Context: an optimization exercise on an open-source flow, tuned for small area. The choices shown serve that exercise and are no tape-out recipe. Where RTL was checked, it was by simulation tests only, not by an equivalence proof against the original. Some runs may be left out. An edit can pass the tests and still lose a function that they never use. Function not checked in run 4: the RTL went through the layout flow alone.

`design/flow/design.v`:
```
`timescale 1us/1ns
module sd2(clk, rst, sd_in, bs_out);
parameter BW = 16;
input clk;
input rst;                       
input signed [BW-1:0] sd_in;     
output bs_out;                   
wire signed [BW-1:0] feedback;   
reg signed [BW+1:0] sd_reg1;
reg signed [BW+1:0] sd_reg2;
assign bs_out = sd_reg1[BW+1] ? 0 : 1;
assign feedback = sd_reg1[BW+1] ? -(2**(BW-1)) : (2**(BW-1) - 1);
always@(posedge clk) begin
	if (rst) begin
		sd_reg1 <= 0;
		sd_reg2 <= 0;
	end else begin
		sd_reg1 <= sd_reg1 + sd_reg2 + sd_in - (feedback <<< 1);
		sd_reg2 <= sd_reg2 + sd_in - feedback;
	end
end
endmodule
`timescale 1ns/1ps
module modulator #(
    parameter WIDTH = 16,        
    parameter THRESHOLD = 32   
)(
    input  wire              clk,
    input  wire              rst,      
    input  wire              sd_bs,    
    output reg               pwm
);
    reg signed [WIDTH-1:0] int1;
    reg signed [WIDTH-1:0] int2;
    reg signed [WIDTH-1:0] error;
    always @(posedge clk) begin
        if (rst) begin
            int1  <= 0;
            int2  <= 0;
            error <= 0;
            pwm   <= 1'b0;
        end else begin
            int1 <= int1 + (sd_bs ?    16'sd1 : - 16'sd1 );
            int2 <= int2 + (pwm ? 16'sd1: -16'sd1);
            error <= int1 - int2;
            if (error > THRESHOLD)
                pwm <= 1'b1;
            else if (error < THRESHOLD)
                pwm <= 1'b0;
        end
    end
endmodule
`timescale 1ns/1ps
module counter_modulator #(
    parameter PERIOD = 60
)(
    input  wire        clk,
    input  wire        rst,      
    input  wire        sd_bs,    
    output reg         count
);
    localparam WIDTH = 6;
    reg [WIDTH-1:0] sum;           
    reg [WIDTH-1:0] period_cnt;    
    reg [WIDTH-1:0] phase;         
    reg [WIDTH-1:0] latched_sum;   
    always @(posedge clk) begin
        if (rst) begin
            sum         <= 0;
            period_cnt  <= 0;
            latched_sum <= 0;
            count       <= 1'b0;
        end else begin
        if(period_cnt == PERIOD-1) begin
            latched_sum <= sum + sd_bs;
            sum         <= 0;
            period_cnt  <= 0;
        end else begin
            sum <= sum + sd_bs;
            period_cnt <= period_cnt + 1;
        end
        count <= (period_cnt < latched_sum);
        end
    end
endmodule
`timescale 1us/1ns
module three_phase_shape(
    clk, rst, omega, phaseA, phaseB, phaseC, phaseAx, phaseBx, phaseCx, pwmA, pwmB, pwmC, countA, countB, countC);
parameter SD_IN_BW = 16;                         
parameter INT_SCALE = 20;                        
parameter OMEGA_BW = 16;                         
localparam REG_BW = SD_IN_BW + INT_SCALE + 1;    
input clk;
input rst;                            
input signed [OMEGA_BW-1:0] omega;    
output phaseA, phaseB, phaseC;        
output signed [SD_IN_BW-1:0] phaseAx, phaseBx, phaseCx;  
output pwmA, pwmB, pwmC;
output countA, countB, countC;
wire signed [SD_IN_BW-1:0] sd_in_0, sd_in_1, sd_in_2;
wire signed [REG_BW-1:0] omega_gain;
wire signed [REG_BW-1:0] fbA, fbB, fbC;
wire signed [REG_BW-1:0] next_f0, next_f1, next_f2;
reg signed [REG_BW-1:0] f0, f1, f2;
sd2 #(.BW(SD_IN_BW)) sd_A (.clk(clk), .rst(rst), .sd_in(sd_in_0), .bs_out(phaseA));
sd2 #(.BW(SD_IN_BW)) sd_B (.clk(clk), .rst(rst), .sd_in(sd_in_1), .bs_out(phaseB));
sd2 #(.BW(SD_IN_BW)) sd_C (.clk(clk), .rst(rst), .sd_in(sd_in_2), .bs_out(phaseC));
modulator modulator_A (.clk(clk), .rst(rst), .sd_bs(phaseA), .pwm(pwmA));
modulator modulator_B (.clk(clk), .rst(rst), .sd_bs(phaseB), .pwm(pwmB));
modulator modulator_C (.clk(clk), .rst(rst), .sd_bs(phaseC), .pwm(pwmC));
counter_modulator modulator_Ac (.clk(clk), .rst(rst), .sd_bs(phaseA), .count(countA));
counter_modulator modulator_Bc (.clk(clk), .rst(rst), .sd_bs(phaseB), .count(countB));
counter_modulator modulator_Cc (.clk(clk), .rst(rst), .sd_bs(phaseC), .count(countC));
assign sd_in_0 = {f0[REG_BW-1], f0[REG_BW-3:INT_SCALE]};
assign sd_in_1 = {f1[REG_BW-1], f1[REG_BW-3:INT_SCALE]};
assign sd_in_2 = {f2[REG_BW-1], f2[REG_BW-3:INT_SCALE]};
assign phaseAx = sd_in_0;
assign phaseBx = sd_in_1;
assign phaseCx = sd_in_2;
assign omega_gain = omega <<< SD_IN_BW;
assign fbA = (phaseB ? omega_gain : -omega_gain) - (phaseC ? omega_gain : -omega_gain);
assign fbB = (phaseC ? omega_gain : -omega_gain) - (phaseA ? omega_gain : -omega_gain);
assign fbC = (phaseA ? omega_gain : -omega_gain) - (phaseB ? omega_gain : -omega_gain);
assign next_f0 = f0 + fbA;
assign next_f1 = f1 + fbB;
assign next_f2 = f2 + fbC;
always @(posedge clk) begin
  if (rst) begin
    f0 <=  (2**(REG_BW-3)) - 1;                      
    f1 <= -((2**(REG_BW-3)) - 1) >>> 1;              
    f2 <= -((2**(REG_BW-3)) - 1) >>> 1;              
  end else begin
    if (next_f0 > ((2**(REG_BW-3)) - 1))
        f0 <= (2**(REG_BW-3)) - 1;
    else if (next_f0 < -(2**(REG_BW-3)))
        f0 <= -(2**(REG_BW-3));
    else
        f0 <= next_f0;
    if (next_f1 > ((2**(REG_BW-3)) - 1))
        f1 <= (2**(REG_BW-3)) - 1;
    else if (next_f1 < -(2**(REG_BW-3)))
        f1 <= -(2**(REG_BW-3));
    else
        f1 <= next_f1;
    if (next_f2 > ((2**(REG_BW-3)) - 1))
        f2 <= (2**(REG_BW-3)) - 1;
    else if (next_f2 < -(2**(REG_BW-3)))
        f2 <= -(2**(REG_BW-3));
    else
        f2 <= next_f2;
  end
end
endmodule
```
`design/flow/run.sh`:
```
#!/bin/bash
# synth_recipe.tcl (not shown) runs the flow's synth.tcl, then flattens the netlist and writes it again
# the make line also repeats each setting of config.mk as NAME=value (left out here)
make -C /OpenROAD-flow-scripts/flow DESIGN_CONFIG=/design/flow/config.mk WORK_HOME=/design/flow/orfs CLKGATE_MAP_FILE= SYNTH_SCRIPT=/design/flow/synth_recipe.tcl finish
```
`design/flow/config.mk`:
```
export PLATFORM = sky130hd
export DESIGN_NAME = three_phase_shape
export DESIGN_NICKNAME = three_phase_shape
export VERILOG_FILES = /design/flow/design.v
export SDC_FILE = /design/flow/constraint.sdc
export NUM_CORES = 4
export LEC_CHECK = 0
export CAP_MARGIN = 20
export CORE_MARGIN = 2
export CORE_UTILIZATION = 40
export SLEW_MARGIN = 20
```
`design/flow/constraint.sdc`:
```
create_clock -name core_clock -period 10.0 [get_ports {clk}]
set_input_delay 2.0000 -clock core_clock [delete_from_list [all_inputs] [get_ports {clk}]]
set_output_delay 2.0000 -clock core_clock [all_outputs]
set_load 0.01 [all_outputs]
```
==> impl_metrics.csv, run 1 <==
group,metric,value,unit
status,status,"no timing/DRC/antenna violations",
cts,cts.path.max_buffers,3,
die,core,83420,um^2
sta,timing.final.crit_share,0.8909,
finish,drive_gt1_frac,0.03969,
detailed_routing,first_pass_iters,6,
logic_synthesis,synth_ff_type,"dfxtp_1",
detailed_routing,drc,0,
global_route,grt_max_degree,179,
logic_synthesis,syn_nets,4536,
critical_path,cp-start-kind,"input port",
placement,dp_hpwl,63.10,mm
logic_synthesis,synth-edff-count,0,
critical_path,worst_setup_path_startpoint,"omega[0]",
critical_path,crit_arrival,9.45,ns
critical_path,r2r-end,"f0[2]$_SDFF_PP1_",
critical_path,crit_path_max_fanout,11,
placement,gp_congestion,0.9068,
logic_synthesis,yosys_warnings,4,
sta,maxSlewViolCount,0,
sta,worstMarginPinSlew,0.9473,ns
logic_synthesis,synth-seq-area-share,0.2498,
critical_path,crit_top_cell,"or3_1",
logic_synthesis,postSynth.asyncResetShare,0,
detailed_routing,viasPerCell,5.325,
logic_synthesis,synth_cells,3965,
die,num_rows,106,
global_route,grt_use_total,0.1904,
finish,antennaDiodeCount,0,
sta,setup_tns,0,ns
die,start_util,0.4035,
cts,h-tree-depth,2,
sta,finClkSkew,0.02904,ns
logic_synthesis,ys_types,90,
finish,final_cell_mix,"nor2_1 (437), dfxtp_1 (417), ha_1 (390)",
cts,cts_setup_buffers,0,
sta,hold_viol,0,
sta,setup_viol,0,
sta,relSlewSlack,0.3647,
cts,cts_tree,"yes",
global_route,grt_pass1_vias,25890,
detailed_routing,final_antenna_net_count,0,
finish,final_common_cell,"nor2_1",
sta,rsz0062_at_grt,"false",
detailed_routing,dr_wl_met3,3.974,mm
finish,area_delta_synth_final,9.229,%
sta,clock.fmax,0.1123,GHz
worst_hold_path,hold_class,"flip-flop to flip-flop",
critical_path,cp_cell_sequence,"clkdlybuf4s50_1 -> or3_1 -> or3_1 -> or3_1 -> or3_1 -> or3_1 -> or3_1 -> or3_1 -> nor2b_1 -> a21oi_1 -> fa_1 -> ha_1 -> nand2_1 -> o31a_1 -> xnor2_1 -> nand3_1 -> ha_1 -> or2_2 -> or3b_2 -> o21ai_1",
sta,post-route-min-period,8.909,ns
finish,nNetsFinal,4511,
detailed_routing,drt_iter0_drc,1681,
detailed_routing,dr_wl_met2,36.30,mm
critical_path,cp-endpoint,"f1[9]$_SDFF_PP0_",
detailed_routing,routed.top_layer,"met4",
cts,worstSkewPairLatency,0.61,ns
critical_path,crit_required,10.54,ns
cts,cts.clk_slew.worst_paths,0.06,ns
logic_synthesis,syn-cell-area,33660,um^2
critical_path,cp-end-kind,"flip-flop",
cts,numClockSinks,420,
global_route,overflow,0,
global_route,antenna_found_initial,0,
critical_path,slowest_delay,0.59,ns
logic_synthesis,avgSynthCellArea,8.490,um^2
die,die_area,86490,um^2
cts,cts_hold_buffers,0,
detailed_routing,finalWirelength,81.99,mm
critical_path,path_class,"input port to flip-flop",
detailed_routing,met1Wirelength,40.02,mm
cts,root_buffer,"clkbuf_16",
critical_path,ff2ff_path_depth,16,
cts,numCtsBuffers,50,
detailed_routing,avgRoutedWirePerCell,16.20,um
logic_synthesis,ys_ff_latch,420,
detailed_routing,vias,26950,
critical_path,cpMaxStageDelayCell,"clkdlybuf4s50_1",
critical_path,reg2reg_slack,3.88,ns
critical_path,r2r-start,"sd_B.sd_reg1[17]$_SDFF_PP0_",
global_route,grt_pass1_wl,135.0,mm
flow_run,max-cap-violations,0,
cts,post_cts_resized,0,
## run 1: layer usage
layer | vias up | global-route usage
li1 | 13730 | -
met1 | 12640 | 0.2700
met2 | 484 | 0.3061
met3 | 93 | 0.02606
met4 | 0 | 0.04293
met5 | - | 0
## run 1: kinds of logic (layout without fill, tap and decap cells)
logic type,Yosys count,in the layout,synth area share
buffers and inverters,495,511,0.06237
AND/OR/NAND/NOR,1231,1231,0.1735
adder cells (fa/ha/maj),553,553,0.2419
XOR/XNOR,319,319,0.08300
flip-flops,420,420,0.2498
multiplexers,17,17,0.005241
AO/OA/AOI/OAI,930,930,0.1842
## run 1: cell type report
class                      instances  area (um^2)
tap                             1080         1351
fill                            8199        46650
clock buffer                      70         1486
inverter                         330         1239
timing repair buffer              88        863.3
sequential                       420         8412
clock inverter                    23        244.0
multi-input combinational       3050        23170
## run 1: stage by stage
step,hold WS (ns),utilization,setup WS (ns),cell area [um^2],instances
2_1_floorplan,0.3681,-,1.623,33660,3965
3_3_place_gp,0.3972,0.4199,0.6157,35030,4967
3_5_place_dp,0.3957,0.4200,0.5492,35040,4968
4_1_cts,0.4053,0.4408,1.126,36770,5061
5_1_grt,0.4186,0.4408,0.6911,36770,5061
6_report,0.4010,0.4408,1.092,36770,5061
## run 1: flip-flops by register name, indices dropped and copies added, names as in the netlist, 16 cells and up
name,count
f0,36
f1,36
f2,36
modulator_A.error,16
modulator_A.int1,16
modulator_A.int2,16
modulator_B.error,16
modulator_B.int1,16
modulator_B.int2,16
modulator_C.error,16
modulator_C.int1,16
modulator_C.int2,16
sd_A.sd_reg1,18
sd_A.sd_reg2,18
sd_B.sd_reg1,18
sd_B.sd_reg2,18
sd_C.sd_reg1,18
sd_C.sd_reg2,18
## run 1: critical path, delay by kind of cell
kind | cells | cell delay (ns)
and+or+nand+nor | 12 | 4.29
buffers and inverters | 1 | 0.59
adders and majority gates | 3 | 1.29
xor gates and xnor gates | 1 | 0.47
AOI/OAI and AO/OA | 3 | 0.78
## run 1: synth_stat cells (32+ instances only)
cell | number | share of area
xor2_1 | 159 | 0.041
nor2_1 | 437 | 0.049
a21oi_1 | 218 | 0.032
nor3_1 | 119 | 0.018
buf_4 | 51 | 0.011
nand2_1 | 267 | 0.030
inv_1 | 329 | 0.037
ha_1 | 390 | 0.14
a21boi_0 | 37 | 0.0083
clkbuf_1 | 98 | 0.011
o22ai_1 | 32 | 0.0059
nand4_1 | 36 | 0.0067
dfxtp_1 | 420 | 0.25
o21ai_1 | 42 | 0.0062
o21a_1 | 42 | 0.0094
and3_1 | 43 | 0.0080
nand3_1 | 67 | 0.010
nand2b_1 | 46 | 0.0085
fa_1 | 163 | 0.097
xnor2_1 | 160 | 0.042
nor2b_1 | 69 | 0.013
o21ai_0 | 178 | 0.026
a21o_1 | 105 | 0.023
## run 1: worst min path at each step
stage,cells past startpoint,end,from
after CTS,1,modulator_B.pwm$_SDFFE_PP0P_,modulator_B.error[15]$_SDFF_PP0_
after detailed placement,1,modulator_B.pwm$_SDFFE_PP0P_,modulator_B.error[15]$_SDFF_PP0_
after floorplan,1,modulator_A.pwm$_SDFFE_PP0P_,modulator_A.error[15]$_SDFF_PP0_
after global placement,1,modulator_C.pwm$_SDFFE_PP0P_,modulator_C.error[15]$_SDFF_PP0_
final,1,modulator_B.pwm$_SDFFE_PP0P_,modulator_B.error[15]$_SDFF_PP0_
after global routing,1,modulator_B.pwm$_SDFFE_PP0P_,modulator_B.error[15]$_SDFF_PP0_
run_1/zoom.png
The bar under the picture is 20 um long. Window x 49 to 99, y 49 to 99 um. Cells in gray, sequential cells in the stronger gray; small squares are vias.
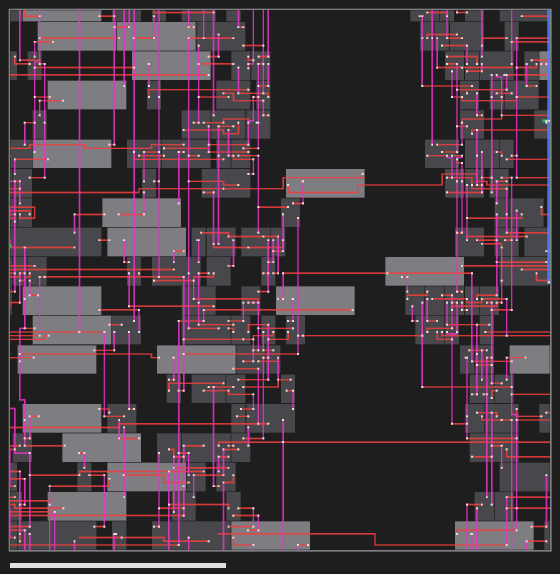
Key: magenta = met2; blue = met4; red = met1; green = met3
Sequential cells in the window: 21. Most frequent: nor2_1 (25), dfxtp_1 (21), o21ai_0 (11). 125 logic cells have their middle in the window. Netlist names of flops here include modulator_A.error (9), modulator_A.int1 (9), sd_A.sd_reg1 (3).

run_1/port_nets.png
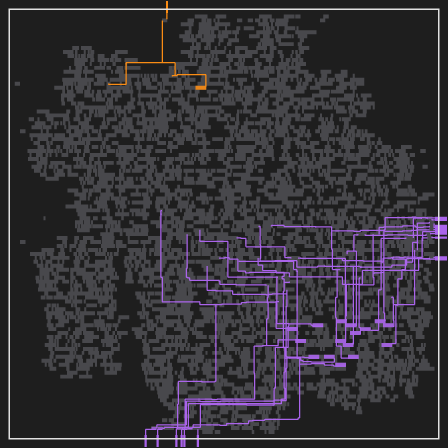
Key: orange = pwmB [bits 1, direction output, edge top, end cells 1, buffers 1, wire 137 um]; purple = phaseBx [bits 16, direction output, edge 10 right, 6 bottom, end cells 16, buffers 16, wire 3330 um]
port buffer count: 74
io pins: 75

run_1/pins.png
The bar under the picture is 100 um long. Pins as bars across the die edge, other pins in gray.
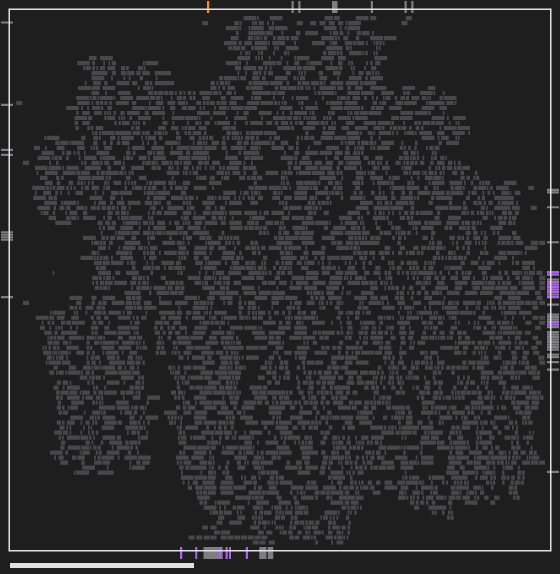
Key: orange = pwmB [pins 1, direction output, edge top]; purple = phaseBx [pins 16, direction output, edge 10 right, 6 bottom]
All pins by edge: 34 right, 23 bottom, 9 left, 9 top.
Chip Width: 294.1 um
Die Y: 294.1 um

--- run 2 (diff from run 1) ---
==> design/flow/design.v (replaced) <==
`timescale 1us/1ns
module sd2(clk, rst, sd_in, bs_out);
input clk;
input rst;                       
input signed [15:0] sd_in;       
output bs_out;                   
reg signed [17:0] sd_reg1;
reg signed [17:0] sd_reg2;
wire s = sd_reg1[17];
assign bs_out = ~s;
wire signed [17:0] nfb = s ? 18'sd32768 : -18'sd32767;
wire signed [17:0] r2 = sd_reg2 + sd_in + nfb;
always @(posedge clk) begin
	if (rst) begin
		sd_reg1 <= 0;
		sd_reg2 <= 0;
	end else begin
		sd_reg1 <= sd_reg1 + r2 + nfb;
		sd_reg2 <= r2;
	end
end
endmodule
`timescale 1ns/1ps
module modulator(
    input  wire              clk,
    input  wire              rst,      
    input  wire              sd_bs,    
    output reg               pwm
);
    reg [4:0] dh;
    reg       gt, lt;
    always @(posedge clk) begin
        if (rst) begin
            dh  <= 0;
            gt  <= 1'b0;
            lt  <= 1'b1;
            pwm <= 1'b0;
        end else begin
            dh  <= dh + sd_bs - pwm;
            gt  <= dh > 5'd16;
            lt  <= dh < 5'd16;
            if (gt)
                pwm <= 1'b1;
            else if (lt)
                pwm <= 1'b0;
        end
    end
endmodule
`timescale 1ns/1ps
module counter_modulator(
    input  wire clk,
    input  wire rst,      
    input  wire sd_a, sd_b, sd_c,
    output wire count_a, count_b, count_c
);
    reg [5:0] period_cnt;
    wire last = (period_cnt == 6'd59);
    always @(posedge clk) begin
        if (rst)
            period_cnt <= 0;
        else if (last)
            period_cnt <= 0;
        else
            period_cnt <= period_cnt + 1'b1;
    end
    window_count wa (.clk(clk), .rst(rst), .sd_bs(sd_a), .last(last), .period_cnt(period_cnt), .count(count_a));
    window_count wb (.clk(clk), .rst(rst), .sd_bs(sd_b), .last(last), .period_cnt(period_cnt), .count(count_b));
    window_count wc (.clk(clk), .rst(rst), .sd_bs(sd_c), .last(last), .period_cnt(period_cnt), .count(count_c));
endmodule
module window_count(
    input  wire       clk,
    input  wire       rst,
    input  wire       sd_bs,
    input  wire       last,
    input  wire [5:0] period_cnt,
    output reg        count
);
    reg [5:0] sum;
    reg [5:0] latched_sum;
    always @(posedge clk) begin
        if (rst) begin
            sum         <= 0;
            latched_sum <= 0;
            count       <= 1'b0;
        end else begin
            if (last) begin
                latched_sum <= sum + sd_bs;
                sum         <= 0;
            end else begin
                sum <= sum + sd_bs;
            end
            count <= (period_cnt < latched_sum);
        end
    end
endmodule
`timescale 1us/1ns
module three_phase_shape(
    clk, rst, omega, phaseA, phaseB, phaseC, phaseAx, phaseBx, phaseCx, pwmA, pwmB, pwmC, countA, countB, countC);
input clk;
input rst;                            
input signed [15:0] omega;            
output phaseA, phaseB, phaseC;        
output signed [15:0] phaseAx, phaseBx, phaseCx;  
output pwmA, pwmB, pwmC;
output countA, countB, countC;
reg signed [17:0] g0, g1, g2;
wire [17:0] n0, n1, n2;
assign phaseAx = {g0[17], g0[17:3]};
assign phaseBx = {g1[17], g1[17:3]};
assign phaseCx = {g2[17], g2[17:3]};
sd2 sd_A (.clk(clk), .rst(rst), .sd_in(phaseAx), .bs_out(phaseA));
sd2 sd_B (.clk(clk), .rst(rst), .sd_in(phaseBx), .bs_out(phaseB));
sd2 sd_C (.clk(clk), .rst(rst), .sd_in(phaseCx), .bs_out(phaseC));
modulator modulator_A (.clk(clk), .rst(rst), .sd_bs(phaseA), .pwm(pwmA));
modulator modulator_B (.clk(clk), .rst(rst), .sd_bs(phaseB), .pwm(pwmB));
modulator modulator_C (.clk(clk), .rst(rst), .sd_bs(phaseC), .pwm(pwmC));
counter_modulator modulator_c (.clk(clk), .rst(rst), .sd_a(phaseA), .sd_b(phaseB), .sd_c(phaseC),
                               .count_a(countA), .count_b(countB), .count_c(countC));
integ i0 (.g(g0), .omega(omega), .up(phaseB & ~phaseC), .dn(~phaseB & phaseC), .g_next(n0));
integ i1 (.g(g1), .omega(omega), .up(phaseC & ~phaseA), .dn(~phaseC & phaseA), .g_next(n1));
integ i2 (.g(g2), .omega(omega), .up(phaseA & ~phaseB), .dn(~phaseA & phaseB), .g_next(n2));
always @(posedge clk) begin
  if (rst) begin
    g0 <= 18'sh1ffff;    
    g1 <= 18'sh30000;    
    g2 <= 18'sh30000;    
  end else begin
    g0 <= n0;
    g1 <= n1;
    g2 <= n2;
  end
end
endmodule
module integ(g, omega, up, dn, g_next);
input signed [17:0] g;
input signed [15:0] omega;
input up, dn;
output [17:0] g_next;
wire signed [18:0] step = up ? omega : dn ? -omega : 19'sd0;
wire signed [18:0] s = g + step;
assign g_next = (s[18] == s[17]) ? s[17:0] : {s[18], {17{~s[18]}}};
endmodule
run_2/zoom.png
The bar under the picture is 20 um long. Window x 27 to 77, y 27 to 77 um. Cells in gray, sequential cells in the stronger gray; small squares are vias.
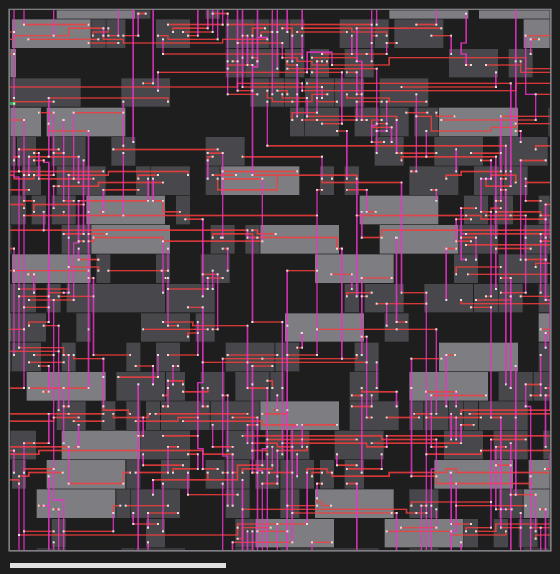
Key: red = met1; magenta = met2; green = met3
Sequential cells in the window: 23. Netlist names of flops here include modulator_c.wc.latched_sum (6), modulator_c.period_cnt (5), modulator_c.wa.latched_sum (3). 156 logic cells have their middle in the window. Most frequent: dfxtp_1 (23), nor2_1 (22), ha_1 (21).

run_2/pins.png
The bar under the picture is 50 um long. Pins as bars across the die edge, other pins in gray.
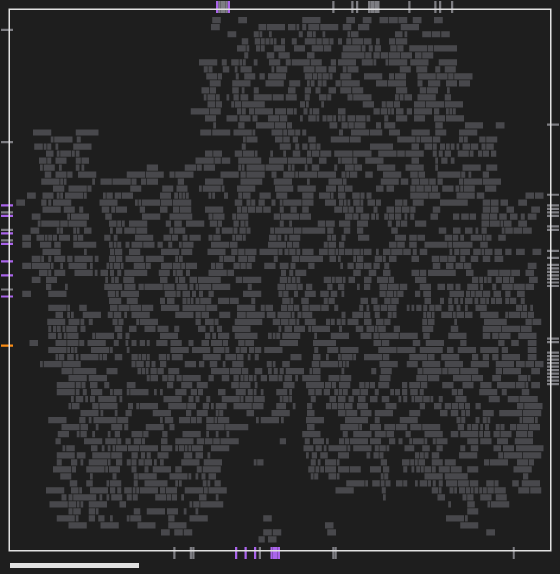
Die Y: 209.3 um
Chip Width: 209.3 um

==> impl_metrics.csv, run 2 <==
group,metric,value,unit
detailed_routing,dr_wl_met3,1.498,mm
logic_synthesis,synth-seq-area-share,0.2742,
detailed_routing,drc,0,
logic_synthesis,yosysTopAreaCell,"dfxtp_1",
sta,clock.fmax,0.1528,GHz
critical_path,cp-end-kind,"flip-flop",
status,status,"no timing/DRC/antenna violations",
finish,final_cell_mix,"ha_1 (287), dfxtp_1 (231), nor2_1 (151)",
logic_synthesis,ys_types,72,
logic_synthesis,synth_compound_gate_area_share,0.2015,
detailed_routing,drt_iter0_drc,732,
logic_synthesis,synth.most_common_cell,"ha_1",
logic_synthesis,postSynth.asyncResetShare,0,
global_route,grt_pass1_vias,12680,
cts,h-tree-depth,1,
finish,antennaDiodeCount,0,
global_route,overflow,0,
worst_hold_path,hold_class,"flip-flop to flip-flop",
placement,gp_congestion,0.8711,
sta,setup_viol,0,
cts,cts_hold_buffers,0,
cts,numCtsBuffers,28,
critical_path,worst_setup_path_startpoint,"omega[2]",
cts,cts.path.max_buffers,3,
worst_hold_path,worstHoldStart,"modulator_C.dh[4]$_SDFF_PP0_",
flow_run,max-cap-violations,0,
sta,relSlewSlack,0.2417,
detailed_routing,viasPerCell,5.348,
die,io_pins,75,
logic_synthesis,synthSimpleGateAreaFrac,0.1327,
cts,post_cts_resized,0,
detailed_routing,vias,13110,
die,die_area,43810,um^2
sta,whs,0.4181,ns
global_route,antenna_found_initial,0,
cts,numClockSinks,231,
sta,fin_ws,3.454,ns
placement,port_buffers,74,
logic_synthesis,synthTopCellsByArea,"dfxtp_1 (27%), ha_1 (21%), xnor2_1 (4.5%)",
critical_path,crit_required,10.41,ns
logic_synthesis,ys_ff_latch,231,
finish,fin_cells,2451,
cts,root_buffer,"clkbuf_16",
finish,nNetsFinal,2218,
placement,dp_hpwl,29.11,mm
finish,drive_gt1_frac,0.04969,
sta,setup_tns,0,ns
die,core,41760,um^2
critical_path,path_class,"input port to flip-flop",
logic_synthesis,synthXorXnorAreaFrac,0.08659,
cts,cts_tree,"yes",
logic_synthesis,synth-edff-count,0,
sta,timing.final.crit_share,0.6546,
detailed_routing,first_pass_iters,4,
global_route,grt_pass1_wl,63.54,mm
detailed_routing,avgRoutedWirePerCell,15.53,um
logic_synthesis,syn_nets,2190,
cts,worstSkewPairLatency,0.58,ns
sta,worstMarginPinSlew,1.127,ns
die,num_rows,75,
critical_path,cp-start-kind,"input port",
placement,post-place-ws,2.874,ns
finish,area_delta_synth_final,11.41,%
logic_synthesis,synth_top_area_frac,0.2742,
critical_path,r2r-start,"sd_C.sd_reg1[17]$_SDFF_PP0_",
logic_synthesis,yosys-top-cells-count,"ha_1 (287), dfxtp_1 (231), nor2_1 (152)",
critical_path,reg2reg_slack,4.63,ns
logic_synthesis,synth_ff_type,"dfxtp_1",
sta,rsz0062_at_grt,"false",
critical_path,crit_arrival,6.96,ns
global_route,grt_use_total,0.1759,
logic_synthesis,synthAdderAreaFrac,0.2379,
global_route,grt_max_degree,78,
logic_synthesis,synth_cells,1864,
die,start_util,0.4038,
sta,hold_viol,0,
placement,dp.cells,2401,
sta,finClkSkew,0.01777,ns
sta,post-route-min-period,6.546,ns
logic_synthesis,avgSynthCellArea,9.046,um^2
detailed_routing,met1Wirelength,18.49,mm
detailed_routing,finalWirelength,38.07,mm
logic_synthesis,synth.area.mux_share,0.008162,
critical_path,crit_path_max_fanout,16,
cts,cts.clk_slew.worst_paths,0.06,ns
detailed_routing,final_antenna_net_count,0,
logic_synthesis,yosys_warnings,5,
finish,final_common_cell,"ha_1",
sta,maxSlewViolCount,0,
logic_synthesis,synth_top_family_by_area,"adder cells",
detailed_routing,dr_wl_met2,17.26,mm
logic_synthesis,syn-cell-area,16860,um^2
detailed_routing,routed.top_layer,"met4",
cts,cts_setup_buffers,0,
finish,fill_cells,4086,
run_2/port_nets.png
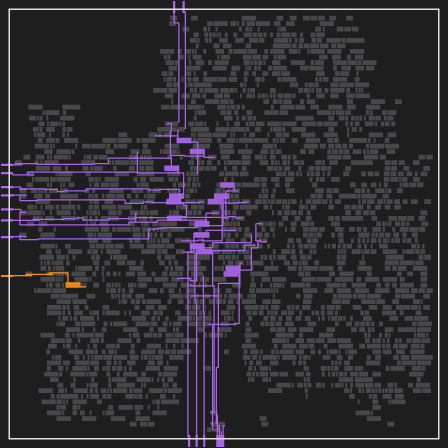

run_2/final_congestion.png
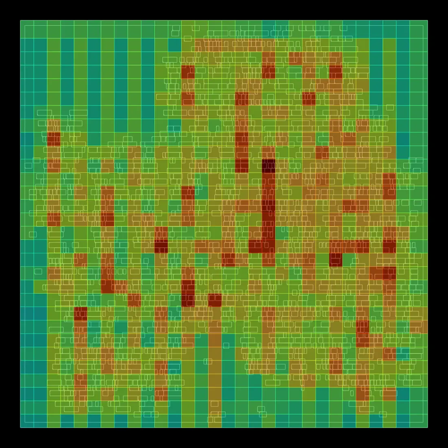
most used routing layer: met2
GR Layer Usage met1: 0.2406
met3 Resource Use GR: 0.02828

## run 2: cell types whose count changed after synthesis, moves of 90 or more
| cell | change |
|---|---|
| nor2_1 | -285 |
| dfxtp_1 | -189 |
| fa_1 | -142 |
| ha_1 | -103 |
| a21oi_1 | -108 |
| o21ai_0 | -112 |
| nor3_1 | -90 |
| nand2_1 | -227 |
| inv_1 | -207 |
## run 2: final timing paths
kind / endpoint / cells past startpoint
max: g2[9]$_SDFF_PP0_ / 15
min reg2reg: modulator_C.lt$_SDFF_PP1_ / 1
max reg2reg: sd_C.sd_reg1[17]$_SDFF_PP0_ / 19
min: modulator_C.lt$_SDFF_PP1_ / 1
## run 2: kinds of logic after synthesis
| logic type | count (synthesis) |
|---|---|
| simple gates | 435 |
| flops | 231 |
| compound gates | 502 |
| mux | 13 |
| buf+inv | 210 |
| fa+ha+maj | 308 |
| xor+xnor | 165 |
## run 2: routing by layer
layer | GRT usage | vias up
met5 | 0 | -
met4 | 0.04310 | 0
met3 | 0.02828 | 44
met2 | 0.2900 | 204
met1 | 0.2406 | 6157
li1 | - | 6704
## run 2: worst max-delay path, cell delays in order
cell and delay, ns:
clkdlybuf4s50_1 0.53, or3_4 0.46, nor3_1 0.24, nand2b_1 0.14
nor3_1 0.49, xnor2_1 0.20, a22o_1 0.21, ha_1 0.34
and3_1 0.23, and3_1 0.19, a211o_1 0.34, a2111oi_0 0.54
a311oi_2 0.16, o21ai_2 0.70, o31ai_1 0.16
## run 2: per-stage QoR
stage | cell area (um^2) | util
6_report | 18790 | 0.4499
5_1_grt | 18790 | 0.4499
4_1_cts | 18770 | 0.4496
3_5_place_dp | 17830 | 0.4270
3_3_place_gp | 17830 | 0.4270
2_1_floorplan | 16860 | -
## run 2: layout make-up
cell class              count  area [um^2]  share of cell area
clock inverters            12        165.2            0.008791
flip-flops and latches    231         4624              0.2462
well taps                 539        674.4             0.03590
inverters                 122        457.9             0.02438
repair buffers             86        828.3             0.04409
multi-input cells        1423        11260              0.5993
clock buffers              38        778.2             0.04143
--- run 3 (diff from run 2) ---
--- a/design/flow/design.v
+++ b/design/flow/design.v
@@ -4,21 +4,44 @@
 input rst;                       
 input signed [15:0] sd_in;       
 output bs_out;                   
-reg signed [17:0] sd_reg1;
-reg signed [17:0] sd_reg2;
+reg [17:0] sd_reg1;
+reg [17:0] sd_reg2;
 wire s = sd_reg1[17];
 assign bs_out = ~s;
-wire signed [17:0] nfb = s ? 18'sd32768 : -18'sd32767;
-wire signed [17:0] r2 = sd_reg2 + sd_in + nfb;
+wire [17:0] y = {~s, ~s, ~sd_in[15], sd_in[14:0]};
+wire [2:0] a_top = sd_reg1[17:15] + {~s, ~s, 1'b1};
+wire [17:0] a = {a_top, sd_reg1[14:0]};
+wire [17:0] r2, r1;
+rca #(18) add2 (.a(sd_reg2), .b(y), .ci(~s), .s(r2));
+rca #(18) add1 (.a(a), .b(r2), .ci(~s), .s(r1));
 always @(posedge clk) begin
 	if (rst) begin
 		sd_reg1 <= 0;
 		sd_reg2 <= 0;
 	end else begin
-		sd_reg1 <= sd_reg1 + r2 + nfb;
+		sd_reg1 <= r1;
 		sd_reg2 <= r2;
 	end
 end
+endmodule
+module rca #(parameter W = 8) (
+    input  wire [W-1:0] a,
+    input  wire [W-1:0] b,
+    input  wire         ci,
+    output wire [W-1:0] s
+);
+    function [W-1:0] add;
+        input [W-1:0] x, y;
+        input         c;
+        integer i;
+        begin
+            for (i = 0; i < W; i = i + 1) begin
+                add[i] = x[i] ^ y[i] ^ c;
+                c      = (x[i] & y[i]) | (c & (x[i] ^ y[i]));
+            end
+        end
+    endfunction
+    assign s = add(a, b, ci);
 endmodule
 `timescale 1ns/1ps
 module modulator(
@@ -136,7 +159,8 @@
 input signed [15:0] omega;
 input up, dn;
 output [17:0] g_next;
-wire signed [18:0] step = up ? omega : dn ? -omega : 19'sd0;
-wire signed [18:0] s = g + step;
+wire [18:0] b = {19{up | dn}} & ({{3{omega[15]}}, omega} ^ {19{dn}});
+wire [18:0] s;
+rca #(19) add (.a({g[17], g}), .b(b), .ci(dn), .s(s));
 assign g_next = (s[18] == s[17]) ? s[17:0] : {s[18], {17{~s[18]}}};
 endmodule
run_3/pins.png
The bar under the picture is 50 um long. Pins as bars across the die edge, other pins in gray.
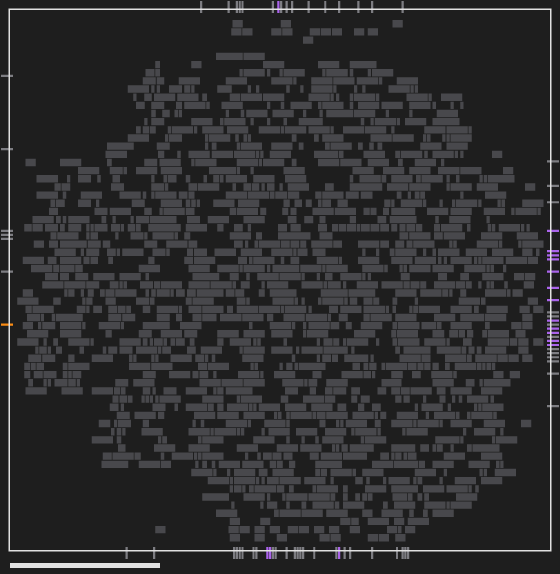
Key: orange = pwmB [pins 1, direction output, edge left]; purple = phaseBx [pins 16, direction output, edge 12 right, 3 bottom, 1 top]
All pins by edge: 27 bottom, 25 right, 16 top, 7 left.
Chip Width: 180.0 um
Die Y: 180.0 um

run_3/zoom.png
The bar under the picture is 20 um long. Window x 20 to 70, y 20 to 70 um. Cells in gray, sequential cells in the stronger gray; small squares are vias.
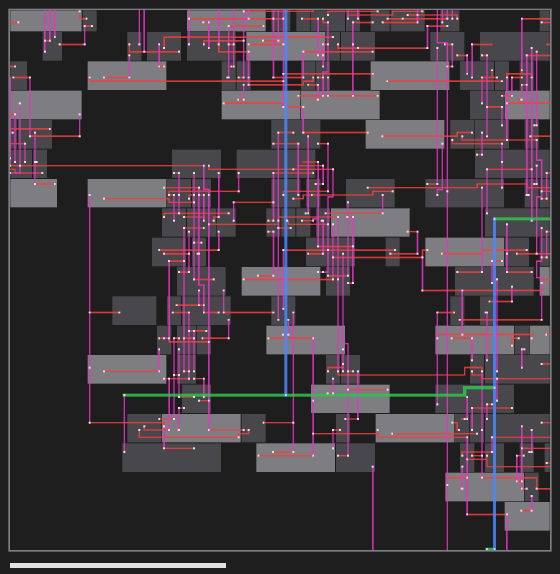

==> impl_metrics.csv, run 3 <==
group,metric,value,unit
cts,numCtsBuffers,27,
finish,nNetsFinal,1443,
die,num_rows,64,
global_route,antenna_found_initial,0,
finish,antennaDiodeCount,0,
cts,post_cts_resized,0,
placement,dp.cells,1583,
worst_hold_path,worstHoldStart,"modulator_C.dh[4]$_SDFF_PP0_",
sta,setup_viol,0,
critical_path,path_class,"input port to flip-flop",
detailed_routing,drc,0,
logic_synthesis,synth-edff-count,0,
flow_run,max-cap-violations,0,
logic_synthesis,synth-seq-area-share,0.3731,
critical_path,reg2reg_slack,1.05,ns
critical_path,cp-end-kind,"flip-flop",
logic_synthesis,postSynth.asyncResetShare,0,
sta,maxSlewViolCount,0,
placement,dp_hpwl,17.13,mm
logic_synthesis,synthTopCellsByArea,"dfxtp_1 (37%), fa_1 (26%), inv_1 (6.4%)",
logic_synthesis,synth_cells,1176,
global_route,grt_pass1_wl,39.45,mm
finish,final_cell_mix,"dfxtp_1 (231), inv_1 (210), fa_1 (147)",
critical_path,r2r-start,"sd_C.sd_reg1[17]$_SDFF_PP0_",
cts,cts_tree,"yes",
finish,seqCellArea,4624,um^2
logic_synthesis,synth_top_area_frac,0.3731,
placement,gp_congestion,0.7708,
logic_synthesis,yosys-top-cells-count,"dfxtp_1 (231), inv_1 (210), fa_1 (159)",
placement,post-place-ws,-0.3565,ns
critical_path,worst_setup_path_startpoint,"omega[0]",
finish,fill_cells,2877,
placement,port_buffers,74,
die,die_area,32410,um^2
logic_synthesis,yosysTopAreaCell,"dfxtp_1",
detailed_routing,first_pass_iters,4,
global_route,overflow,0,
finish,multi_input_area,6499,um^2
sta,clock.fmax,0.1026,GHz
detailed_routing,drt_iter0_drc,305,
cts,worstSkewPairLatency,0.53,ns
critical_path,crit_path_max_fanout,8,
die,start_util,0.4052,
detailed_routing,vias,7309,
critical_path,cp-endpoint,"g1[3]$_SDFF_PP0_",
sta,timing.final.crit_share,0.9746,
logic_synthesis,syn-cell-area,12400,um^2
detailed_routing,viasPerCell,4.465,
sta,relSlewSlack,0.4563,
logic_synthesis,synth_ff_type,"dfxtp_1",
detailed_routing,avgRoutedWirePerCell,14.02,um
logic_synthesis,synth.most_common_cell,"dfxtp_1",
logic_synthesis,avgSynthCellArea,10.54,um^2
finish,drive_gt1_frac,0.08058,
critical_path,r2r-end,"sd_C.sd_reg1[17]$_SDFF_PP0_",
die,io_pins,75,
global_route,grt_pass1_vias,7748,
status,status,"no timing/DRC/antenna violations",
finish,fin_cells,1637,
worst_hold_path,hold_class,"flip-flop to flip-flop",
sta,post-route-min-period,9.746,ns
global_route,grt_max_degree,79,
critical_path,crit_required,10.43,ns
critical_path,cp-start-kind,"input port",
critical_path,ff2ff_path_depth,24,
sta,finClkSkew,0.01704,ns
finish,final_common_cell,"dfxtp_1",
logic_synthesis,ys_ff_latch,231,
logic_synthesis,syn_nets,1399,
detailed_routing,final_antenna_net_count,0,
detailed_routing,finalWirelength,22.95,mm
sta,worstMarginPinSlew,0.8156,ns
cts,root_buffer,"clkbuf_16",
sta,hold_viol,0,
cts,numClockSinks,231,
cts,cts.clk_slew.worst_paths,0.06,ns
cts,cts_hold_buffers,0,
logic_synthesis,yosys_warnings,7,
sta,fin_ws,0.2544,ns
critical_path,crit_arrival,10.17,ns
die,core,30590,um^2
logic_synthesis,ys_types,38,
finish,area_delta_synth_final,15.31,%
cts,cts_setup_buffers,0,
finish,final_core_util,0.4673,
cts,h-tree-depth,1,
cts,cts.path.max_buffers,3,
run_3/final_congestion.png
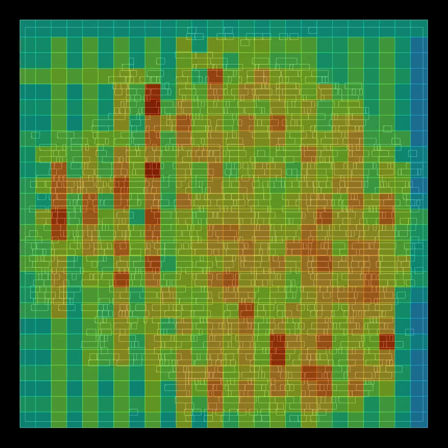
GR Layer Usage met1: 0.1948
met3 Resource Use GR: 0.02162
overall routing resource usage: 0.1476

run_3/port_nets.png
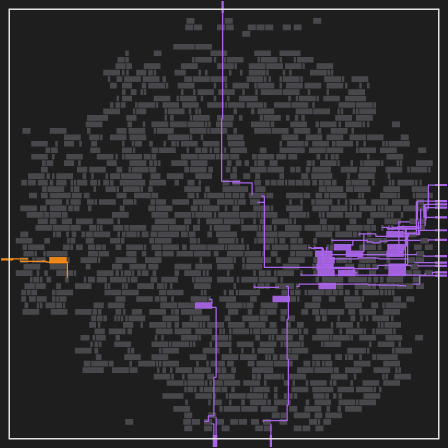
Key: purple = phaseBx [bits 16, direction output, edge 12 right, 3 bottom, 1 top, end cells 15, buffers 16, wire 904 um]; orange = pwmB [bits 1, direction output, edge left, end cells 1, buffers 1, wire 34.6 um]

run 3: cell types whose count changed after synthesis, sizes merged, moves of 27 or more:
| cell | change |
|---|---|
| fa | +138 |
| nand2b | +39 |
| inv | +88 |
| xnor2 | -60 |
| ha | -241 |
| o21ai | -88 |
| nand2 | -31 |
| a22o | -39 |
| nor3 | -27 |
| a21oi | -61 |
| and2 | -49 |
| a211oi | -29 |
| a21o | -68 |
run 3: area by class of cell:
cell class	instances	area share
flip-flops and latches	231	0.3235
inverters	210	0.05515
well taps	396	0.03466
clock buffers	35	0.05287
multi-input cells	651	0.4547
repair buffers	99	0.06766
clock inverters	15	0.01147
run 3: critical path, stage by stage:
cell,delay [ns]
clkdlybuf4s50_1,0.46
buf_4,0.14
xor2_1,0.16
nand2b_1,0.10
fa_1,0.39
fa_1,0.39
fa_1,0.39
fa_2,0.36
fa_1,0.40
fa_2,0.35
fa_1,0.38
fa_1,0.39
fa_1,0.38
fa_1,0.38
fa_1,0.39
fa_1,0.40
fa_1,0.39
fa_1,0.39
fa_1,0.39
fa_1,0.36
inv_1,0.08
fa_2,0.20
fa_2,0.48
o21bai_4,0.19
buf_6,0.16
a21oi_1,0.05
run 3: logic make-up after synthesis:
group,synth area share
compound gates,0.05481
xor+xnor,0.06218
fa+ha+maj,0.3032
buf+inv,0.1066
flops,0.3731
mux,0.002423
simple gates,0.09771
run 3: worst min path at each step:
| stage | endpoint | slack [ns] | cells after the start |
|---|---|---|---|
| floorplan | modulator_A.lt$_SDFF_PP1_ | 0.40 | 1 |
| global placement | modulator_C.pwm$_SDFFE_PP0P_ | 0.42 | 2 |
| detailed placement | modulator_B.lt$_SDFF_PP1_ | 0.43 | 1 |
| CTS | modulator_C.lt$_SDFF_PP1_ | 0.44 | 1 |
| global route | modulator_C.lt$_SDFF_PP1_ | 0.46 | 1 |
| finish | modulator_C.lt$_SDFF_PP1_ | 0.43 | 1 |
run 3: layer usage:
layer | vias up | global-route usage | wire [um]
met3 | 36 | 0.02162 | 897
met1 | 3590 | 0.1948 | 10300
met5 | - | 0 | 0
met2 | 113 | 0.2567 | 11280
met4 | 0 | 0.03452 | 465
li1 | 3570 | - | -
run 3: stage by stage:
stage / hold slack (ns) / TNS [ns] / area (um^2)
final: 0.4339 / 0 / 14290
after detailed placement: 0.4272 / -16.92 / 13280
after global placement: 0.4236 / -9.418 / 13280
after CTS: 0.4400 / 0 / 14200
after floorplan: 0.4033 / 0 / 12400
after global routing: 0.4562 / -0.05805 / 14290
--- run 4 (diff from run 3) ---
--- a/design/flow/design.v
+++ b/design/flow/design.v
@@ -44,57 +44,49 @@
     assign s = add(a, b, ci);
 endmodule
 `timescale 1ns/1ps
-module modulator(
-    input  wire              clk,
-    input  wire              rst,      
-    input  wire              sd_bs,    
-    output reg               pwm
-);
-    reg [4:0] dh;
-    reg       gt, lt;
+module modulator(input wire clk, input wire rst, input wire sd_bs, output reg pwm);
+    reg [4:0] k;  
+    reg q;
+    wire en = sd_bs ^ pwm;
+    wire up = sd_bs;
+    wire t1 = en & (k[0] ~^ up);
+    wire t2 = t1 & (k[1] ~^ up);
+    wire t3 = t2 & (k[2] ~^ up);
+    wire t4 = t3 & (k[3] ~^ up);
     always @(posedge clk) begin
-        if (rst) begin
-            dh  <= 0;
-            gt  <= 1'b0;
-            lt  <= 1'b1;
-            pwm <= 1'b0;
-        end else begin
-            dh  <= dh + sd_bs - pwm;
-            gt  <= dh > 5'd16;
-            lt  <= dh < 5'd16;
-            if (gt)
-                pwm <= 1'b1;
-            else if (lt)
-                pwm <= 1'b0;
+        if (rst) begin k <= 5'b10000; q <= 0; pwm <= 0; end
+        else begin
+            k <= k ^ {t4, t3, t2, t1, en};
+            pwm <= q;
+            if (!k[4] && k != 0) q <= 1'b1;
+            else if (k[4]) q <= 1'b0;
         end
     end
 endmodule
 `timescale 1ns/1ps
 module counter_modulator(
     input  wire clk,
-    input  wire rst,      
+    input  wire rst,
     input  wire sd_a, sd_b, sd_c,
     output wire count_a, count_b, count_c
 );
     reg [5:0] period_cnt;
     wire last = (period_cnt == 6'd59);
+    wire first = (period_cnt == 6'd0);
     always @(posedge clk) begin
-        if (rst)
-            period_cnt <= 0;
-        else if (last)
-            period_cnt <= 0;
-        else
-            period_cnt <= period_cnt + 1'b1;
+        if (rst | last) period_cnt <= 0;
+        else period_cnt <= period_cnt + 1'b1;
     end
-    window_count wa (.clk(clk), .rst(rst), .sd_bs(sd_a), .last(last), .period_cnt(period_cnt), .count(count_a));
-    window_count wb (.clk(clk), .rst(rst), .sd_bs(sd_b), .last(last), .period_cnt(period_cnt), .count(count_b));
-    window_count wc (.clk(clk), .rst(rst), .sd_bs(sd_c), .last(last), .period_cnt(period_cnt), .count(count_c));
+    window_count wa (.clk(clk), .rst(rst), .sd_bs(sd_a), .last(last), .first(first), .period_cnt(period_cnt), .count(count_a));
+    window_count wb (.clk(clk), .rst(rst), .sd_bs(sd_b), .last(last), .first(first), .period_cnt(period_cnt), .count(count_b));
+    window_count wc (.clk(clk), .rst(rst), .sd_bs(sd_c), .last(last), .first(first), .period_cnt(period_cnt), .count(count_c));
 endmodule
 module window_count(
     input  wire       clk,
     input  wire       rst,
     input  wire       sd_bs,
     input  wire       last,
+    input  wire       first,
     input  wire [5:0] period_cnt,
     output reg        count
 );
@@ -102,17 +94,14 @@
     reg [5:0] latched_sum;
     always @(posedge clk) begin
         if (rst) begin
-            sum         <= 0;
-            latched_sum <= 0;
-            count       <= 1'b0;
+            sum <= 0; latched_sum <= 0; count <= 1'b0;
         end else begin
             if (last) begin
                 latched_sum <= sum + sd_bs;
-                sum         <= 0;
-            end else begin
+                sum <= 0;
+            end else
                 sum <= sum + sd_bs;
-            end
-            count <= (period_cnt < latched_sum);
+            count <= first ? (latched_sum != 0) : (count & (period_cnt != latched_sum));
         end
     end
 endmodule
--- a/design/flow/config.mk
+++ b/design/flow/config.mk
@@ -5,6 +5,7 @@
 export SDC_FILE = /design/flow/constraint.sdc
 export NUM_CORES = 4
 export LEC_CHECK = 0
+export ABC_AREA = 1
 export CAP_MARGIN = 20
 export CORE_MARGIN = 2
 export CORE_UTILIZATION = 40
run_4/cell_classes.png
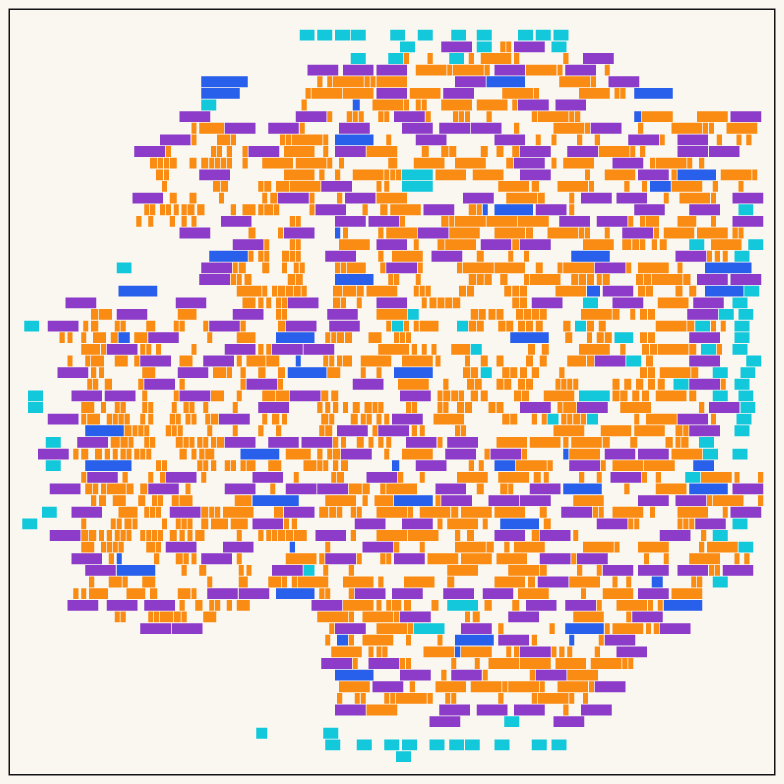
Key: purple = flip-flops [cells 228, share of their area 34%]; orange = all other logic [cells 1014, share of their area 52%]; blue = clock drivers and dummy loads [cells 49, share of their area 6.8%]; cyan = other buffers and delay cells [cells 88, share of their area 6.8%]
CORE AREA: 29800 um^2
fraction of area in registers: 0.3281
fin util: 0.4669
row count: 63

run_4/pins.png
The bar under the picture is 50 um long. Pins as bars across the die edge, other pins in gray.
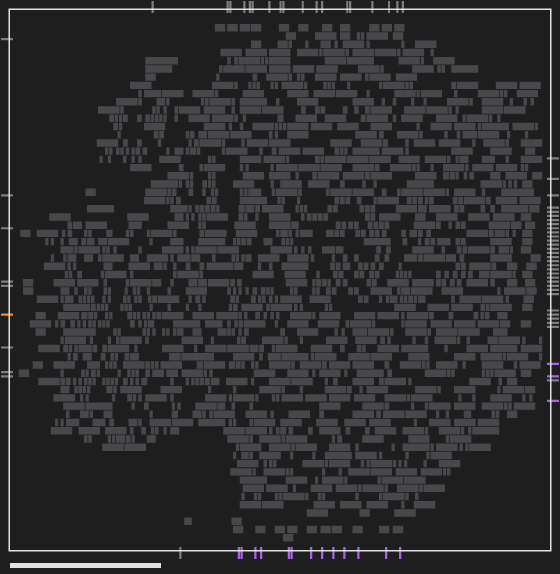
Key: purple = phaseBx [pins 16, direction output, edge 13 bottom, 3 right]; orange = pwmB [pins 1, direction output, edge left]
Chip Width: 178.6 um
Die Y: 178.6 um

==> impl_metrics.csv, run 4 <==
group,metric,value,unit
status,status,"no timing/DRC/antenna violations",
detailed_routing,vias,7928,
finish,final_area,13910,um^2
logic_synthesis,avgSynthCellArea,9.142,um^2
finish,nNetsFinal,1547,
cts,root_buffer,"clkbuf_16",
placement,dp.cells,1720,
worst_hold_path,holdPathStages,2,
detailed_routing,first_pass_iters,4,
sta,finClkSkew,0.008565,ns
logic_synthesis,yosys_warnings,7,
sta,timing.final.crit_share,0.9680,
sta,rsz0062_at_grt,"false",
sta,setup_tns,0,ns
sta,setup_viol,0,
cts,numClockSinks,228,
logic_synthesis,ys_types,30,
cts,h-tree-depth,1,
die,start_util,0.4093,
critical_path,crit_required,10.41,ns
critical_path,crit_family,"adder cells",
finish,final_common_cell,"inv_1",
flow_run,max-cap-violations,0,
sta,post-route-min-period,9.680,ns
detailed_routing,viasPerCell,4.482,
logic_synthesis,synth.most_common_cell,"inv_1",
die,io_pins,75,
global_route,overflow,0,
logic_synthesis,syn_nets,1522,
sta,clock.fmax,0.1033,GHz
logic_synthesis,synth_cells,1334,
placement,gp_congestion,0.8301,
cts,cts_tree,"yes",
sta,relSlewSlack,0.4187,
logic_synthesis,synth_top_area_frac,0.3743,
critical_path,r2r-end,"g1[5]$_SDFF_PP0_",
critical_path,crit_path_max_fanout,16,
placement,dpl-instance-area,13000,um^2
logic_synthesis,postSynth.asyncResetShare,0,
die,die_area,31900,um^2
critical_path,cp_num_buf_inv,3,
sta,maxSlewViolCount,0,
critical_path,r2r-start,"sd_A.sd_reg1[17]$_SDFF_PP0_",
critical_path,reg2reg_slack,0.63,ns
critical_path,ff2ff_path_depth,27,
finish,drive_gt1_frac,0.06019,
global_route,grt_pass1_vias,8088,
worst_hold_path,holdPathEnd,"modulator_C.pwm$_SDFF_PP0_",
cts,numCtsBuffers,27,
critical_path,slowest_delay,0.52,ns
detailed_routing,avgRoutedWirePerCell,13.18,um
critical_path,cpMaxStageDelayCell,"clkdlybuf4s50_1",
critical_path,cp-end-kind,"flip-flop",
global_route,grt_pass1_wl,39.61,mm
logic_synthesis,synth_ff_type,"dfxtp_1",
logic_synthesis,synthTopCellsByArea,"dfxtp_1 (37%), fa_1 (26%), inv_1 (7.8%)",
global_route,antenna_found_initial,0,
finish,area_delta_synth_final,14.08,%
critical_path,crit_arrival,10.09,ns
logic_synthesis,synth-edff-count,0,
worst_hold_path,hold_class,"flip-flop to flip-flop",
placement,dp_hpwl,17.24,mm
logic_synthesis,yosys-top-cells-count,"inv_1 (252), dfxtp_1 (228), nor2_1 (179)",
finish,final_cell_mix,"inv_1 (252), dfxtp_1 (228), nor2_1 (179)",
detailed_routing,drc,0,
critical_path,crit_top_cell,"fa_1",
placement,port_buffers,74,
worst_hold_path,worstHoldStart,"modulator_C.q$_SDFFE_PP0P_",
logic_synthesis,ys_ff_latch,228,
critical_path,path_class,"input port to flip-flop",
cts,worstSkewPairLatency,0.52,ns
sta,worstMarginPinSlew,0.8719,ns
critical_path,cp-start-kind,"input port",
finish,fin_cells,1769,
detailed_routing,final_antenna_net_count,0,
logic_synthesis,yosysTopAreaCell,"dfxtp_1",
sta,hold_viol,0,
finish,antennaDiodeCount,0,
detailed_routing,finalWirelength,23.31,mm
global_route,grt_use_total,0.1550,
logic_synthesis,syn-cell-area,12200,um^2
cts,cts.path.max_buffers,3,
global_route,grt_max_degree,77,
cts,cts.clk_slew.worst_paths,0.06,ns
logic_synthesis,synth-seq-area-share,0.3743,
detailed_routing,drt_iter0_drc,321,
run_4/port_nets.png
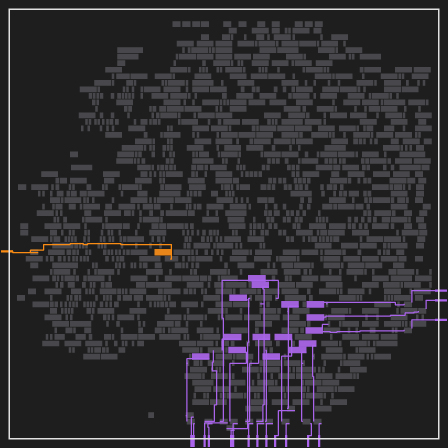
Key: purple = phaseBx [bits 16, direction output, edge 13 bottom, 3 right, end cells 15, buffers 16, wire 845 um]; orange = pwmB [bits 1, direction output, edge left, end cells 1, buffers 1, wire 81.7 um]

run_4/zoom.png
The bar under the picture is 20 um long. Window x 20 to 70, y 20 to 70 um. Cells in gray, sequential cells in the stronger gray; small squares are vias.
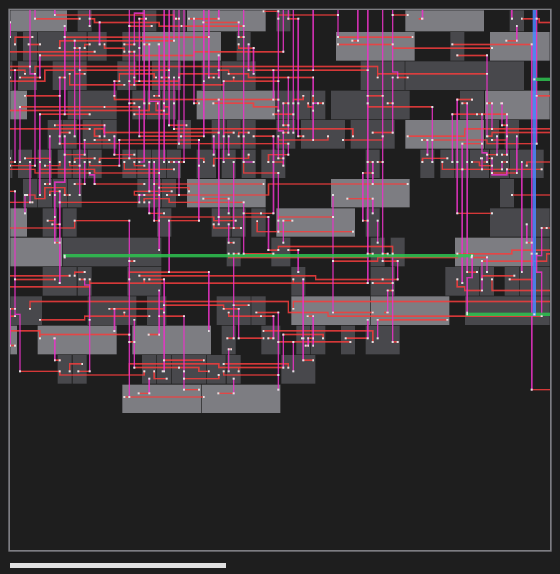

-- run 4: cell families (layout without fill, tap and decap cells) --
| group | Yosys count | count (layout) | synth area share |
|---|---|---|---|
| AO/OA/AOI/OAI | 193 | 193 | 0.08259 |
| AND/OR/NAND/NOR | 367 | 367 | 0.1229 |
| adder cells (fa/ha/maj) | 170 | 170 | 0.2704 |
| XOR/XNOR | 29 | 29 | 0.02267 |
| buffers and inverters | 347 | 392 | 0.1271 |
| flip-flops | 228 | 228 | 0.3743 |
-- run 4: how the worst max path moves through the flow --
stage	from	endpoint	slack, ns	cells past startpoint
after floorplan	omega[0]	g2[10]$_SDFF_PP0_	0.27	25
after global placement	omega[0]	g1[0]$_SDFF_PP0_	-0.35	26
after detailed placement	omega[0]	g1[4]$_SDFF_PP0_	-0.51	26
after CTS	omega[0]	g1[4]$_SDFF_PP0_	0.04	26
after global routing	omega[1]	g1[5]$_SDFF_PP0_	0.05	25
final	omega[1]	g1[5]$_SDFF_PP0_	0.32	25
-- run 4: repair_timing --
item,CTS,global route
buffers inserted,0,0
endpoints found under the setup margin,0,51
hold buffers,0,0
resized for setup,0,1
-- run 4: tightest hold or removal path, cell delays in order (launching register included) --
cell and delay, ns:
dfxtp_1 0.29, inv_1 0.06, nor2_1 0.04
-- run 4: layer usage --
metal | part of all wire | routed length (um) | up-vias | global-route usage
li1 | - | - | 4016 | -
met1 | 0.46 | 10760 | 3765 | 0.2092
met2 | 0.47 | 11050 | 111 | 0.2614
met3 | 0.044 | 1016 | 36 | 0.02558
met4 | 0.021 | 488 | 0 | 0.03523
met5 | 0 | 0 | - | 0
-- run 4: final cells by class --
cell class / instances / area [um^2]
clock buffer: 38 / 747.0
clock inverter: 11 / 166.4
fill: 2864 / 15880
inverter: 255 / 957.2
multi-input combinational: 759 / 6081
sequential: 228 / 4564
tap: 390 / 488.0
timing repair buffer: 88 / 908.4
-- run 4: stage by stage --
stage	setup slack (ns)	utilization	hold WS [ns]
6_report	0.3197	0.4669	0.4343
5_1_grt	0.04893	0.4669	0.4674
4_1_cts	0.03815	0.4668	0.4340
3_5_place_dp	-0.5128	0.4362	0.4206
3_3_place_gp	-0.3452	0.4362	0.4230
2_1_floorplan	0.2728	-	0.4105
--- run 5 (diff from run 4) ---
--- a/design/flow/design.v
+++ b/design/flow/design.v
@@ -115,8 +115,7 @@
 output signed [15:0] phaseAx, phaseBx, phaseCx;  
 output pwmA, pwmB, pwmC;
 output countA, countB, countC;
-reg signed [17:0] g0, g1, g2;
-wire [17:0] n0, n1, n2;
+wire [17:0] g0, g1, g2;
 assign phaseAx = {g0[17], g0[17:3]};
 assign phaseBx = {g1[17], g1[17:3]};
 assign phaseCx = {g2[17], g2[17:3]};
@@ -128,28 +127,32 @@
 modulator modulator_C (.clk(clk), .rst(rst), .sd_bs(phaseC), .pwm(pwmC));
 counter_modulator modulator_c (.clk(clk), .rst(rst), .sd_a(phaseA), .sd_b(phaseB), .sd_c(phaseC),
                                .count_a(countA), .count_b(countB), .count_c(countC));
-integ i0 (.g(g0), .omega(omega), .up(phaseB & ~phaseC), .dn(~phaseB & phaseC), .g_next(n0));
-integ i1 (.g(g1), .omega(omega), .up(phaseC & ~phaseA), .dn(~phaseC & phaseA), .g_next(n1));
-integ i2 (.g(g2), .omega(omega), .up(phaseA & ~phaseB), .dn(~phaseA & phaseB), .g_next(n2));
+wire [15:0] om_n = ~omega;
+integ #(.RST(18'h1ffff)) i0 (.clk(clk), .rst(rst), .omega(omega), .omega_n(om_n),
+                             .up(phaseB & ~phaseC), .dn(~phaseB & phaseC), .g(g0));
+integ #(.RST(18'h30000)) i1 (.clk(clk), .rst(rst), .omega(omega), .omega_n(om_n),
+                             .up(phaseC & ~phaseA), .dn(~phaseC & phaseA), .g(g1));
+integ #(.RST(18'h30000)) i2 (.clk(clk), .rst(rst), .omega(omega), .omega_n(om_n),
+                             .up(phaseA & ~phaseB), .dn(~phaseA & phaseB), .g(g2));
+endmodule
+module integ #(parameter [17:0] RST = 18'h0) (
+    input  wire        clk,
+    input  wire        rst,
+    input  wire [15:0] omega,
+    input  wire [15:0] omega_n,
+    input  wire        up,
+    input  wire        dn,
+    output reg  [17:0] g
+);
+wire [15:0] b = ({16{up}} & omega) | ({16{dn}} & omega_n);
+wire [18:0] s;
+rca #(19) add (.a({g[17], g}), .b({{3{b[15]}}, b}), .ci(dn), .s(s));
+wire pos_ovf = ~s[18] & s[17];
+wire neg_ovf = s[18] & ~s[17];
 always @(posedge clk) begin
-  if (rst) begin
-    g0 <= 18'sh1ffff;    
-    g1 <= 18'sh30000;    
-    g2 <= 18'sh30000;    
-  end else begin
-    g0 <= n0;
-    g1 <= n1;
-    g2 <= n2;
-  end
+  if (rst)
+    g <= RST;
+  else
+    g <= {s[18], (s[16:0] & {17{~neg_ovf}}) | {17{pos_ovf}}};
 end
 endmodule
-module integ(g, omega, up, dn, g_next);
-input signed [17:0] g;
-input signed [15:0] omega;
-input up, dn;
-output [17:0] g_next;
-wire [18:0] b = {19{up | dn}} & ({{3{omega[15]}}, omega} ^ {19{dn}});
-wire [18:0] s;
-rca #(19) add (.a({g[17], g}), .b(b), .ci(dn), .s(s));
-assign g_next = (s[18] == s[17]) ? s[17:0] : {s[18], {17{~s[18]}}};
-endmodule
--- a/design/flow/config.mk
+++ b/design/flow/config.mk
@@ -5,8 +5,10 @@
 export SDC_FILE = /design/flow/constraint.sdc
 export NUM_CORES = 4
 export LEC_CHECK = 0
-export ABC_AREA = 1
 export CAP_MARGIN = 20
 export CORE_MARGIN = 2
 export CORE_UTILIZATION = 40
+export CTS_BUF_LIST = sky130_fd_sc_hd__clkbuf_4
+export CTS_CLUSTER_DIAMETER = 60
+export CTS_CLUSTER_SIZE = 10
 export SLEW_MARGIN = 20
run_5/port_nets.png
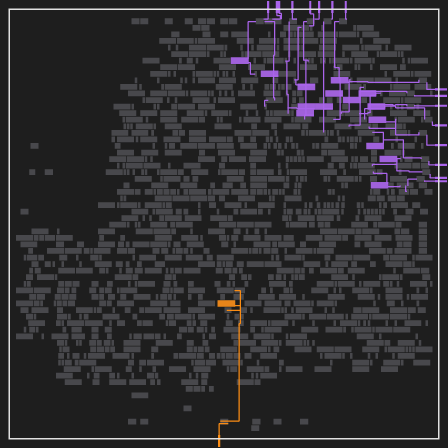
Key: orange = pwmB [bits 1, direction output, edge bottom, end cells 1, buffers 1, wire 81.8 um]; purple = phaseBx [bits 16, direction output, edge 8 right, 8 top, end cells 15, buffers 16, wire 683 um]

run_5/pins.png
The bar under the picture is 50 um long. Pins as bars across the die edge, other pins in gray.
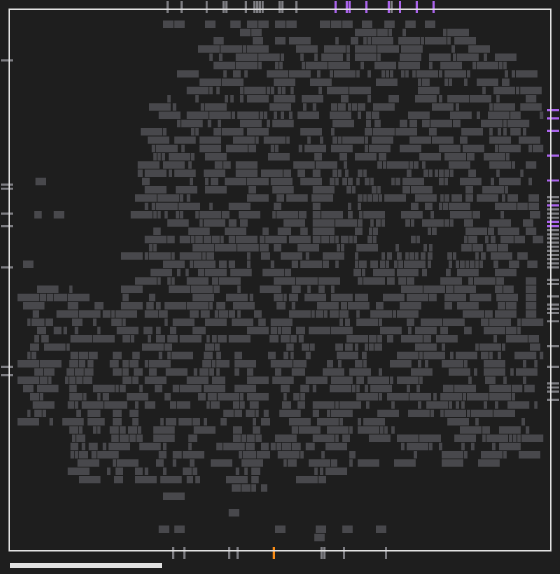
Key: purple = phaseBx [pins 16, direction output, edge 8 right, 8 top]; orange = pwmB [pins 1, direction output, edge bottom]
Chip Width: 177.4 um
Die Y: 177.4 um

==> impl_metrics.csv, run 5 <==
group,metric,value,unit
status,status,"no timing/DRC/antenna violations",
logic_synthesis,yosys_warnings,8,
logic_synthesis,synthTopCellsByArea,"dfxtp_1 (38%), fa_1 (26%), inv_1 (5.0%)",
logic_synthesis,synth_top_area_frac,0.3796,
global_route,grt.met3_usage,0.02785,
cts,worstSkewPairLatency,0.68,ns
critical_path,crit_required,10.63,ns
finish,final_cell_mix,"dfxtp_1 (228), inv_1 (160), fa_1 (159)",
placement,dpl-instance-area,12820,um^2
logic_synthesis,syn-cell-area,12030,um^2
sta,post-route-min-period,9.603,ns
critical_path,r2r-start,"sd_A.sd_reg1[17]$_SDFF_PP0_",
logic_synthesis,synth_top_family_by_area,"adder cells",
detailed_routing,vias,7264,
cts,cts_hold_buffers,0,
worst_hold_path,hold_class,"flip-flop to flip-flop",
critical_path,ff2ff_path_depth,25,
logic_synthesis,postSynth.asyncResetShare,0,
finish,area_delta_synth_final,8.480,%
logic_synthesis,synth-edff-count,0,
detailed_routing,drc,0,
sta,finClkSkew,0.04149,ns
detailed_routing,drt_iter0_drc,416,
logic_synthesis,avgSynthCellArea,10.30,um^2
global_route,overflow,0,
logic_synthesis,synth_ff_type,"dfxtp_1",
critical_path,cp-end-kind,"flip-flop",
sta,maxSlewViolCount,0,
cts,cts.path.max_buffers,3,
sta,relSlewSlack,0.3905,
critical_path,crit_path_max_fanout,16,
cts,numClockSinks,228,
logic_synthesis,synth.most_common_cell,"dfxtp_1",
logic_synthesis,syn_nets,1355,
logic_synthesis,synth_cells,1167,
logic_synthesis,ys_types,39,
global_route,grt.busiest_layer,"met2",
sta,whs,0.4461,ns
critical_path,path_class,"input port to flip-flop",
sta,setup_viol,0,
logic_synthesis,ys_ff_latch,228,
placement,port_buffers,74,
global_route,grt_pass1_wl,37.81,mm
critical_path,worst_setup_path_startpoint,"omega[0]",
critical_path,cp-start-kind,"input port",
detailed_routing,finalWirelength,21.93,mm
critical_path,r2r-end,"sd_A.sd_reg1[17]$_SDFF_PP0_",
global_route,grt_max_degree,75,
die,num_rows,63,
logic_synthesis,synthXorXnorAreaFrac,0.05098,
logic_synthesis,yosys-top-cells-count,"dfxtp_1 (228), inv_1 (160), fa_1 (159)",
sta,worstMarginPinSlew,0.9110,ns
finish,final_common_cell,"dfxtp_1",
sta,timing.final.crit_share,0.9603,
logic_synthesis,synthAdderAreaFrac,0.2761,
cts,h-tree-depth,1,
cts,cts_setup_buffers,0,
sta,rsz0062_at_grt,"false",
logic_synthesis,synth-seq-area-share,0.3796,
logic_synthesis,synthSimpleGateAreaFrac,0.1176,
die,start_util,0.4057,
critical_path,cp-endpoint,"i2.g[10]$_SDFF_PP0_",
global_route,antenna_found_initial,1,
cts,root_buffer,"clkbuf_4",
sta,hold_viol,0,
flow_run,max-cap-violations,0,
detailed_routing,final_antenna_net_count,0,
detailed_routing,first_pass_iters,5,
detailed_routing,viasPerCell,4.574,
critical_path,reg2reg_slack,1.14,ns
placement,dp_hpwl,16.43,mm
cts,post_cts_resized,0,
logic_synthesis,yosysTopAreaCell,"dfxtp_1",
sta,clock.fmax,0.1041,GHz
cts,cts.clk_slew.worst_paths,0.11,ns
placement,gp_congestion,0.8091,
cts,cts_tree,"yes",
logic_synthesis,synth_compound_gate_area_share,0.07179,
sta,setup_tns,0,ns
die,io_pins,75,
global_route,grt_pass1_vias,7503,
cts,numCtsBuffers,27,
finish,drive_gt1_frac,0.04929,
finish,nNetsFinal,1383,
die,die_area,31470,um^2
run_5/cell_classes.png
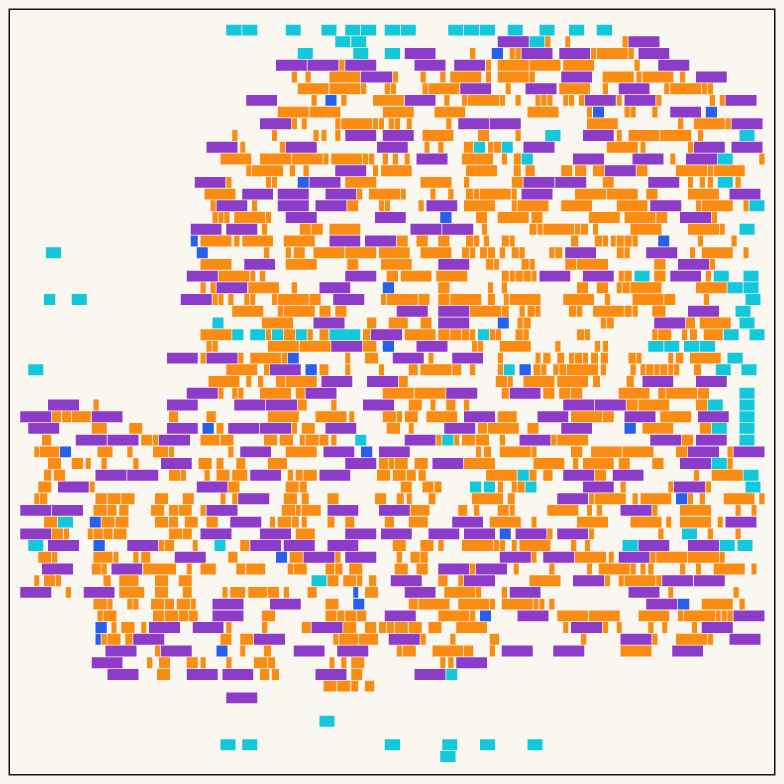
CORE AREA: 29640 um^2
fin util: 0.4401
final instance area: 13050 um^2
fraction of area in registers: 0.3499

run_5/final_congestion.png
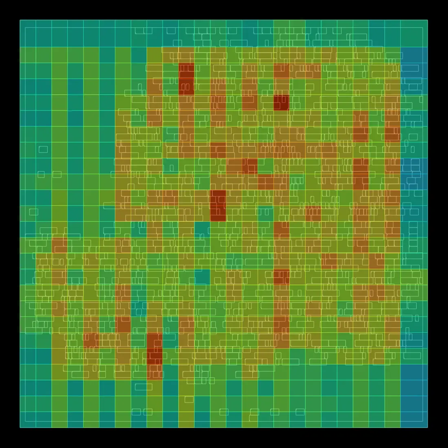
GR Layer Usage met1: 0.2026
M2 GR Usage: 0.2461
overall routing resource usage: 0.1483
Wirelength per Cell: 13.81 um

==> run 5: changes by cell type after synthesis, sizes merged, moves of 20 or more <==
| cell | before | now |
|---|---|---|
| o21ai | 93 | 56 |
| nand2 | 136 | 54 |
| o21a | 0 | 35 |
| nand3 | 29 | 9 |
| a21oi | 97 | 9 |
| xnor2 | 9 | 46 |
| nor2 | 181 | 158 |
| inv | 255 | 161 |
==> run 5: how the worst min path moves through the flow <==
stage	from	to	slack, ns	cells after the start
global route	modulator_B.k[4]$_SDFF_PP1_	modulator_B.q$_SDFFE_PP0P_	0.47	1
finish	modulator_B.k[4]$_SDFF_PP1_	modulator_B.q$_SDFFE_PP0P_	0.45	1
CTS	modulator_B.k[4]$_SDFF_PP1_	modulator_B.q$_SDFFE_PP0P_	0.45	1
detailed placement	modulator_B.k[4]$_SDFF_PP1_	modulator_B.q$_SDFFE_PP0P_	0.44	1
floorplan	modulator_A.k[4]$_SDFF_PP1_	modulator_A.q$_SDFFE_PP0P_	0.42	1
global placement	modulator_C.k[4]$_SDFF_PP1_	modulator_C.q$_SDFFE_PP0P_	0.43	1
==> run 5: area by class of cell <==
cell class / instances / area [um^2]
fill: 2879 / 16590
multi-input combinational: 685 / 6277
sequential: 228 / 4564
timing repair buffer: 92 / 885.9
inverter: 161 / 604.3
tap: 390 / 488.0
clock buffer: 27 / 202.7
clock inverter: 4 / 20.02
antenna: 1 / 2.502
==> run 5: cell families after synthesis <==
| kind of cell | count (synthesis) |
|---|---|
| AND/OR/NAND/NOR | 302 |
| buffers and inverters | 254 |
| flip-flops | 228 |
| adder cells (fa/ha/maj) | 170 |
| AO/OA/AOI/OAI | 137 |
| XOR/XNOR | 70 |
| multiplexers | 6 |
==> run 5: metrics by stage <==
stage / std cells / setup WS (ns)
2_1_floorplan: 1167 / 0.3279
3_3_place_gp: 1556 / -0.09117
3_5_place_dp: 1556 / -0.2611
4_1_cts: 1587 / 0.4804
5_1_grt: 1588 / 0.02213
6_report: 1588 / 0.3969
==> run 5: per-layer routing <==
layer  wire, um  up-vias
met5          0        -
met4        403        0
met3       1096       44
met2      10250      114
met1      10180     3523
li1           -     3583
==> run 5: worst max-delay path, stage by stage <==
cell and delay (ns):
clkdlybuf4s50_1 0.58, o21ai_0 0.16, fa_1 0.43, fa_1 0.38
fa_1 0.41, fa_1 0.42, fa_1 0.41, fa_1 0.41
fa_1 0.40, fa_1 0.39, fa_1 0.39, fa_1 0.39
fa_1 0.38, fa_1 0.39, fa_1 0.39, fa_1 0.36
inv_1 0.07, fa_1 0.15, inv_1 0.05, fa_1 0.35
inv_1 0.07, fa_1 0.20, fa_1 0.47, a21oi_1 0.17
buf_4 0.24, o21a_1 0.14
--- run 6 (diff from run 5) ---
==> design/flow/flow/run.sh (new file) <==
#!/bin/bash
# Standard layout, but with the smallest buffer on the ports.
set -euo pipefail
export BUFFER_PORTS_ARGS="-buffer_cell sky130_fd_sc_hd__buf_1"
bash standard.sh synth > synth.log 2>&1
bash standard.sh > layout.log 2>&1
==> design/flow/standard.sh (new file) <==
#!/bin/bash
# synth_recipe.tcl (not shown) runs the flow's synth.tcl, then flattens the netlist and writes it again
# the make line also repeats each setting of config.mk as NAME=value (left out here)
make -C /OpenROAD-flow-scripts/flow DESIGN_CONFIG=/design/flow/config.mk WORK_HOME=/design/flow/orfs CLKGATE_MAP_FILE= SYNTH_SCRIPT=/design/flow/synth_recipe.tcl "${@:-finish}"
--- a/design/flow/config.mk
+++ b/design/flow/config.mk
@@ -5,6 +5,7 @@
 export SDC_FILE = /design/flow/constraint.sdc
 export NUM_CORES = 4
 export LEC_CHECK = 0
+export ABC_AREA = 1
 export CAP_MARGIN = 20
 export CORE_MARGIN = 2
 export CORE_UTILIZATION = 40
removed: design/flow/run.sh
run_6/pins.png
The bar under the picture is 50 um long. Pins as bars across the die edge, other pins in gray.
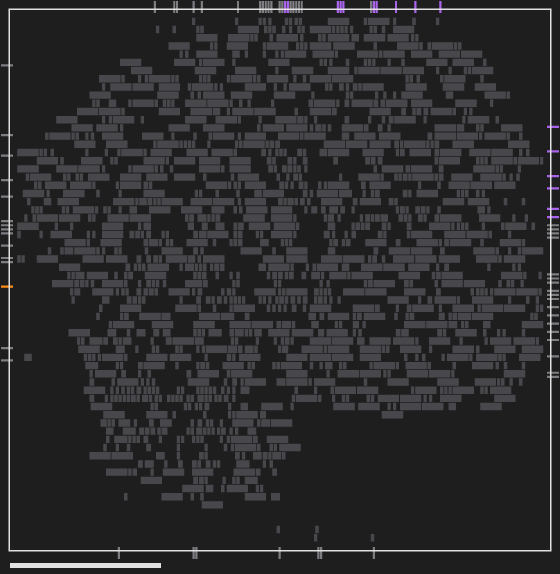
Key: orange = pwmB [pins 1, direction output, edge left]; purple = phaseBx [pins 16, direction output, edge 10 top, 6 right]
All pins by edge: 29 top, 24 right, 15 left, 7 bottom.
Chip Width: 179.2 um
Die Y: 179.2 um

run_6/port_nets.png
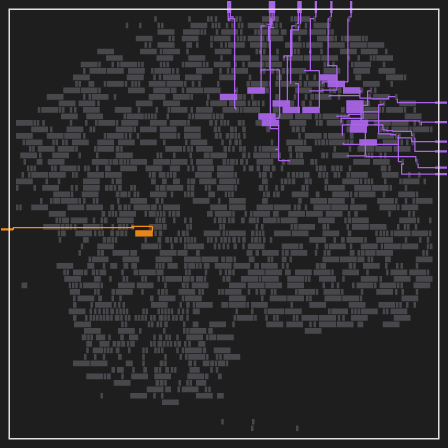
Key: purple = phaseBx [bits 16, direction output, edge 10 top, 6 right, end cells 15, buffers 16, wire 786 um]; orange = pwmB [bits 1, direction output, edge left, end cells 1, buffers 1, wire 62.9 um]

==> impl_metrics.csv, run 6 <==
group,metric,value,unit
placement,dp_hpwl,17.63,mm
logic_synthesis,ys_ff_latch,228,
logic_synthesis,yosys_warnings,8,
die,start_util,0.4035,
sta,post-route-min-period,9.374,ns
logic_synthesis,syn-cell-area,12280,um^2
sta,clock.fmax,0.1067,GHz
cts,worstSkewPairLatency,0.67,ns
finish,fin_cells,1796,
critical_path,crit_arrival,9.94,ns
cts,numClockSinks,228,
logic_synthesis,postSynth.asyncResetShare,0,
sta,maxSlewViolCount,0,
detailed_routing,vias,7970,
placement,gp_congestion,0.8113,
flow_run,max-cap-violations,0,
sta,worstMarginPinSlew,0.8504,ns
cts,cts.clk_slew.worst_paths,0.11,ns
finish,nNetsFinal,1587,
detailed_routing,drc,0,
global_route,overflow,0,
global_route,grt_pass1_vias,7995,
cts,cts_hold_buffers,0,
finish,final_common_cell,"inv_1",
sta,timing.final.crit_share,0.9374,
critical_path,cp-start-kind,"input port",
logic_synthesis,avgSynthCellArea,8.911,um^2
sta,setup_viol,0,
die,core,30430,um^2
cts,cts.path.max_buffers,3,
placement,dp.cells,1767,
logic_synthesis,synth_top_area_frac,0.3717,
detailed_routing,drt_iter0_drc,447,
sta,relSlewSlack,0.4271,
die,die_area,32120,um^2
die,io_pins,75,
status,status,"no timing/DRC/antenna violations",
cts,numCtsBuffers,26,
logic_synthesis,ys_types,31,
sta,fin_ws,0.6263,ns
global_route,grt_max_degree,66,
logic_synthesis,yosysTopAreaCell,"dfxtp_1",
logic_synthesis,synth.most_common_cell,"inv_1",
cts,cts_tree,"yes",
finish,final_core_util,0.4187,
cts,root_buffer,"clkbuf_4",
worst_hold_path,hold_class,"flip-flop to flip-flop",
detailed_routing,avgRoutedWirePerCell,12.74,um
cts,h-tree-depth,1,
global_route,grt_pass1_wl,38.92,mm
cts,post_cts_resized,0,
logic_synthesis,yosys-top-cells-count,"inv_1 (288), dfxtp_1 (228), nand2_1 (204)",
sta,finClkSkew,0.02598,ns
logic_synthesis,synthTopCellsByArea,"dfxtp_1 (37%), fa_1 (26%), inv_1 (8.8%)",
logic_synthesis,synth_ff_type,"dfxtp_1",
detailed_routing,finalWirelength,22.88,mm
logic_synthesis,syn_nets,1566,
critical_path,crit_required,10.57,ns
finish,final_cell_mix,"inv_1 (288), dfxtp_1 (228), nand2_1 (204)",
finish,drive_gt1_frac,0.04146,
detailed_routing,final_antenna_net_count,0,
finish,area_delta_synth_final,3.760,%
critical_path,cp-end-kind,"flip-flop",
critical_path,path_class,"input port to flip-flop",
placement,port_buffers,74,
logic_synthesis,synth_cells,1378,
global_route,antenna_found_initial,1,
finish,final_area,12740,um^2
sta,rsz0062_at_grt,"false",
sta,hold_viol,0,
global_route,grt_use_total,0.1520,
logic_synthesis,synth-edff-count,0,
logic_synthesis,synth-seq-area-share,0.3717,
critical_path,crit_path_max_fanout,16,
cts,cts_setup_buffers,0,
placement,post-place-ws,-0.005054,ns
detailed_routing,viasPerCell,4.438,
detailed_routing,first_pass_iters,5,
placement,dpl-instance-area,12530,um^2
run_6/zoom.png
The bar under the picture is 20 um long. Window x 20 to 70, y 20 to 70 um. Cells in gray, sequential cells in the stronger gray; small squares are vias.
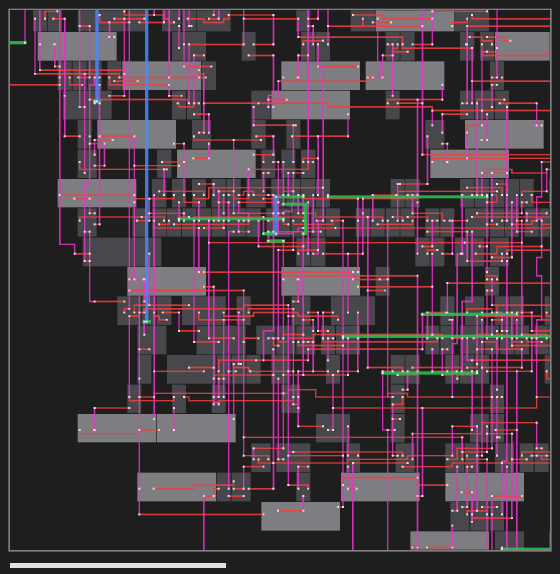

run_6/cell_classes.png
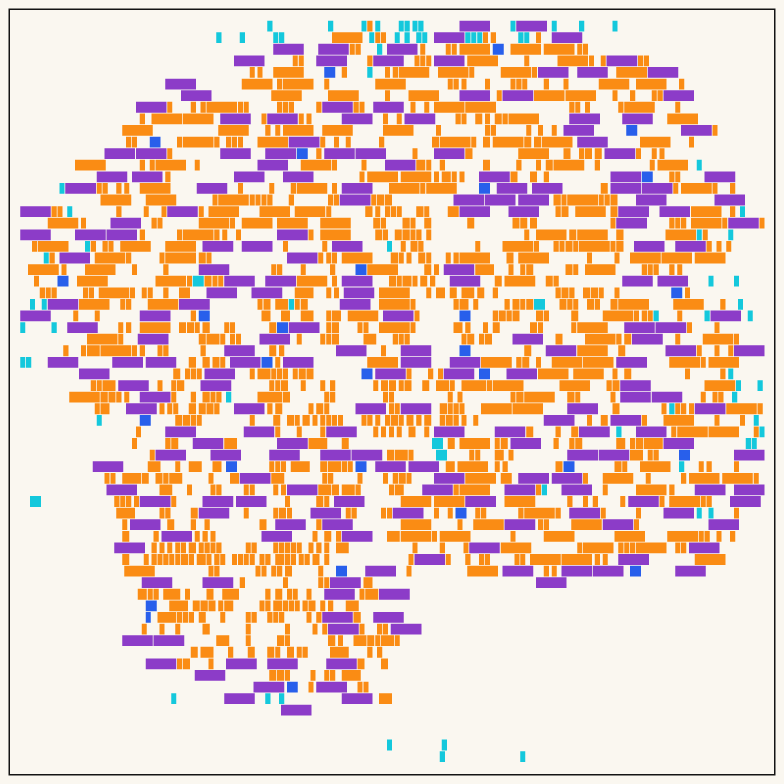
fraction of area in registers: 0.3582
row count: 64

run 6: changes by cell type in the layout (fill, tap and decap cells not counted), moves of 19 or more:
| cell | previous run | this run |
|---|---|---|
| o21a_1 | 35 | 1 |
| nand3_1 | 9 | 28 |
| nor2b_1 | 19 | 0 |
| o21ai_0 | 56 | 76 |
| xnor2_1 | 46 | 7 |
| clkdlybuf4s50_1 | 73 | 0 |
| inv_1 | 160 | 288 |
| buf_1 | 0 | 73 |
| a21oi_1 | 9 | 53 |
| nand2_1 | 54 | 204 |
run 6: cell type report:
type                    count  area, um^2
flip-flops and latches    228        4564
clock buffers              27       202.7
inverters                 294        1106
diodes                      1       2.502
repair buffers             78       311.5
multi-input cells         771        6055
well taps                 396       495.5
fillers                  3058       17690
clock inverters             1       3.754
run 6: through the flow:
step,hold WS [ns],TNS [ns]
after floorplan,0.4105,0
after global placement,0.4235,0
after detailed placement,0.4234,-0.005054
after CTS,0.4380,0
after global routing,0.4516,0
final,0.4348,0
run 6: kinds of logic after synthesis:
group,Yosys count,share of synthesized area
XOR/XNOR,28,0.02119
AO/OA/AOI/OAI,141,0.05900
adder cells (fa/ha/maj),170,0.2704
AND/OR/NAND/NOR,432,0.1424
flip-flops,228,0.3717
buffers and inverters,379,0.1352
run 6: worst paths after layout:
path	start	end	slack, ns	depth (start not counted)
max	omega[0]	i1.g[2]$_SDFF_PP0_	0.63	27
min	modulator_B.q$_SDFFE_PP0P_	modulator_B.pwm$_SDFF_PP0_	0.43	2
max reg2reg	sd_A.sd_reg1[17]$_SDFF_PP0_	i2.g[14]$_SDFF_PP0_	0.95	27
min reg2reg	modulator_B.q$_SDFFE_PP0P_	modulator_B.pwm$_SDFF_PP0_	0.43	2
run 6: worst max-delay path, cell delays in order:
cell	delay, ns
buf_1	0.07
inv_1	0.16
o21ai_0	0.17
fa_1	0.44
fa_1	0.39
fa_1	0.40
fa_1	0.43
fa_1	0.40
fa_1	0.39
fa_1	0.39
fa_1	0.39
fa_1	0.39
fa_1	0.39
fa_1	0.38
fa_1	0.39
fa_1	0.39
fa_1	0.36
inv_1	0.07
fa_1	0.15
inv_1	0.05
fa_1	0.35
inv_1	0.07
fa_1	0.22
fa_1	0.43
nand2_1	0.10
nand2_1	0.30
a21oi_1	0.25
run 6: metal layers:
| metal | track usage | vias to the layer above | wire length [um] |
|---|---|---|---|
| met5 | 0 | - | 0 |
| met4 | 0.04066 | 0 | 516 |
| met3 | 0.03053 | 37 | 1113 |
| met2 | 0.2452 | 112 | 10560 |
| met1 | 0.2088 | 3802 | 10680 |
| li1 | - | 4019 | - |
--- run 7 (diff from run 6) ---
--- a/design/flow/config.mk
+++ b/design/flow/config.mk
@@ -5,7 +5,6 @@
 export SDC_FILE = /design/flow/constraint.sdc
 export NUM_CORES = 4
 export LEC_CHECK = 0
-export ABC_AREA = 1
 export CAP_MARGIN = 20
 export CORE_MARGIN = 2
 export CORE_UTILIZATION = 40
run_7/pins.png
The bar under the picture is 50 um long. Pins as bars across the die edge, other pins in gray.
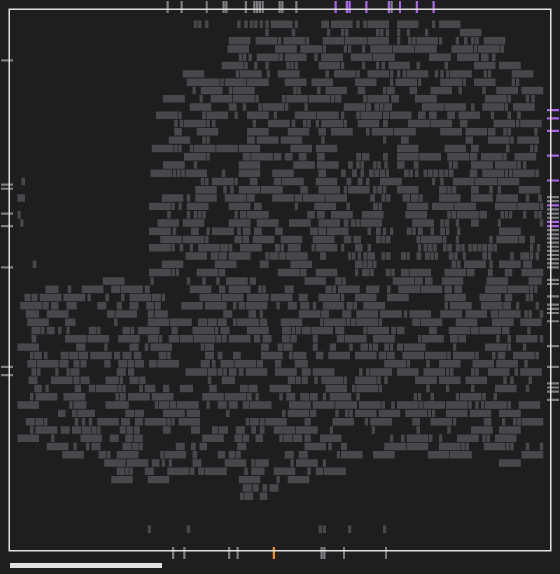
Chip Width: 177.4 um
Die Y: 177.4 um

run_7/cell_classes.png
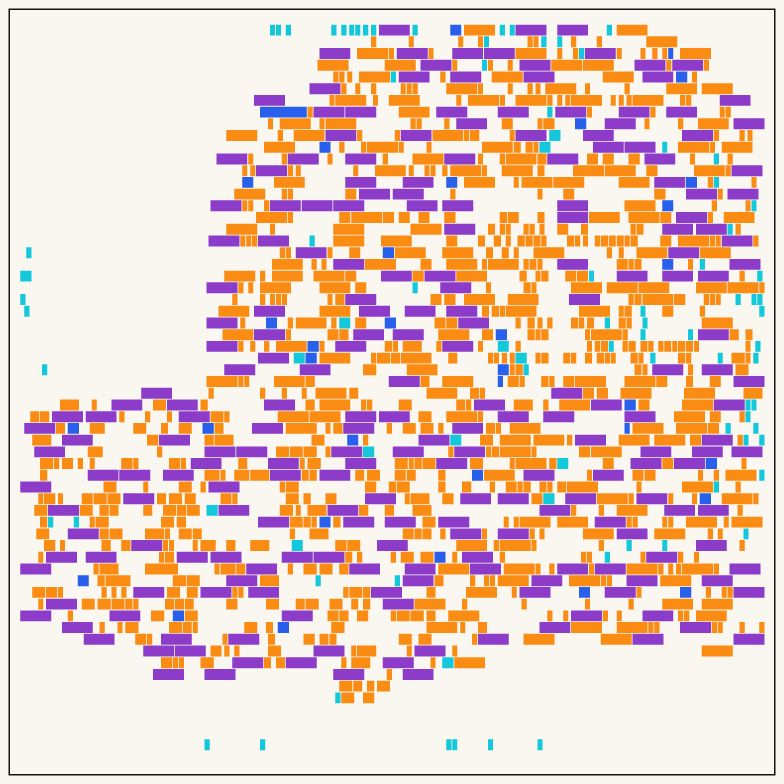
Key: orange = all other logic [cells 846, share of their area 57%]; cyan = other buffers and delay cells [cells 87, share of their area 3.1%]; purple = flip-flops [cells 228, share of their area 38%]; blue = clock drivers and dummy loads [cells 34, share of their area 2.2%]
final instance area: 12580 um^2
row count: 63
fin util: 0.4245
fraction of area in registers: 0.3628

==> impl_metrics.csv, run 7 <==
group,metric,value,unit
sta,fin_ws,0.7677,ns
logic_synthesis,postSynth.asyncResetShare,0,
critical_path,cp-start-kind,"input port",
critical_path,cp-end-kind,"flip-flop",
cts,numCtsBuffers,27,
detailed_routing,drt_iter0_drc,386,
cts,cts.path.max_buffers,3,
die,die_area,31470,um^2
logic_synthesis,yosys_warnings,8,
logic_synthesis,syn-cell-area,12030,um^2
die,start_util,0.4057,
placement,dp_hpwl,16.52,mm
cts,post_cts_resized,0,
cts,cts_tree,"yes",
global_route,antenna_found_initial,2,
cts,cts_hold_buffers,0,
logic_synthesis,yosys-top-cells-count,"dfxtp_1 (228), inv_1 (160), fa_1 (159)",
logic_synthesis,synth_cells,1167,
sta,rsz0062_at_grt,"false",
flow_run,max-cap-violations,0,
detailed_routing,finalWirelength,21.86,mm
detailed_routing,drc,0,
logic_synthesis,syn_nets,1355,
sta,post-route-min-period,9.232,ns
detailed_routing,final_antenna_net_count,0,
placement,post-place-ws,0.07724,ns
critical_path,crit_required,10.63,ns
cts,worstSkewPairLatency,0.69,ns
cts,cts.clk_slew.worst_paths,0.10,ns
finish,final_common_cell,"dfxtp_1",
cts,h-tree-depth,1,
logic_synthesis,synthTopCellsByArea,"dfxtp_1 (38%), fa_1 (26%), inv_1 (5.0%)",
critical_path,crit_path_max_fanout,16,
logic_synthesis,ys_types,39,
sta,finClkSkew,0.05857,ns
status,status,"no timing/DRC/antenna violations",
sta,maxSlewViolCount,0,
finish,area_delta_synth_final,4.630,%
critical_path,crit_arrival,9.86,ns
cts,root_buffer,"clkbuf_4",
logic_synthesis,synth-edff-count,0,
finish,nNetsFinal,1378,
global_route,grt_pass1_vias,7731,
logic_synthesis,synth-seq-area-share,0.3796,
sta,setup_tns,0,ns
finish,final_cell_mix,"dfxtp_1 (228), inv_1 (160), fa_1 (159)",
detailed_routing,vias,7273,
sta,setup_viol,0,
sta,relSlewSlack,0.3711,
die,core,29640,um^2
critical_path,path_class,"input port to flip-flop",
worst_hold_path,hold_class,"flip-flop to flip-flop",
detailed_routing,first_pass_iters,7,
placement,port_buffers,74,
logic_synthesis,synth.most_common_cell,"dfxtp_1",
cts,cts_setup_buffers,0,
cts,numClockSinks,228,
logic_synthesis,synth_ff_type,"dfxtp_1",
sta,hold_viol,0,
die,io_pins,75,
sta,worstMarginPinSlew,0.9399,ns
detailed_routing,viasPerCell,4.586,
finish,drive_gt1_frac,0.04686,
sta,timing.final.crit_share,0.9232,
global_route,overflow,0,
logic_synthesis,avgSynthCellArea,10.30,um^2
placement,gp_congestion,0.7864,
global_route,grt_max_degree,73,
logic_synthesis,yosysTopAreaCell,"dfxtp_1",
global_route,grt_pass1_wl,38.13,mm
logic_synthesis,synth_top_area_frac,0.3796,
logic_synthesis,ys_ff_latch,228,
sta,clock.fmax,0.1083,GHz
run_7/port_nets.png
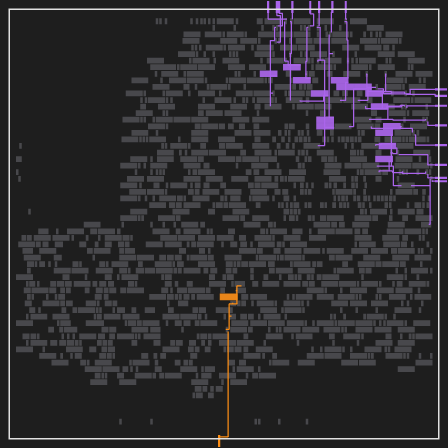
Key: purple = phaseBx [bits 16, direction output, edge 8 right, 8 top, end cells 15, buffers 16, wire 693 um]; orange = pwmB [bits 1, direction output, edge bottom, end cells 1, buffers 1, wire 73.5 um]

run_7/final_congestion.png
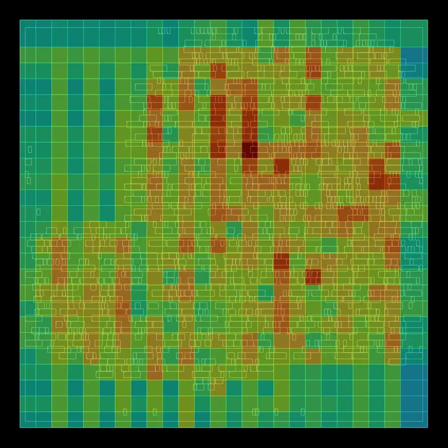
met3 Resource Use GR: 0.02464
Wirelength per Cell: 13.78 um
GR Layer Usage met1: 0.2013
overall routing resource usage: 0.1487

[run 7: changes by cell type after synthesis, sizes merged, moves of 10 or more]
cell	delta
inv	-133
a211oi	+15
nand3	-19
nor2b	+19
nor2	-16
a21oi	-44
o21ai	-26
o21a	+34
clkbuf	+15
a21o	+17
xnor2	+37
nand2	-153
nor4	+10
[run 7: logic make-up (layout without fill, tap and decap cells)]
family                   after synthesis  after routing  share of synthesized area
AO/OA/AOI/OAI                        137            137                    0.07179
XOR/XNOR                              70             70                    0.05098
adder cells (fa/ha/maj)              170            170                     0.2761
buffers and inverters                254            282                    0.09895
flip-flops                           228            228                     0.3796
multiplexers                           6              6                   0.004994
other                                  0              1                          0
AND/OR/NAND/NOR                      302            302                     0.1176
[run 7: critical path, cell delays in order]
cell,delay [ns]
buf_1,0.19
o21ai_0,0.16
fa_1,0.44
fa_1,0.40
fa_1,0.40
fa_1,0.40
fa_1,0.40
fa_1,0.40
fa_1,0.39
fa_1,0.39
fa_1,0.39
fa_1,0.39
fa_1,0.39
fa_1,0.38
fa_1,0.41
fa_1,0.38
inv_1,0.07
fa_1,0.15
inv_1,0.05
fa_1,0.35
inv_1,0.07
fa_1,0.22
fa_1,0.47
a21oi_1,0.17
buf_4,0.23
and2_1,0.16
[run 7: per-stage QoR]
stage	hold slack, ns	cell area [um^2]	std cells
3_3_place_gp	0.4315	12310	1551
2_1_floorplan	0.4168	12030	1167
3_5_place_dp	0.4355	12310	1551
6_report	0.4437	12580	1586
4_1_cts	0.4500	12580	1585
5_1_grt	0.4697	12580	1586
[run 7: cell type report]
| type | instances | area [um^2] |
|---|---|---|
| fillers | 2916 | 17060 |
| multi-input cells | 685 | 6277 |
| flip-flops and latches | 228 | 4564 |
| inverters | 161 | 604.3 |
| well taps | 390 | 488.0 |
| repair buffers | 87 | 379.1 |
| clock buffers | 29 | 217.7 |
| clock inverters | 5 | 48.80 |
| diodes | 1 | 2.502 |
[run 7: path summary, 6_finish.rpt]
path,slack [ns],endpoint,startpoint,depth (start not counted)
setup / recovery,0.77,i1.g[14]$_SDFF_PP0_,omega[0],26
hold reg to reg,0.44,modulator_B.q$_SDFFE_PP0P_,modulator_B.k[4]$_SDFF_PP1_,1
setup reg to reg,1.18,sd_C.sd_reg1[17]$_SDFF_PP0_,sd_C.sd_reg1[17]$_SDFF_PP0_,24
hold / removal,0.44,modulator_B.q$_SDFFE_PP0P_,modulator_B.k[4]$_SDFF_PP1_,1
[run 7: routing by layer]
layer	vias to the layer above	GRT usage	share of wire
met4	2	0.03415	0.021
met1	3537	0.2013	0.45
li1	3571	-	-
met3	39	0.02464	0.050
met5	-	0	0.00059
met2	124	0.2500	0.47
--- run 8 (diff from run 7) ---
==> design/flow/flow/run.sh (replaced) <==
#!/bin/bash
# Standard synthesis, then the combinational logic between the registers
# (and the adder cells) re-mapped by ABC for area, then the standard layout
# with the smallest buffer on the ports.  Registers, adder cells and their
# names are kept as the standard synthesis made them.
set -euo pipefail
export BUFFER_PORTS_ARGS="-buffer_cell sky130_fd_sc_hd__buf_1"
bash standard.sh synth > synth.log 2>&1

R=orfs/results/${FLOW_PLATFORM}/three_phase_shape/base
LIB=$FLOW_HOME/platforms/sky130hd/lib/sky130_fd_sc_hd__tt_025C_1v80.lib
YOSYS=$FLOW_HOME/../tools/install/yosys/bin/yosys
[[ -x $YOSYS ]] || YOSYS=yosys
DU=$(sed -n '/DONT_USE_CELLS/,/^$/p' $FLOW_HOME/platforms/sky130hd/config.mk | grep -o "sky130_fd_sc_hd__[a-z0-9_]*" | sed 's/^/-dont_use /' | tr '\n' ' ')
cp $R/1_2_yosys.v std_synth.v
cat > reopt.ys <<EOS
read_liberty -ignore_miss_func $LIB
blackbox sky130_fd_sc_hd__dfxtp_1 sky130_fd_sc_hd__fa_1 sky130_fd_sc_hd__ha_1 sky130_fd_sc_hd__conb_1
read_verilog std_synth.v
hierarchy -top $FLOW_TOP
flatten
opt_clean -purge
abc -liberty $LIB $DU -script +strash;&get,-n;&dch,-f;&nf,-R,1000;&put;
opt_clean -purge
insbuf -buf sky130_fd_sc_hd__buf_1 A X
hilomap -singleton -hicell sky130_fd_sc_hd__conb_1 HI -locell sky130_fd_sc_hd__conb_1 LO
opt_clean -purge
tee -o reopt_stat.txt stat -liberty $LIB $FLOW_TOP
write_verilog -noattr -noexpr -nohex -nodec -selected reopt.v
EOS
$YOSYS -s reopt.ys > reopt.log 2>&1
cp reopt.v $R/1_2_yosys.v
rm -f $R/1_synth.odb $R/1_synth.sdc
bash standard.sh > layout.log 2>&1
--- a/design/flow/config.mk
+++ b/design/flow/config.mk
@@ -8,7 +8,7 @@
 export CAP_MARGIN = 20
 export CORE_MARGIN = 2
 export CORE_UTILIZATION = 40
-export CTS_BUF_LIST = sky130_fd_sc_hd__clkbuf_4
+export CTS_BUF_LIST = sky130_fd_sc_hd__clkbuf_2 sky130_fd_sc_hd__clkbuf_4
 export CTS_CLUSTER_DIAMETER = 60
-export CTS_CLUSTER_SIZE = 10
+export CTS_CLUSTER_SIZE = 8
 export SLEW_MARGIN = 20
run_8/final_congestion.png
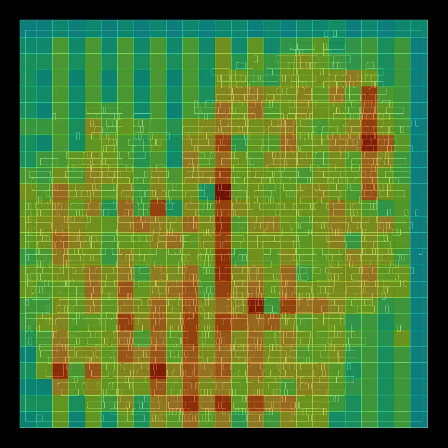
overall routing resource usage: 0.1536
GR Layer Usage met1: 0.2129
fin util: 0.4471
M2 GR Usage: 0.2420

run_8/port_nets.png
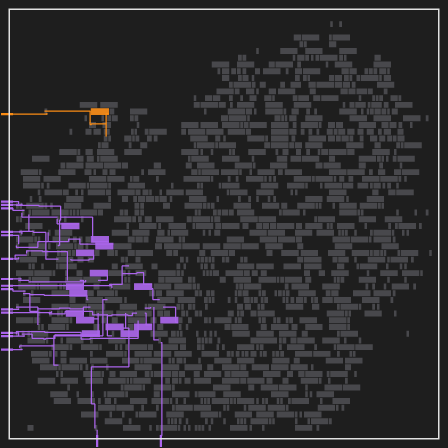
Key: purple = phaseBx [bits 16, direction output, edge 14 left, 2 bottom, end cells 15, buffers 16, wire 861 um]; orange = pwmB [bits 1, direction output, edge left, end cells 1, buffers 1, wire 55.4 um]

==> impl_metrics.csv, run 8 <==
group,metric,value,unit
status,status,"no timing/DRC/antenna violations",
cts,cts_setup_buffers,0,
cts,numCtsBuffers,34,
cts,cts.clk_slew.worst_paths,0.09,ns
global_route,antenna_found_initial,1,
flow_run,max-cap-violations,0,
detailed_routing,drc,0,
logic_synthesis,synth_cells,1111,
critical_path,crit_family,"adder cells",
placement,gp_congestion,0.7792,
detailed_routing,first_pass_iters,4,
finish,drive_gt1_frac,0.04937,
sta,timing.final.crit_share,0.9303,
cts,worstSkewPairLatency,0.63,ns
critical_path,crit_arrival,9.86,ns
global_route,grt_max_degree,58,
sta,post-route-min-period,9.303,ns
cts,cts_hold_buffers,0,
critical_path,path_class,"input port to flip-flop",
cts,numClockSinks,228,
die,core,27930,um^2
detailed_routing,routed.top_layer,"met4",
logic_synthesis,syn-cell-area,11420,um^2
critical_path,crit_top_cell,"fa_1",
cts,post_cts_resized,0,
finish,nNetsFinal,1379,
sta,hold_viol,0,
sta,clock.fmax,0.1075,GHz
sta,maxSlewViolCount,0,
logic_synthesis,avgSynthCellArea,10.28,um^2
placement,dp_hpwl,16.27,mm
global_route,grt_pass1_wl,37.18,mm
detailed_routing,finalWirelength,21.47,mm
finish,final_cell_mix,"dfxtp_1 (228), nor2_1 (181), clkinv_1 (162)",
detailed_routing,drt_iter0_drc,423,
cts,cts_tree,"yes",
die,io_pins,75,
sta,finClkSkew,0.03932,ns
worst_hold_path,hold_class,"flip-flop to flip-flop",
detailed_routing,met1Wirelength,10.23,mm
detailed_routing,avgRoutedWirePerCell,13.61,um
detailed_routing,dr_wl_met2,9.718,mm
critical_path,crit_path_max_fanout,16,
finish,final_common_cell,"dfxtp_1",
detailed_routing,final_antenna_net_count,0,
global_route,grt_pass1_vias,7244,
critical_path,cpMaxStageDelayCell,"fa_1",
sta,worstMarginPinSlew,0.9835,ns
die,die_w,173.0,um
critical_path,cp-start-kind,"input port",
global_route,overflow,0,
cts,h-tree-depth,2,
detailed_routing,viasPerCell,4.556,
logic_synthesis,yosys_warnings,8,
sta,relSlewSlack,0.3419,
detailed_routing,vias,7189,
finish,area_delta_synth_final,9.367,%
critical_path,cp-end-kind,"flip-flop",
critical_path,slowest_delay,0.49,ns
logic_synthesis,syn_nets,1299,
die,start_util,0.4089,
die,die_h,173.0,um
placement,port_buffers,74,
critical_path,crit_required,10.56,ns
sta,setup_viol,0,
detailed_routing,dr_wl_met3,1.073,mm
sta,setup_tns,0,ns
cts,root_buffer,"clkbuf_4",
sta,rsz0062_at_grt,"false",
critical_path,cp_num_buf_inv,5,
die,die_area,29920,um^2
cts,cts.path.max_buffers,3,
run_8/zoom.png
The bar under the picture is 20 um long. Window x 18 to 68, y 18 to 68 um. Cells in gray, sequential cells in the stronger gray; small squares are vias.
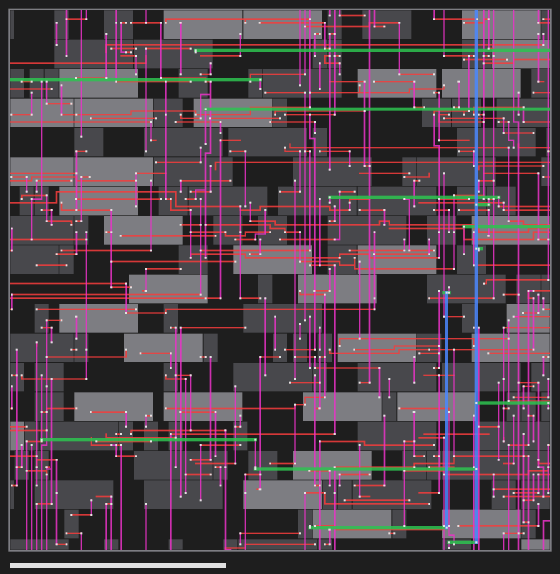
Key: green = met3; magenta = met2; red = met1; blue = met4
133 logic cells have their middle in the window. Most frequent: dfxtp_1 (32), fa_1 (30), clkinv_1 (29). Netlist names of flops here include i1.g (14), sd_B.sd_reg1 (7), sd_B.sd_reg2 (4). Sequential cells in the window: 32.

run_8/cell_classes.png
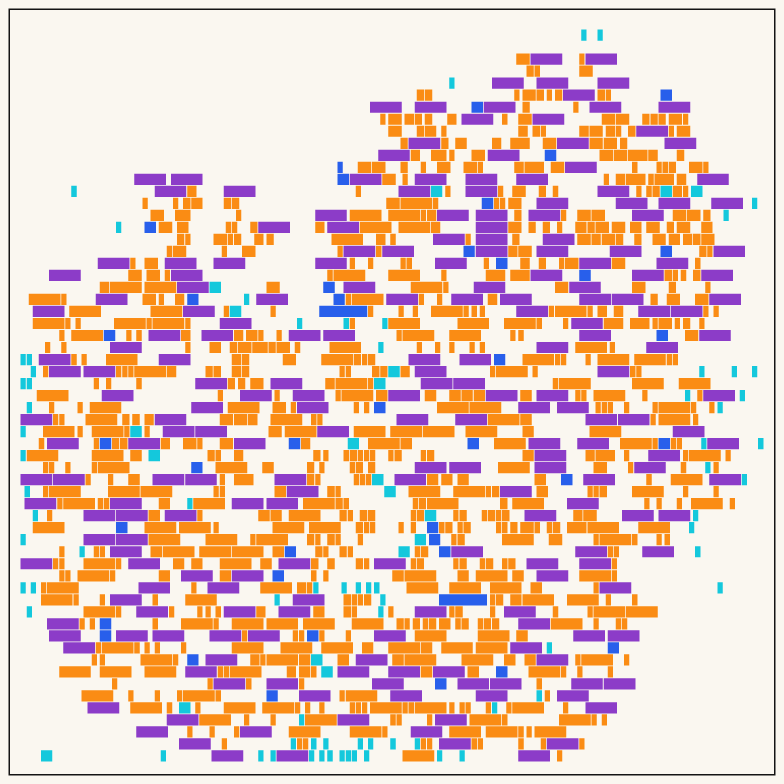
fraction of area in registers: 0.3654
row count: 61
final instance area: 12490 um^2

[run 8: through the flow]
step | hold slack [ns] | worst slack (ns) | area [um^2] | instances
6_report | 0.4469 | 0.6973 | 12490 | 1578
3_3_place_gp | 0.4284 | 0.2286 | 12130 | 1533
5_1_grt | 0.4818 | 0.3473 | 12490 | 1578
4_1_cts | 0.4538 | 0.7563 | 12470 | 1573
2_1_floorplan | 0.4083 | 0.2490 | 11420 | 1111
3_5_place_dp | 0.4399 | 0.1033 | 12130 | 1533
[run 8: worst paths after layout]
| kind | start | to | slack [ns] | cells after the start |
|---|---|---|---|---|
| max | omega[0] | i2.g[4]$_SDFF_PP0_ | 0.70 | 26 |
| min | modulator_A.k[4]$_SDFF_PP1_ | modulator_A.q$_SDFFE_PP0P_ | 0.45 | 1 |
| max reg2reg | sd_C.sd_reg1[17]$_SDFF_PP0_ | i1.g[5]$_SDFF_PP0_ | 1.08 | 27 |
| min reg2reg | modulator_A.k[4]$_SDFF_PP1_ | modulator_A.q$_SDFFE_PP0P_ | 0.45 | 1 |
[run 8: per-layer routing]
layer / GRT usage / vias up
li1: - / 3576
met1: 0.2129 / 3462
met2: 0.2420 / 113
met3: 0.03474 / 38
met4: 0.04343 / 0
met5: 0 / -
[run 8: area by class of cell]
cell class,instances,area (um^2)
Fill cell,2721,15440
Multi-Input combinational cell,674,6078
Sequential cell,228,4564
Inverter,161,604.3
Tap cell,378,473.0
Timing Repair Buffer,92,416.7
Clock buffer,37,277.8
Clock inverter,3,63.81
Antenna cell,5,12.51
[run 8: worst reg2reg max path, stage by stage (launching register included)]
cell and delay (ns):
dfxtp_1 0.34, clkinv_1 0.39, nand2_1 0.56, a21oi_1 0.17, fa_1 0.43, fa_1 0.39, fa_1 0.39, fa_1 0.38
fa_1 0.38, fa_1 0.38, fa_1 0.38, fa_1 0.39, fa_1 0.39, fa_1 0.39, fa_1 0.39, fa_1 0.40
fa_1 0.39, fa_1 0.37, clkinv_1 0.06, fa_1 0.15, clkinv_1 0.07, fa_1 0.36, clkinv_1 0.06, fa_1 0.22
fa_1 0.49, a21oi_1 0.16, buf_4 0.23, a21o_1 0.14
--- run 9 (diff from run 8) ---
--- a/design/flow/config.mk
+++ b/design/flow/config.mk
@@ -8,7 +8,7 @@
 export CAP_MARGIN = 20
 export CORE_MARGIN = 2
 export CORE_UTILIZATION = 40
-export CTS_BUF_LIST = sky130_fd_sc_hd__clkbuf_2 sky130_fd_sc_hd__clkbuf_4
+export CTS_BUF_LIST = sky130_fd_sc_hd__clkbuf_4
 export CTS_CLUSTER_DIAMETER = 60
-export CTS_CLUSTER_SIZE = 8
+export CTS_CLUSTER_SIZE = 10
 export SLEW_MARGIN = 20
run_9/zoom.png
The bar under the picture is 20 um long. Window x 18 to 68, y 18 to 68 um. Cells in gray, sequential cells in the stronger gray; small squares are vias.
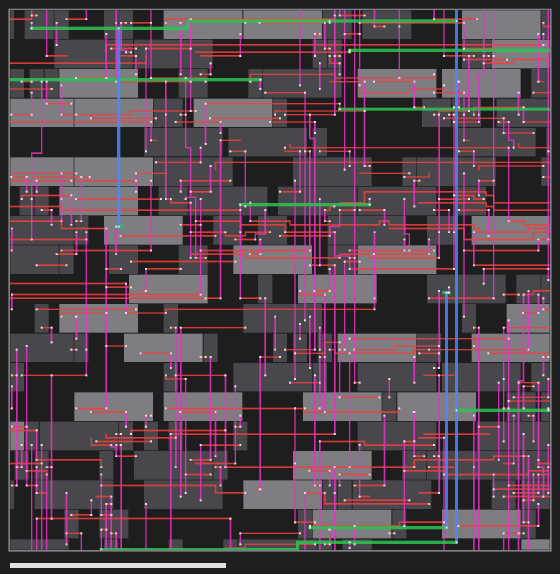
Key: green = met3; magenta = met2; blue = met4; red = met1
131 logic cells have their middle in the window. Most frequent: dfxtp_1 (32), fa_1 (30), clkinv_1 (29). Sequential cells in the window: 32. Netlist names of flops here include i1.g (14), sd_B.sd_reg1 (7), sd_B.sd_reg2 (4).

run_9/final_congestion.png
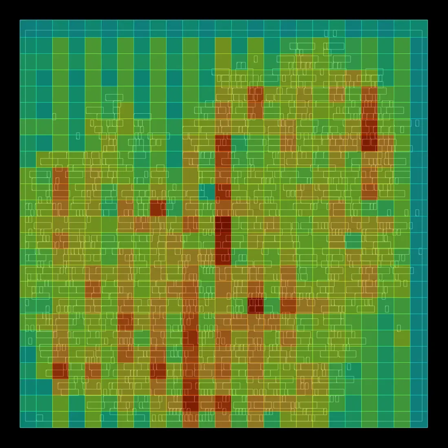
M2 GR Usage: 0.2423
Wirelength per Cell: 13.65 um
fin util: 0.4455
GR Layer Usage met1: 0.2128

==> impl_metrics.csv, run 9 <==
group,metric,value,unit
placement,dp.cells,1533,
detailed_routing,finalWirelength,21.51,mm
die,num_rows,61,
global_route,grt_pass1_wl,37.07,mm
cts,numClockSinks,228,
sta,clock.fmax,0.1083,GHz
status,status,"no timing/DRC/antenna violations",
global_route,grt_use_total,0.1520,
placement,dp_hpwl,16.27,mm
global_route,overflow,0,
cts,cts.path.max_buffers,3,
critical_path,crit_arrival,9.84,ns
finish,area_delta_synth_final,8.961,%
placement,gp_congestion,0.7792,
critical_path,cp-start-kind,"input port",
worst_hold_path,hold_class,"flip-flop to flip-flop",
die,start_util,0.4089,
finish,final_common_cell,"dfxtp_1",
sta,finClkSkew,0.02167,ns
cts,root_buffer,"clkbuf_4",
global_route,grt_pass1_vias,7185,
sta,setup_viol,0,
die,die_area,29920,um^2
critical_path,path_class,"input port to flip-flop",
cts,cts_tree,"yes",
logic_synthesis,syn_nets,1299,
cts,worstSkewPairLatency,0.67,ns
die,die_h,173.0,um
sta,maxSlewViolCount,0,
cts,cts.clk_slew.worst_paths,0.10,ns
logic_synthesis,yosys_warnings,8,
cts,h-tree-depth,1,
cts,cts_setup_buffers,0,
cts,post_cts_resized,0,
die,core,27930,um^2
logic_synthesis,synth_cells,1111,
die,die_w,173.0,um
critical_path,cpMaxStageDelayCell,"fa_1",
die,io_pins,75,
logic_synthesis,syn-cell-area,11420,um^2
sta,worstMarginPinSlew,1.003,ns
worst_hold_path,worstHoldStart,"modulator_B.k[4]$_SDFF_PP1_",
placement,dpl-instance-area,12130,um^2
critical_path,cp-end-kind,"flip-flop",
finish,drive_gt1_frac,0.04610,
sta,rsz0062_at_grt,"false",
sta,hold_viol,0,
sta,setup_tns,0,ns
sta,relSlewSlack,0.3290,
detailed_routing,first_pass_iters,5,
sta,fin_ws,0.7625,ns
detailed_routing,final_antenna_net_count,0,
worst_hold_path,holdPathEnd,"modulator_B.q$_SDFFE_PP0P_",
global_route,antenna_found_initial,1,
finish,fin_cells,1576,
critical_path,slowest_delay,0.49,ns
critical_path,crit_top_cell,"fa_1",
detailed_routing,vias,7202,
detailed_routing,drc,0,
global_route,grt_max_degree,58,
sta,timing.final.crit_share,0.9237,
flow_run,max-cap-violations,0,
sta,whs,0.4566,ns
critical_path,r2r-start,"sd_C.sd_reg1[17]$_SDFF_PP0_",
placement,post-place-ws,0.1033,ns
cts,cts_hold_buffers,0,
critical_path,crit_required,10.61,ns
critical_path,reg2reg_slack,1.08,ns
detailed_routing,viasPerCell,4.570,
cts,numCtsBuffers,28,
placement,port_buffers,74,
critical_path,r2r-end,"i1.g[9]$_SDFF_PP0_",
finish,nNetsFinal,1373,
worst_hold_path,holdPathStages,1,
sta,post-route-min-period,9.237,ns
finish,final_cell_mix,"dfxtp_1 (228), nor2_1 (181), clkinv_1 (164)",
logic_synthesis,avgSynthCellArea,10.28,um^2
detailed_routing,drt_iter0_drc,352,
critical_path,crit_path_max_fanout,16,
critical_path,ff2ff_path_depth,27,
run_9/cell_classes.png
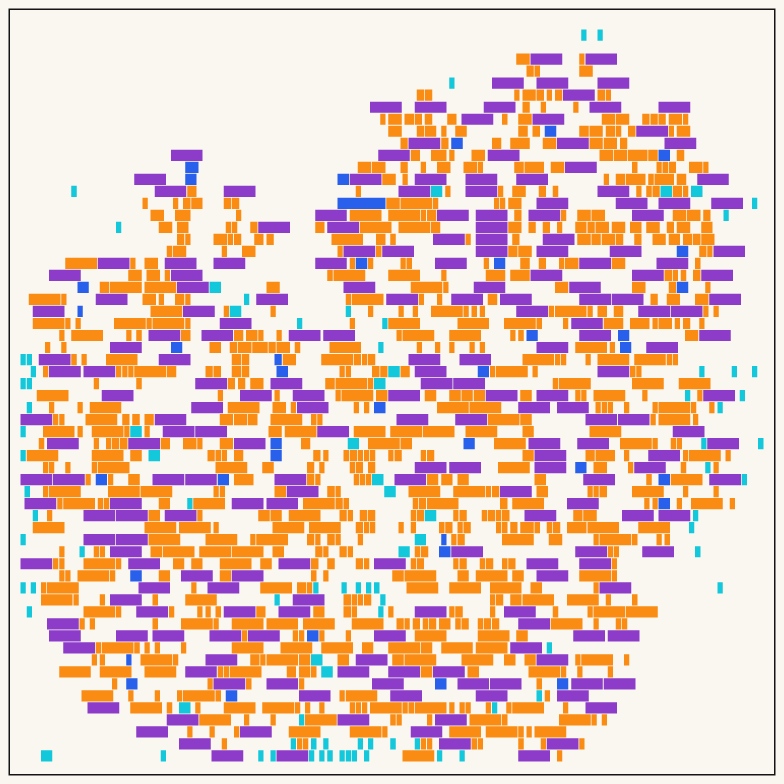
Key: cyan = other buffers and delay cells [cells 92, share of their area 3.5%]; purple = flip-flops [cells 228, share of their area 38%]; orange = all other logic [cells 835, share of their area 56%]; blue = clock drivers and dummy loads [cells 38, share of their area 2.5%]
final instance area: 12440 um^2
fraction of area in registers: 0.3668

run_9/port_nets.png
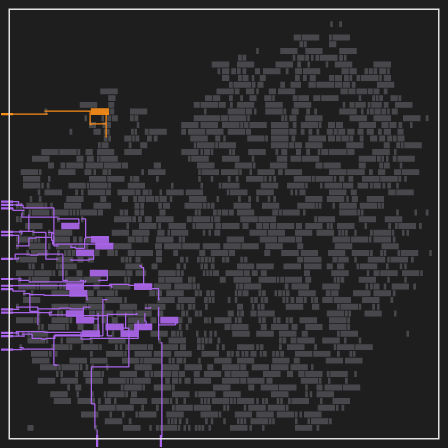

run 9: how the worst max path moves through the flow:
stage                         from                   to  cells after the start
after floorplan           omega[0]  i2.g[14]$_SDFF_PP0_                     25
after global placement    omega[0]  i2.g[14]$_SDFF_PP0_                     26
after detailed placement  omega[0]  i2.g[14]$_SDFF_PP0_                     26
after CTS                 omega[0]  i2.g[14]$_SDFF_PP0_                     26
after global routing      omega[0]   i2.g[6]$_SDFF_PP0_                     26
final                     omega[0]   i2.g[6]$_SDFF_PP0_                     26
run 9: layout make-up:
class | instances | area (um^2)
Antenna cell | 5 | 12.51
Clock buffer | 32 | 240.2
Clock inverter | 6 | 55.05
Fill cell | 2718 | 15490
Inverter | 161 | 604.3
Multi-Input combinational cell | 674 | 6078
Sequential cell | 228 | 4564
Tap cell | 378 | 473.0
Timing Repair Buffer | 92 | 416.7
run 9: critical path: cells and delay by family:
| family | cells | cell delay (ns) |
|---|---|---|
| fa+ha+maj | 18 | 6.74 |
| compound gates | 3 | 0.45 |
| buf+inv | 5 | 0.66 |
run 9: metal layers:
metal / global-route usage / wire, um / up-vias
met3: 0.03100 / 1049 / 39
met5: 0 / 0 / -
met1: 0.2128 / 10200 / 3485
met4: 0.03743 / 484 / 0
met2: 0.2423 / 9780 / 123
li1: - / - / 3555
--- run 10 (diff from run 9) ---
--- a/design/flow/config.mk
+++ b/design/flow/config.mk
@@ -9,6 +9,6 @@
 export CORE_MARGIN = 2
 export CORE_UTILIZATION = 40
 export CTS_BUF_LIST = sky130_fd_sc_hd__clkbuf_4
-export CTS_CLUSTER_DIAMETER = 60
-export CTS_CLUSTER_SIZE = 10
+export CTS_CLUSTER_DIAMETER = 40
+export CTS_CLUSTER_SIZE = 12
 export SLEW_MARGIN = 20
run_10/final_congestion.png
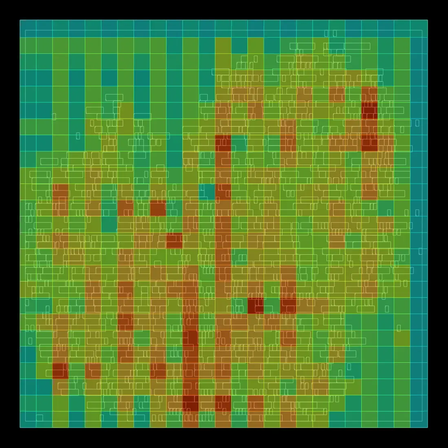
fin util: 0.4565
met3 Resource Use GR: 0.03584
M2 GR Usage: 0.2433
Wirelength per Cell: 13.56 um

run_10/zoom.png
The bar under the picture is 20 um long. Window x 18 to 68, y 18 to 68 um. Cells in gray, sequential cells in the stronger gray; small squares are vias.
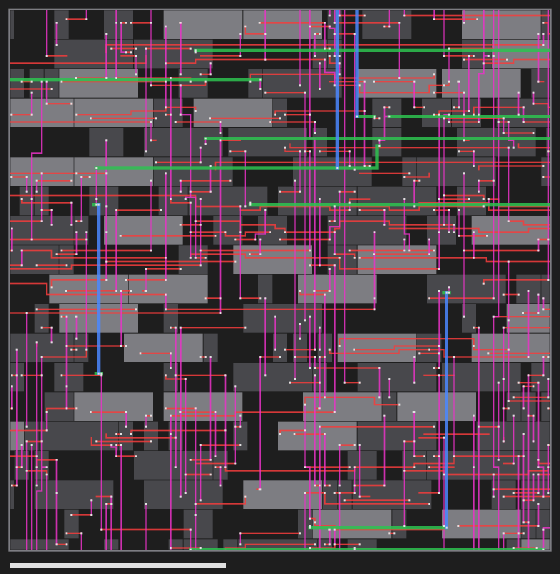
Key: red = met1; green = met3; blue = met4; magenta = met2
Netlist names of flops here include i1.g (14), sd_B.sd_reg1 (7), sd_B.sd_reg2 (4). 135 logic cells have their middle in the window. Most frequent: dfxtp_1 (32), fa_1 (30), clkinv_1 (29). Sequential cells in the window: 32.

==> impl_metrics.csv, run 10 <==
group,metric,value,unit
status,status,"no timing/DRC/antenna violations",
worst_hold_path,hold_class,"flip-flop to flip-flop",
placement,dp_hpwl,16.27,mm
critical_path,worst_setup_path_startpoint,"omega[0]",
logic_synthesis,synth_cells,1111,
cts,cts.clk_slew.worst_paths,0.11,ns
finish,nNetsFinal,1382,
finish,final_cell_mix,"dfxtp_1 (228), nor2_1 (181), clkinv_1 (163)",
critical_path,path_class,"input port to flip-flop",
sta,worstMarginPinSlew,1.002,ns
logic_synthesis,syn-cell-area,11420,um^2
cts,post_cts_resized,0,
die,start_util,0.4089,
cts,cts_hold_buffers,0,
flow_run,max-cap-violations,0,
critical_path,cp-end-kind,"flip-flop",
worst_hold_path,worstHoldStart,"modulator_A.k[4]$_SDFF_PP1_",
global_route,overflow,0,
detailed_routing,first_pass_iters,4,
critical_path,ff2ff_path_depth,27,
sta,timing.final.crit_share,0.9300,
detailed_routing,drt_iter0_drc,414,
sta,setup_viol,0,
die,die_area,29920,um^2
global_route,grt_pass1_vias,7345,
critical_path,r2r-start,"sd_C.sd_reg1[17]$_SDFF_PP0_",
sta,finClkSkew,0.06052,ns
logic_synthesis,syn_nets,1299,
critical_path,reg2reg_slack,1.07,ns
global_route,grt_use_total,0.1548,
detailed_routing,vias,7255,
placement,dp.cells,1533,
cts,numClockSinks,228,
cts,cts_tree,"yes",
finish,area_delta_synth_final,11.66,%
finish,fin_cells,1602,
sta,maxSlewViolCount,0,
finish,drive_gt1_frac,0.07032,
sta,fin_ws,0.7003,ns
critical_path,crit_arrival,9.87,ns
cts,numCtsBuffers,37,
die,core,27930,um^2
global_route,grt_pass1_wl,37.55,mm
cts,cts.path.max_buffers,3,
global_route,antenna_found_initial,1,
finish,fill_cells,2719,
detailed_routing,finalWirelength,21.73,mm
cts,worstSkewPairLatency,0.64,ns
run_10/pins.png
The bar under the picture is 50 um long. Pins as bars across the die edge, other pins in gray.
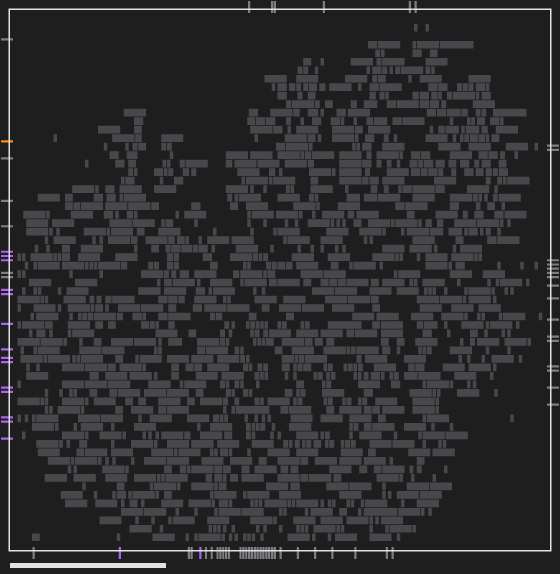
Key: orange = pwmB [pins 1, direction output, edge left]; purple = phaseBx [pins 16, direction output, edge 14 left, 2 bottom]
Die Y: 173.0 um
Chip Width: 173.0 um

run_10/cell_classes.png
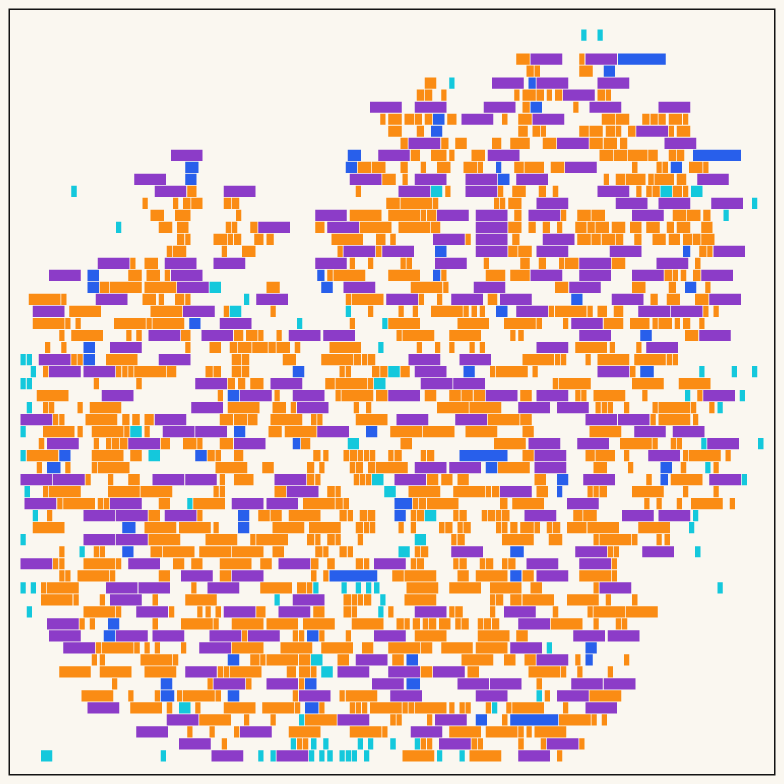
Key: orange = all other logic [cells 835, share of their area 54%]; purple = flip-flops [cells 228, share of their area 37%]; cyan = other buffers and delay cells [cells 92, share of their area 3.4%]; blue = clock drivers and dummy loads [cells 68, share of their area 5.0%]

==> run 10: worst max-delay path, cell delays in order <==
cell      delay [ns]
buf_1           0.24
a21oi_1         0.14
fa_1            0.42
fa_1            0.40
fa_1            0.42
fa_1            0.41
fa_1            0.40
fa_1            0.39
fa_1            0.39
fa_1            0.38
fa_1            0.39
fa_1            0.39
fa_1            0.39
fa_1            0.39
fa_1            0.39
fa_1            0.39
clkinv_1        0.07
fa_1            0.15
clkinv_1        0.07
fa_1            0.36
clkinv_1        0.06
fa_1            0.21
fa_1            0.48
a21oi_1         0.17
buf_4           0.22
a21o_1          0.14
==> run 10: worst paths after layout <==
kind	to
hold / removal	modulator_A.q$_SDFFE_PP0P_
setup reg to reg	i1.g[1]$_SDFF_PP0_
hold reg to reg	modulator_A.q$_SDFFE_PP0P_
setup / recovery	i2.g[4]$_SDFF_PP0_
==> run 10: cell type report <==
cell class | count | area [um^2] | share of cell area
well taps | 378 | 473.0 | 0.03709
diodes | 1 | 2.502 | 0.0001962
clock inverters | 30 | 327.8 | 0.02571
repair buffers | 92 | 416.7 | 0.03267
clock buffers | 38 | 285.3 | 0.02237
multi-input cells | 674 | 6078 | 0.4766
flip-flops and latches | 228 | 4564 | 0.3579
inverters | 161 | 604.3 | 0.04739
==> run 10: metal layers <==
| layer | global-route usage | part of all wire | vias up |
|---|---|---|---|
| met5 | 0 | 0 | - |
| met4 | 0.04838 | 0.022 | 0 |
| met3 | 0.03584 | 0.058 | 37 |
| met2 | 0.2433 | 0.46 | 122 |
| met1 | 0.2126 | 0.46 | 3500 |
| li1 | - | - | 3596 |
==> run 10: through the flow <==
| stage | hold slack [ns] | cell area (um^2) | utilization |
|---|---|---|---|
| 5_1_grt | 0.4848 | 12750 | 0.4565 |
| 6_report | 0.4489 | 12750 | 0.4565 |
| 2_1_floorplan | 0.4083 | 11420 | - |
| 4_1_cts | 0.4600 | 12740 | 0.4562 |
| 3_5_place_dp | 0.4399 | 12130 | 0.4342 |
| 3_3_place_gp | 0.4284 | 12130 | 0.4342 |

## static timing again, ports no longer ideal
How much do the figures lean on ideal ports? The routed layouts below were timed once more, with nothing changed but the port constraints. Step 1 sets driving cells, clkbuf_16 on the clock port and buf_2 on the other inputs (assumed; they add their load-dependent delay and slew). Step 2 also shifts input and output timing later by t, the mid clock arrival at the registers, as if the neighbouring blocks saw the same clock. Slacks: ideal / step 1 / step 2; pairs: ideal / step 1.
| run | shift t [ns] | slack for setup (ns) | worst slew at a driven data input, ns | pins driven straight from the clock port |
|---|---|---|---|---|
| run 1 | 0.663 | 1.091 / 1.133 / 0.471 | 0.12 | 1 |
| run 2 | 0.621 | 3.454 / 3.486 / 2.864 | 0.08 | 1 |
| run 3 | 0.573 | 0.254 / 0.273 / -0.300 | 0.04 | 1 |
| run 4 | 0.569 | 0.320 / 0.328 / -0.242 | 0.06 | 1 |
| run 5 | 0.699 | 0.397 / 0.390 / -0.309 | 0.05 | 1 |
| run 6 | 0.695 | 0.626 / 0.635 / -0.060 | 0.05 | 1 |
| run 7 | 0.697 | 0.768 / 0.744 / 0.047 | 0.07 | 1 |
| run 8 | 0.659 | 0.697 / 0.691 / 0.031 | 0.06 | 1 |
| run 9 | 0.708 | 0.763 / 0.754 / 0.047 | 0.06 | 1 |
| run 10 | 0.655 | 0.700 / 0.684 / 0.029 | 0.06 | 1 |
With both steps, setup timing fails in run 3, run 4, run 5 and run 6, where it was met with ideal ports. For run 7, which loses most, drivers alone change the setup slack by -0.024 ns; drivers and shift together by -0.721 ns.
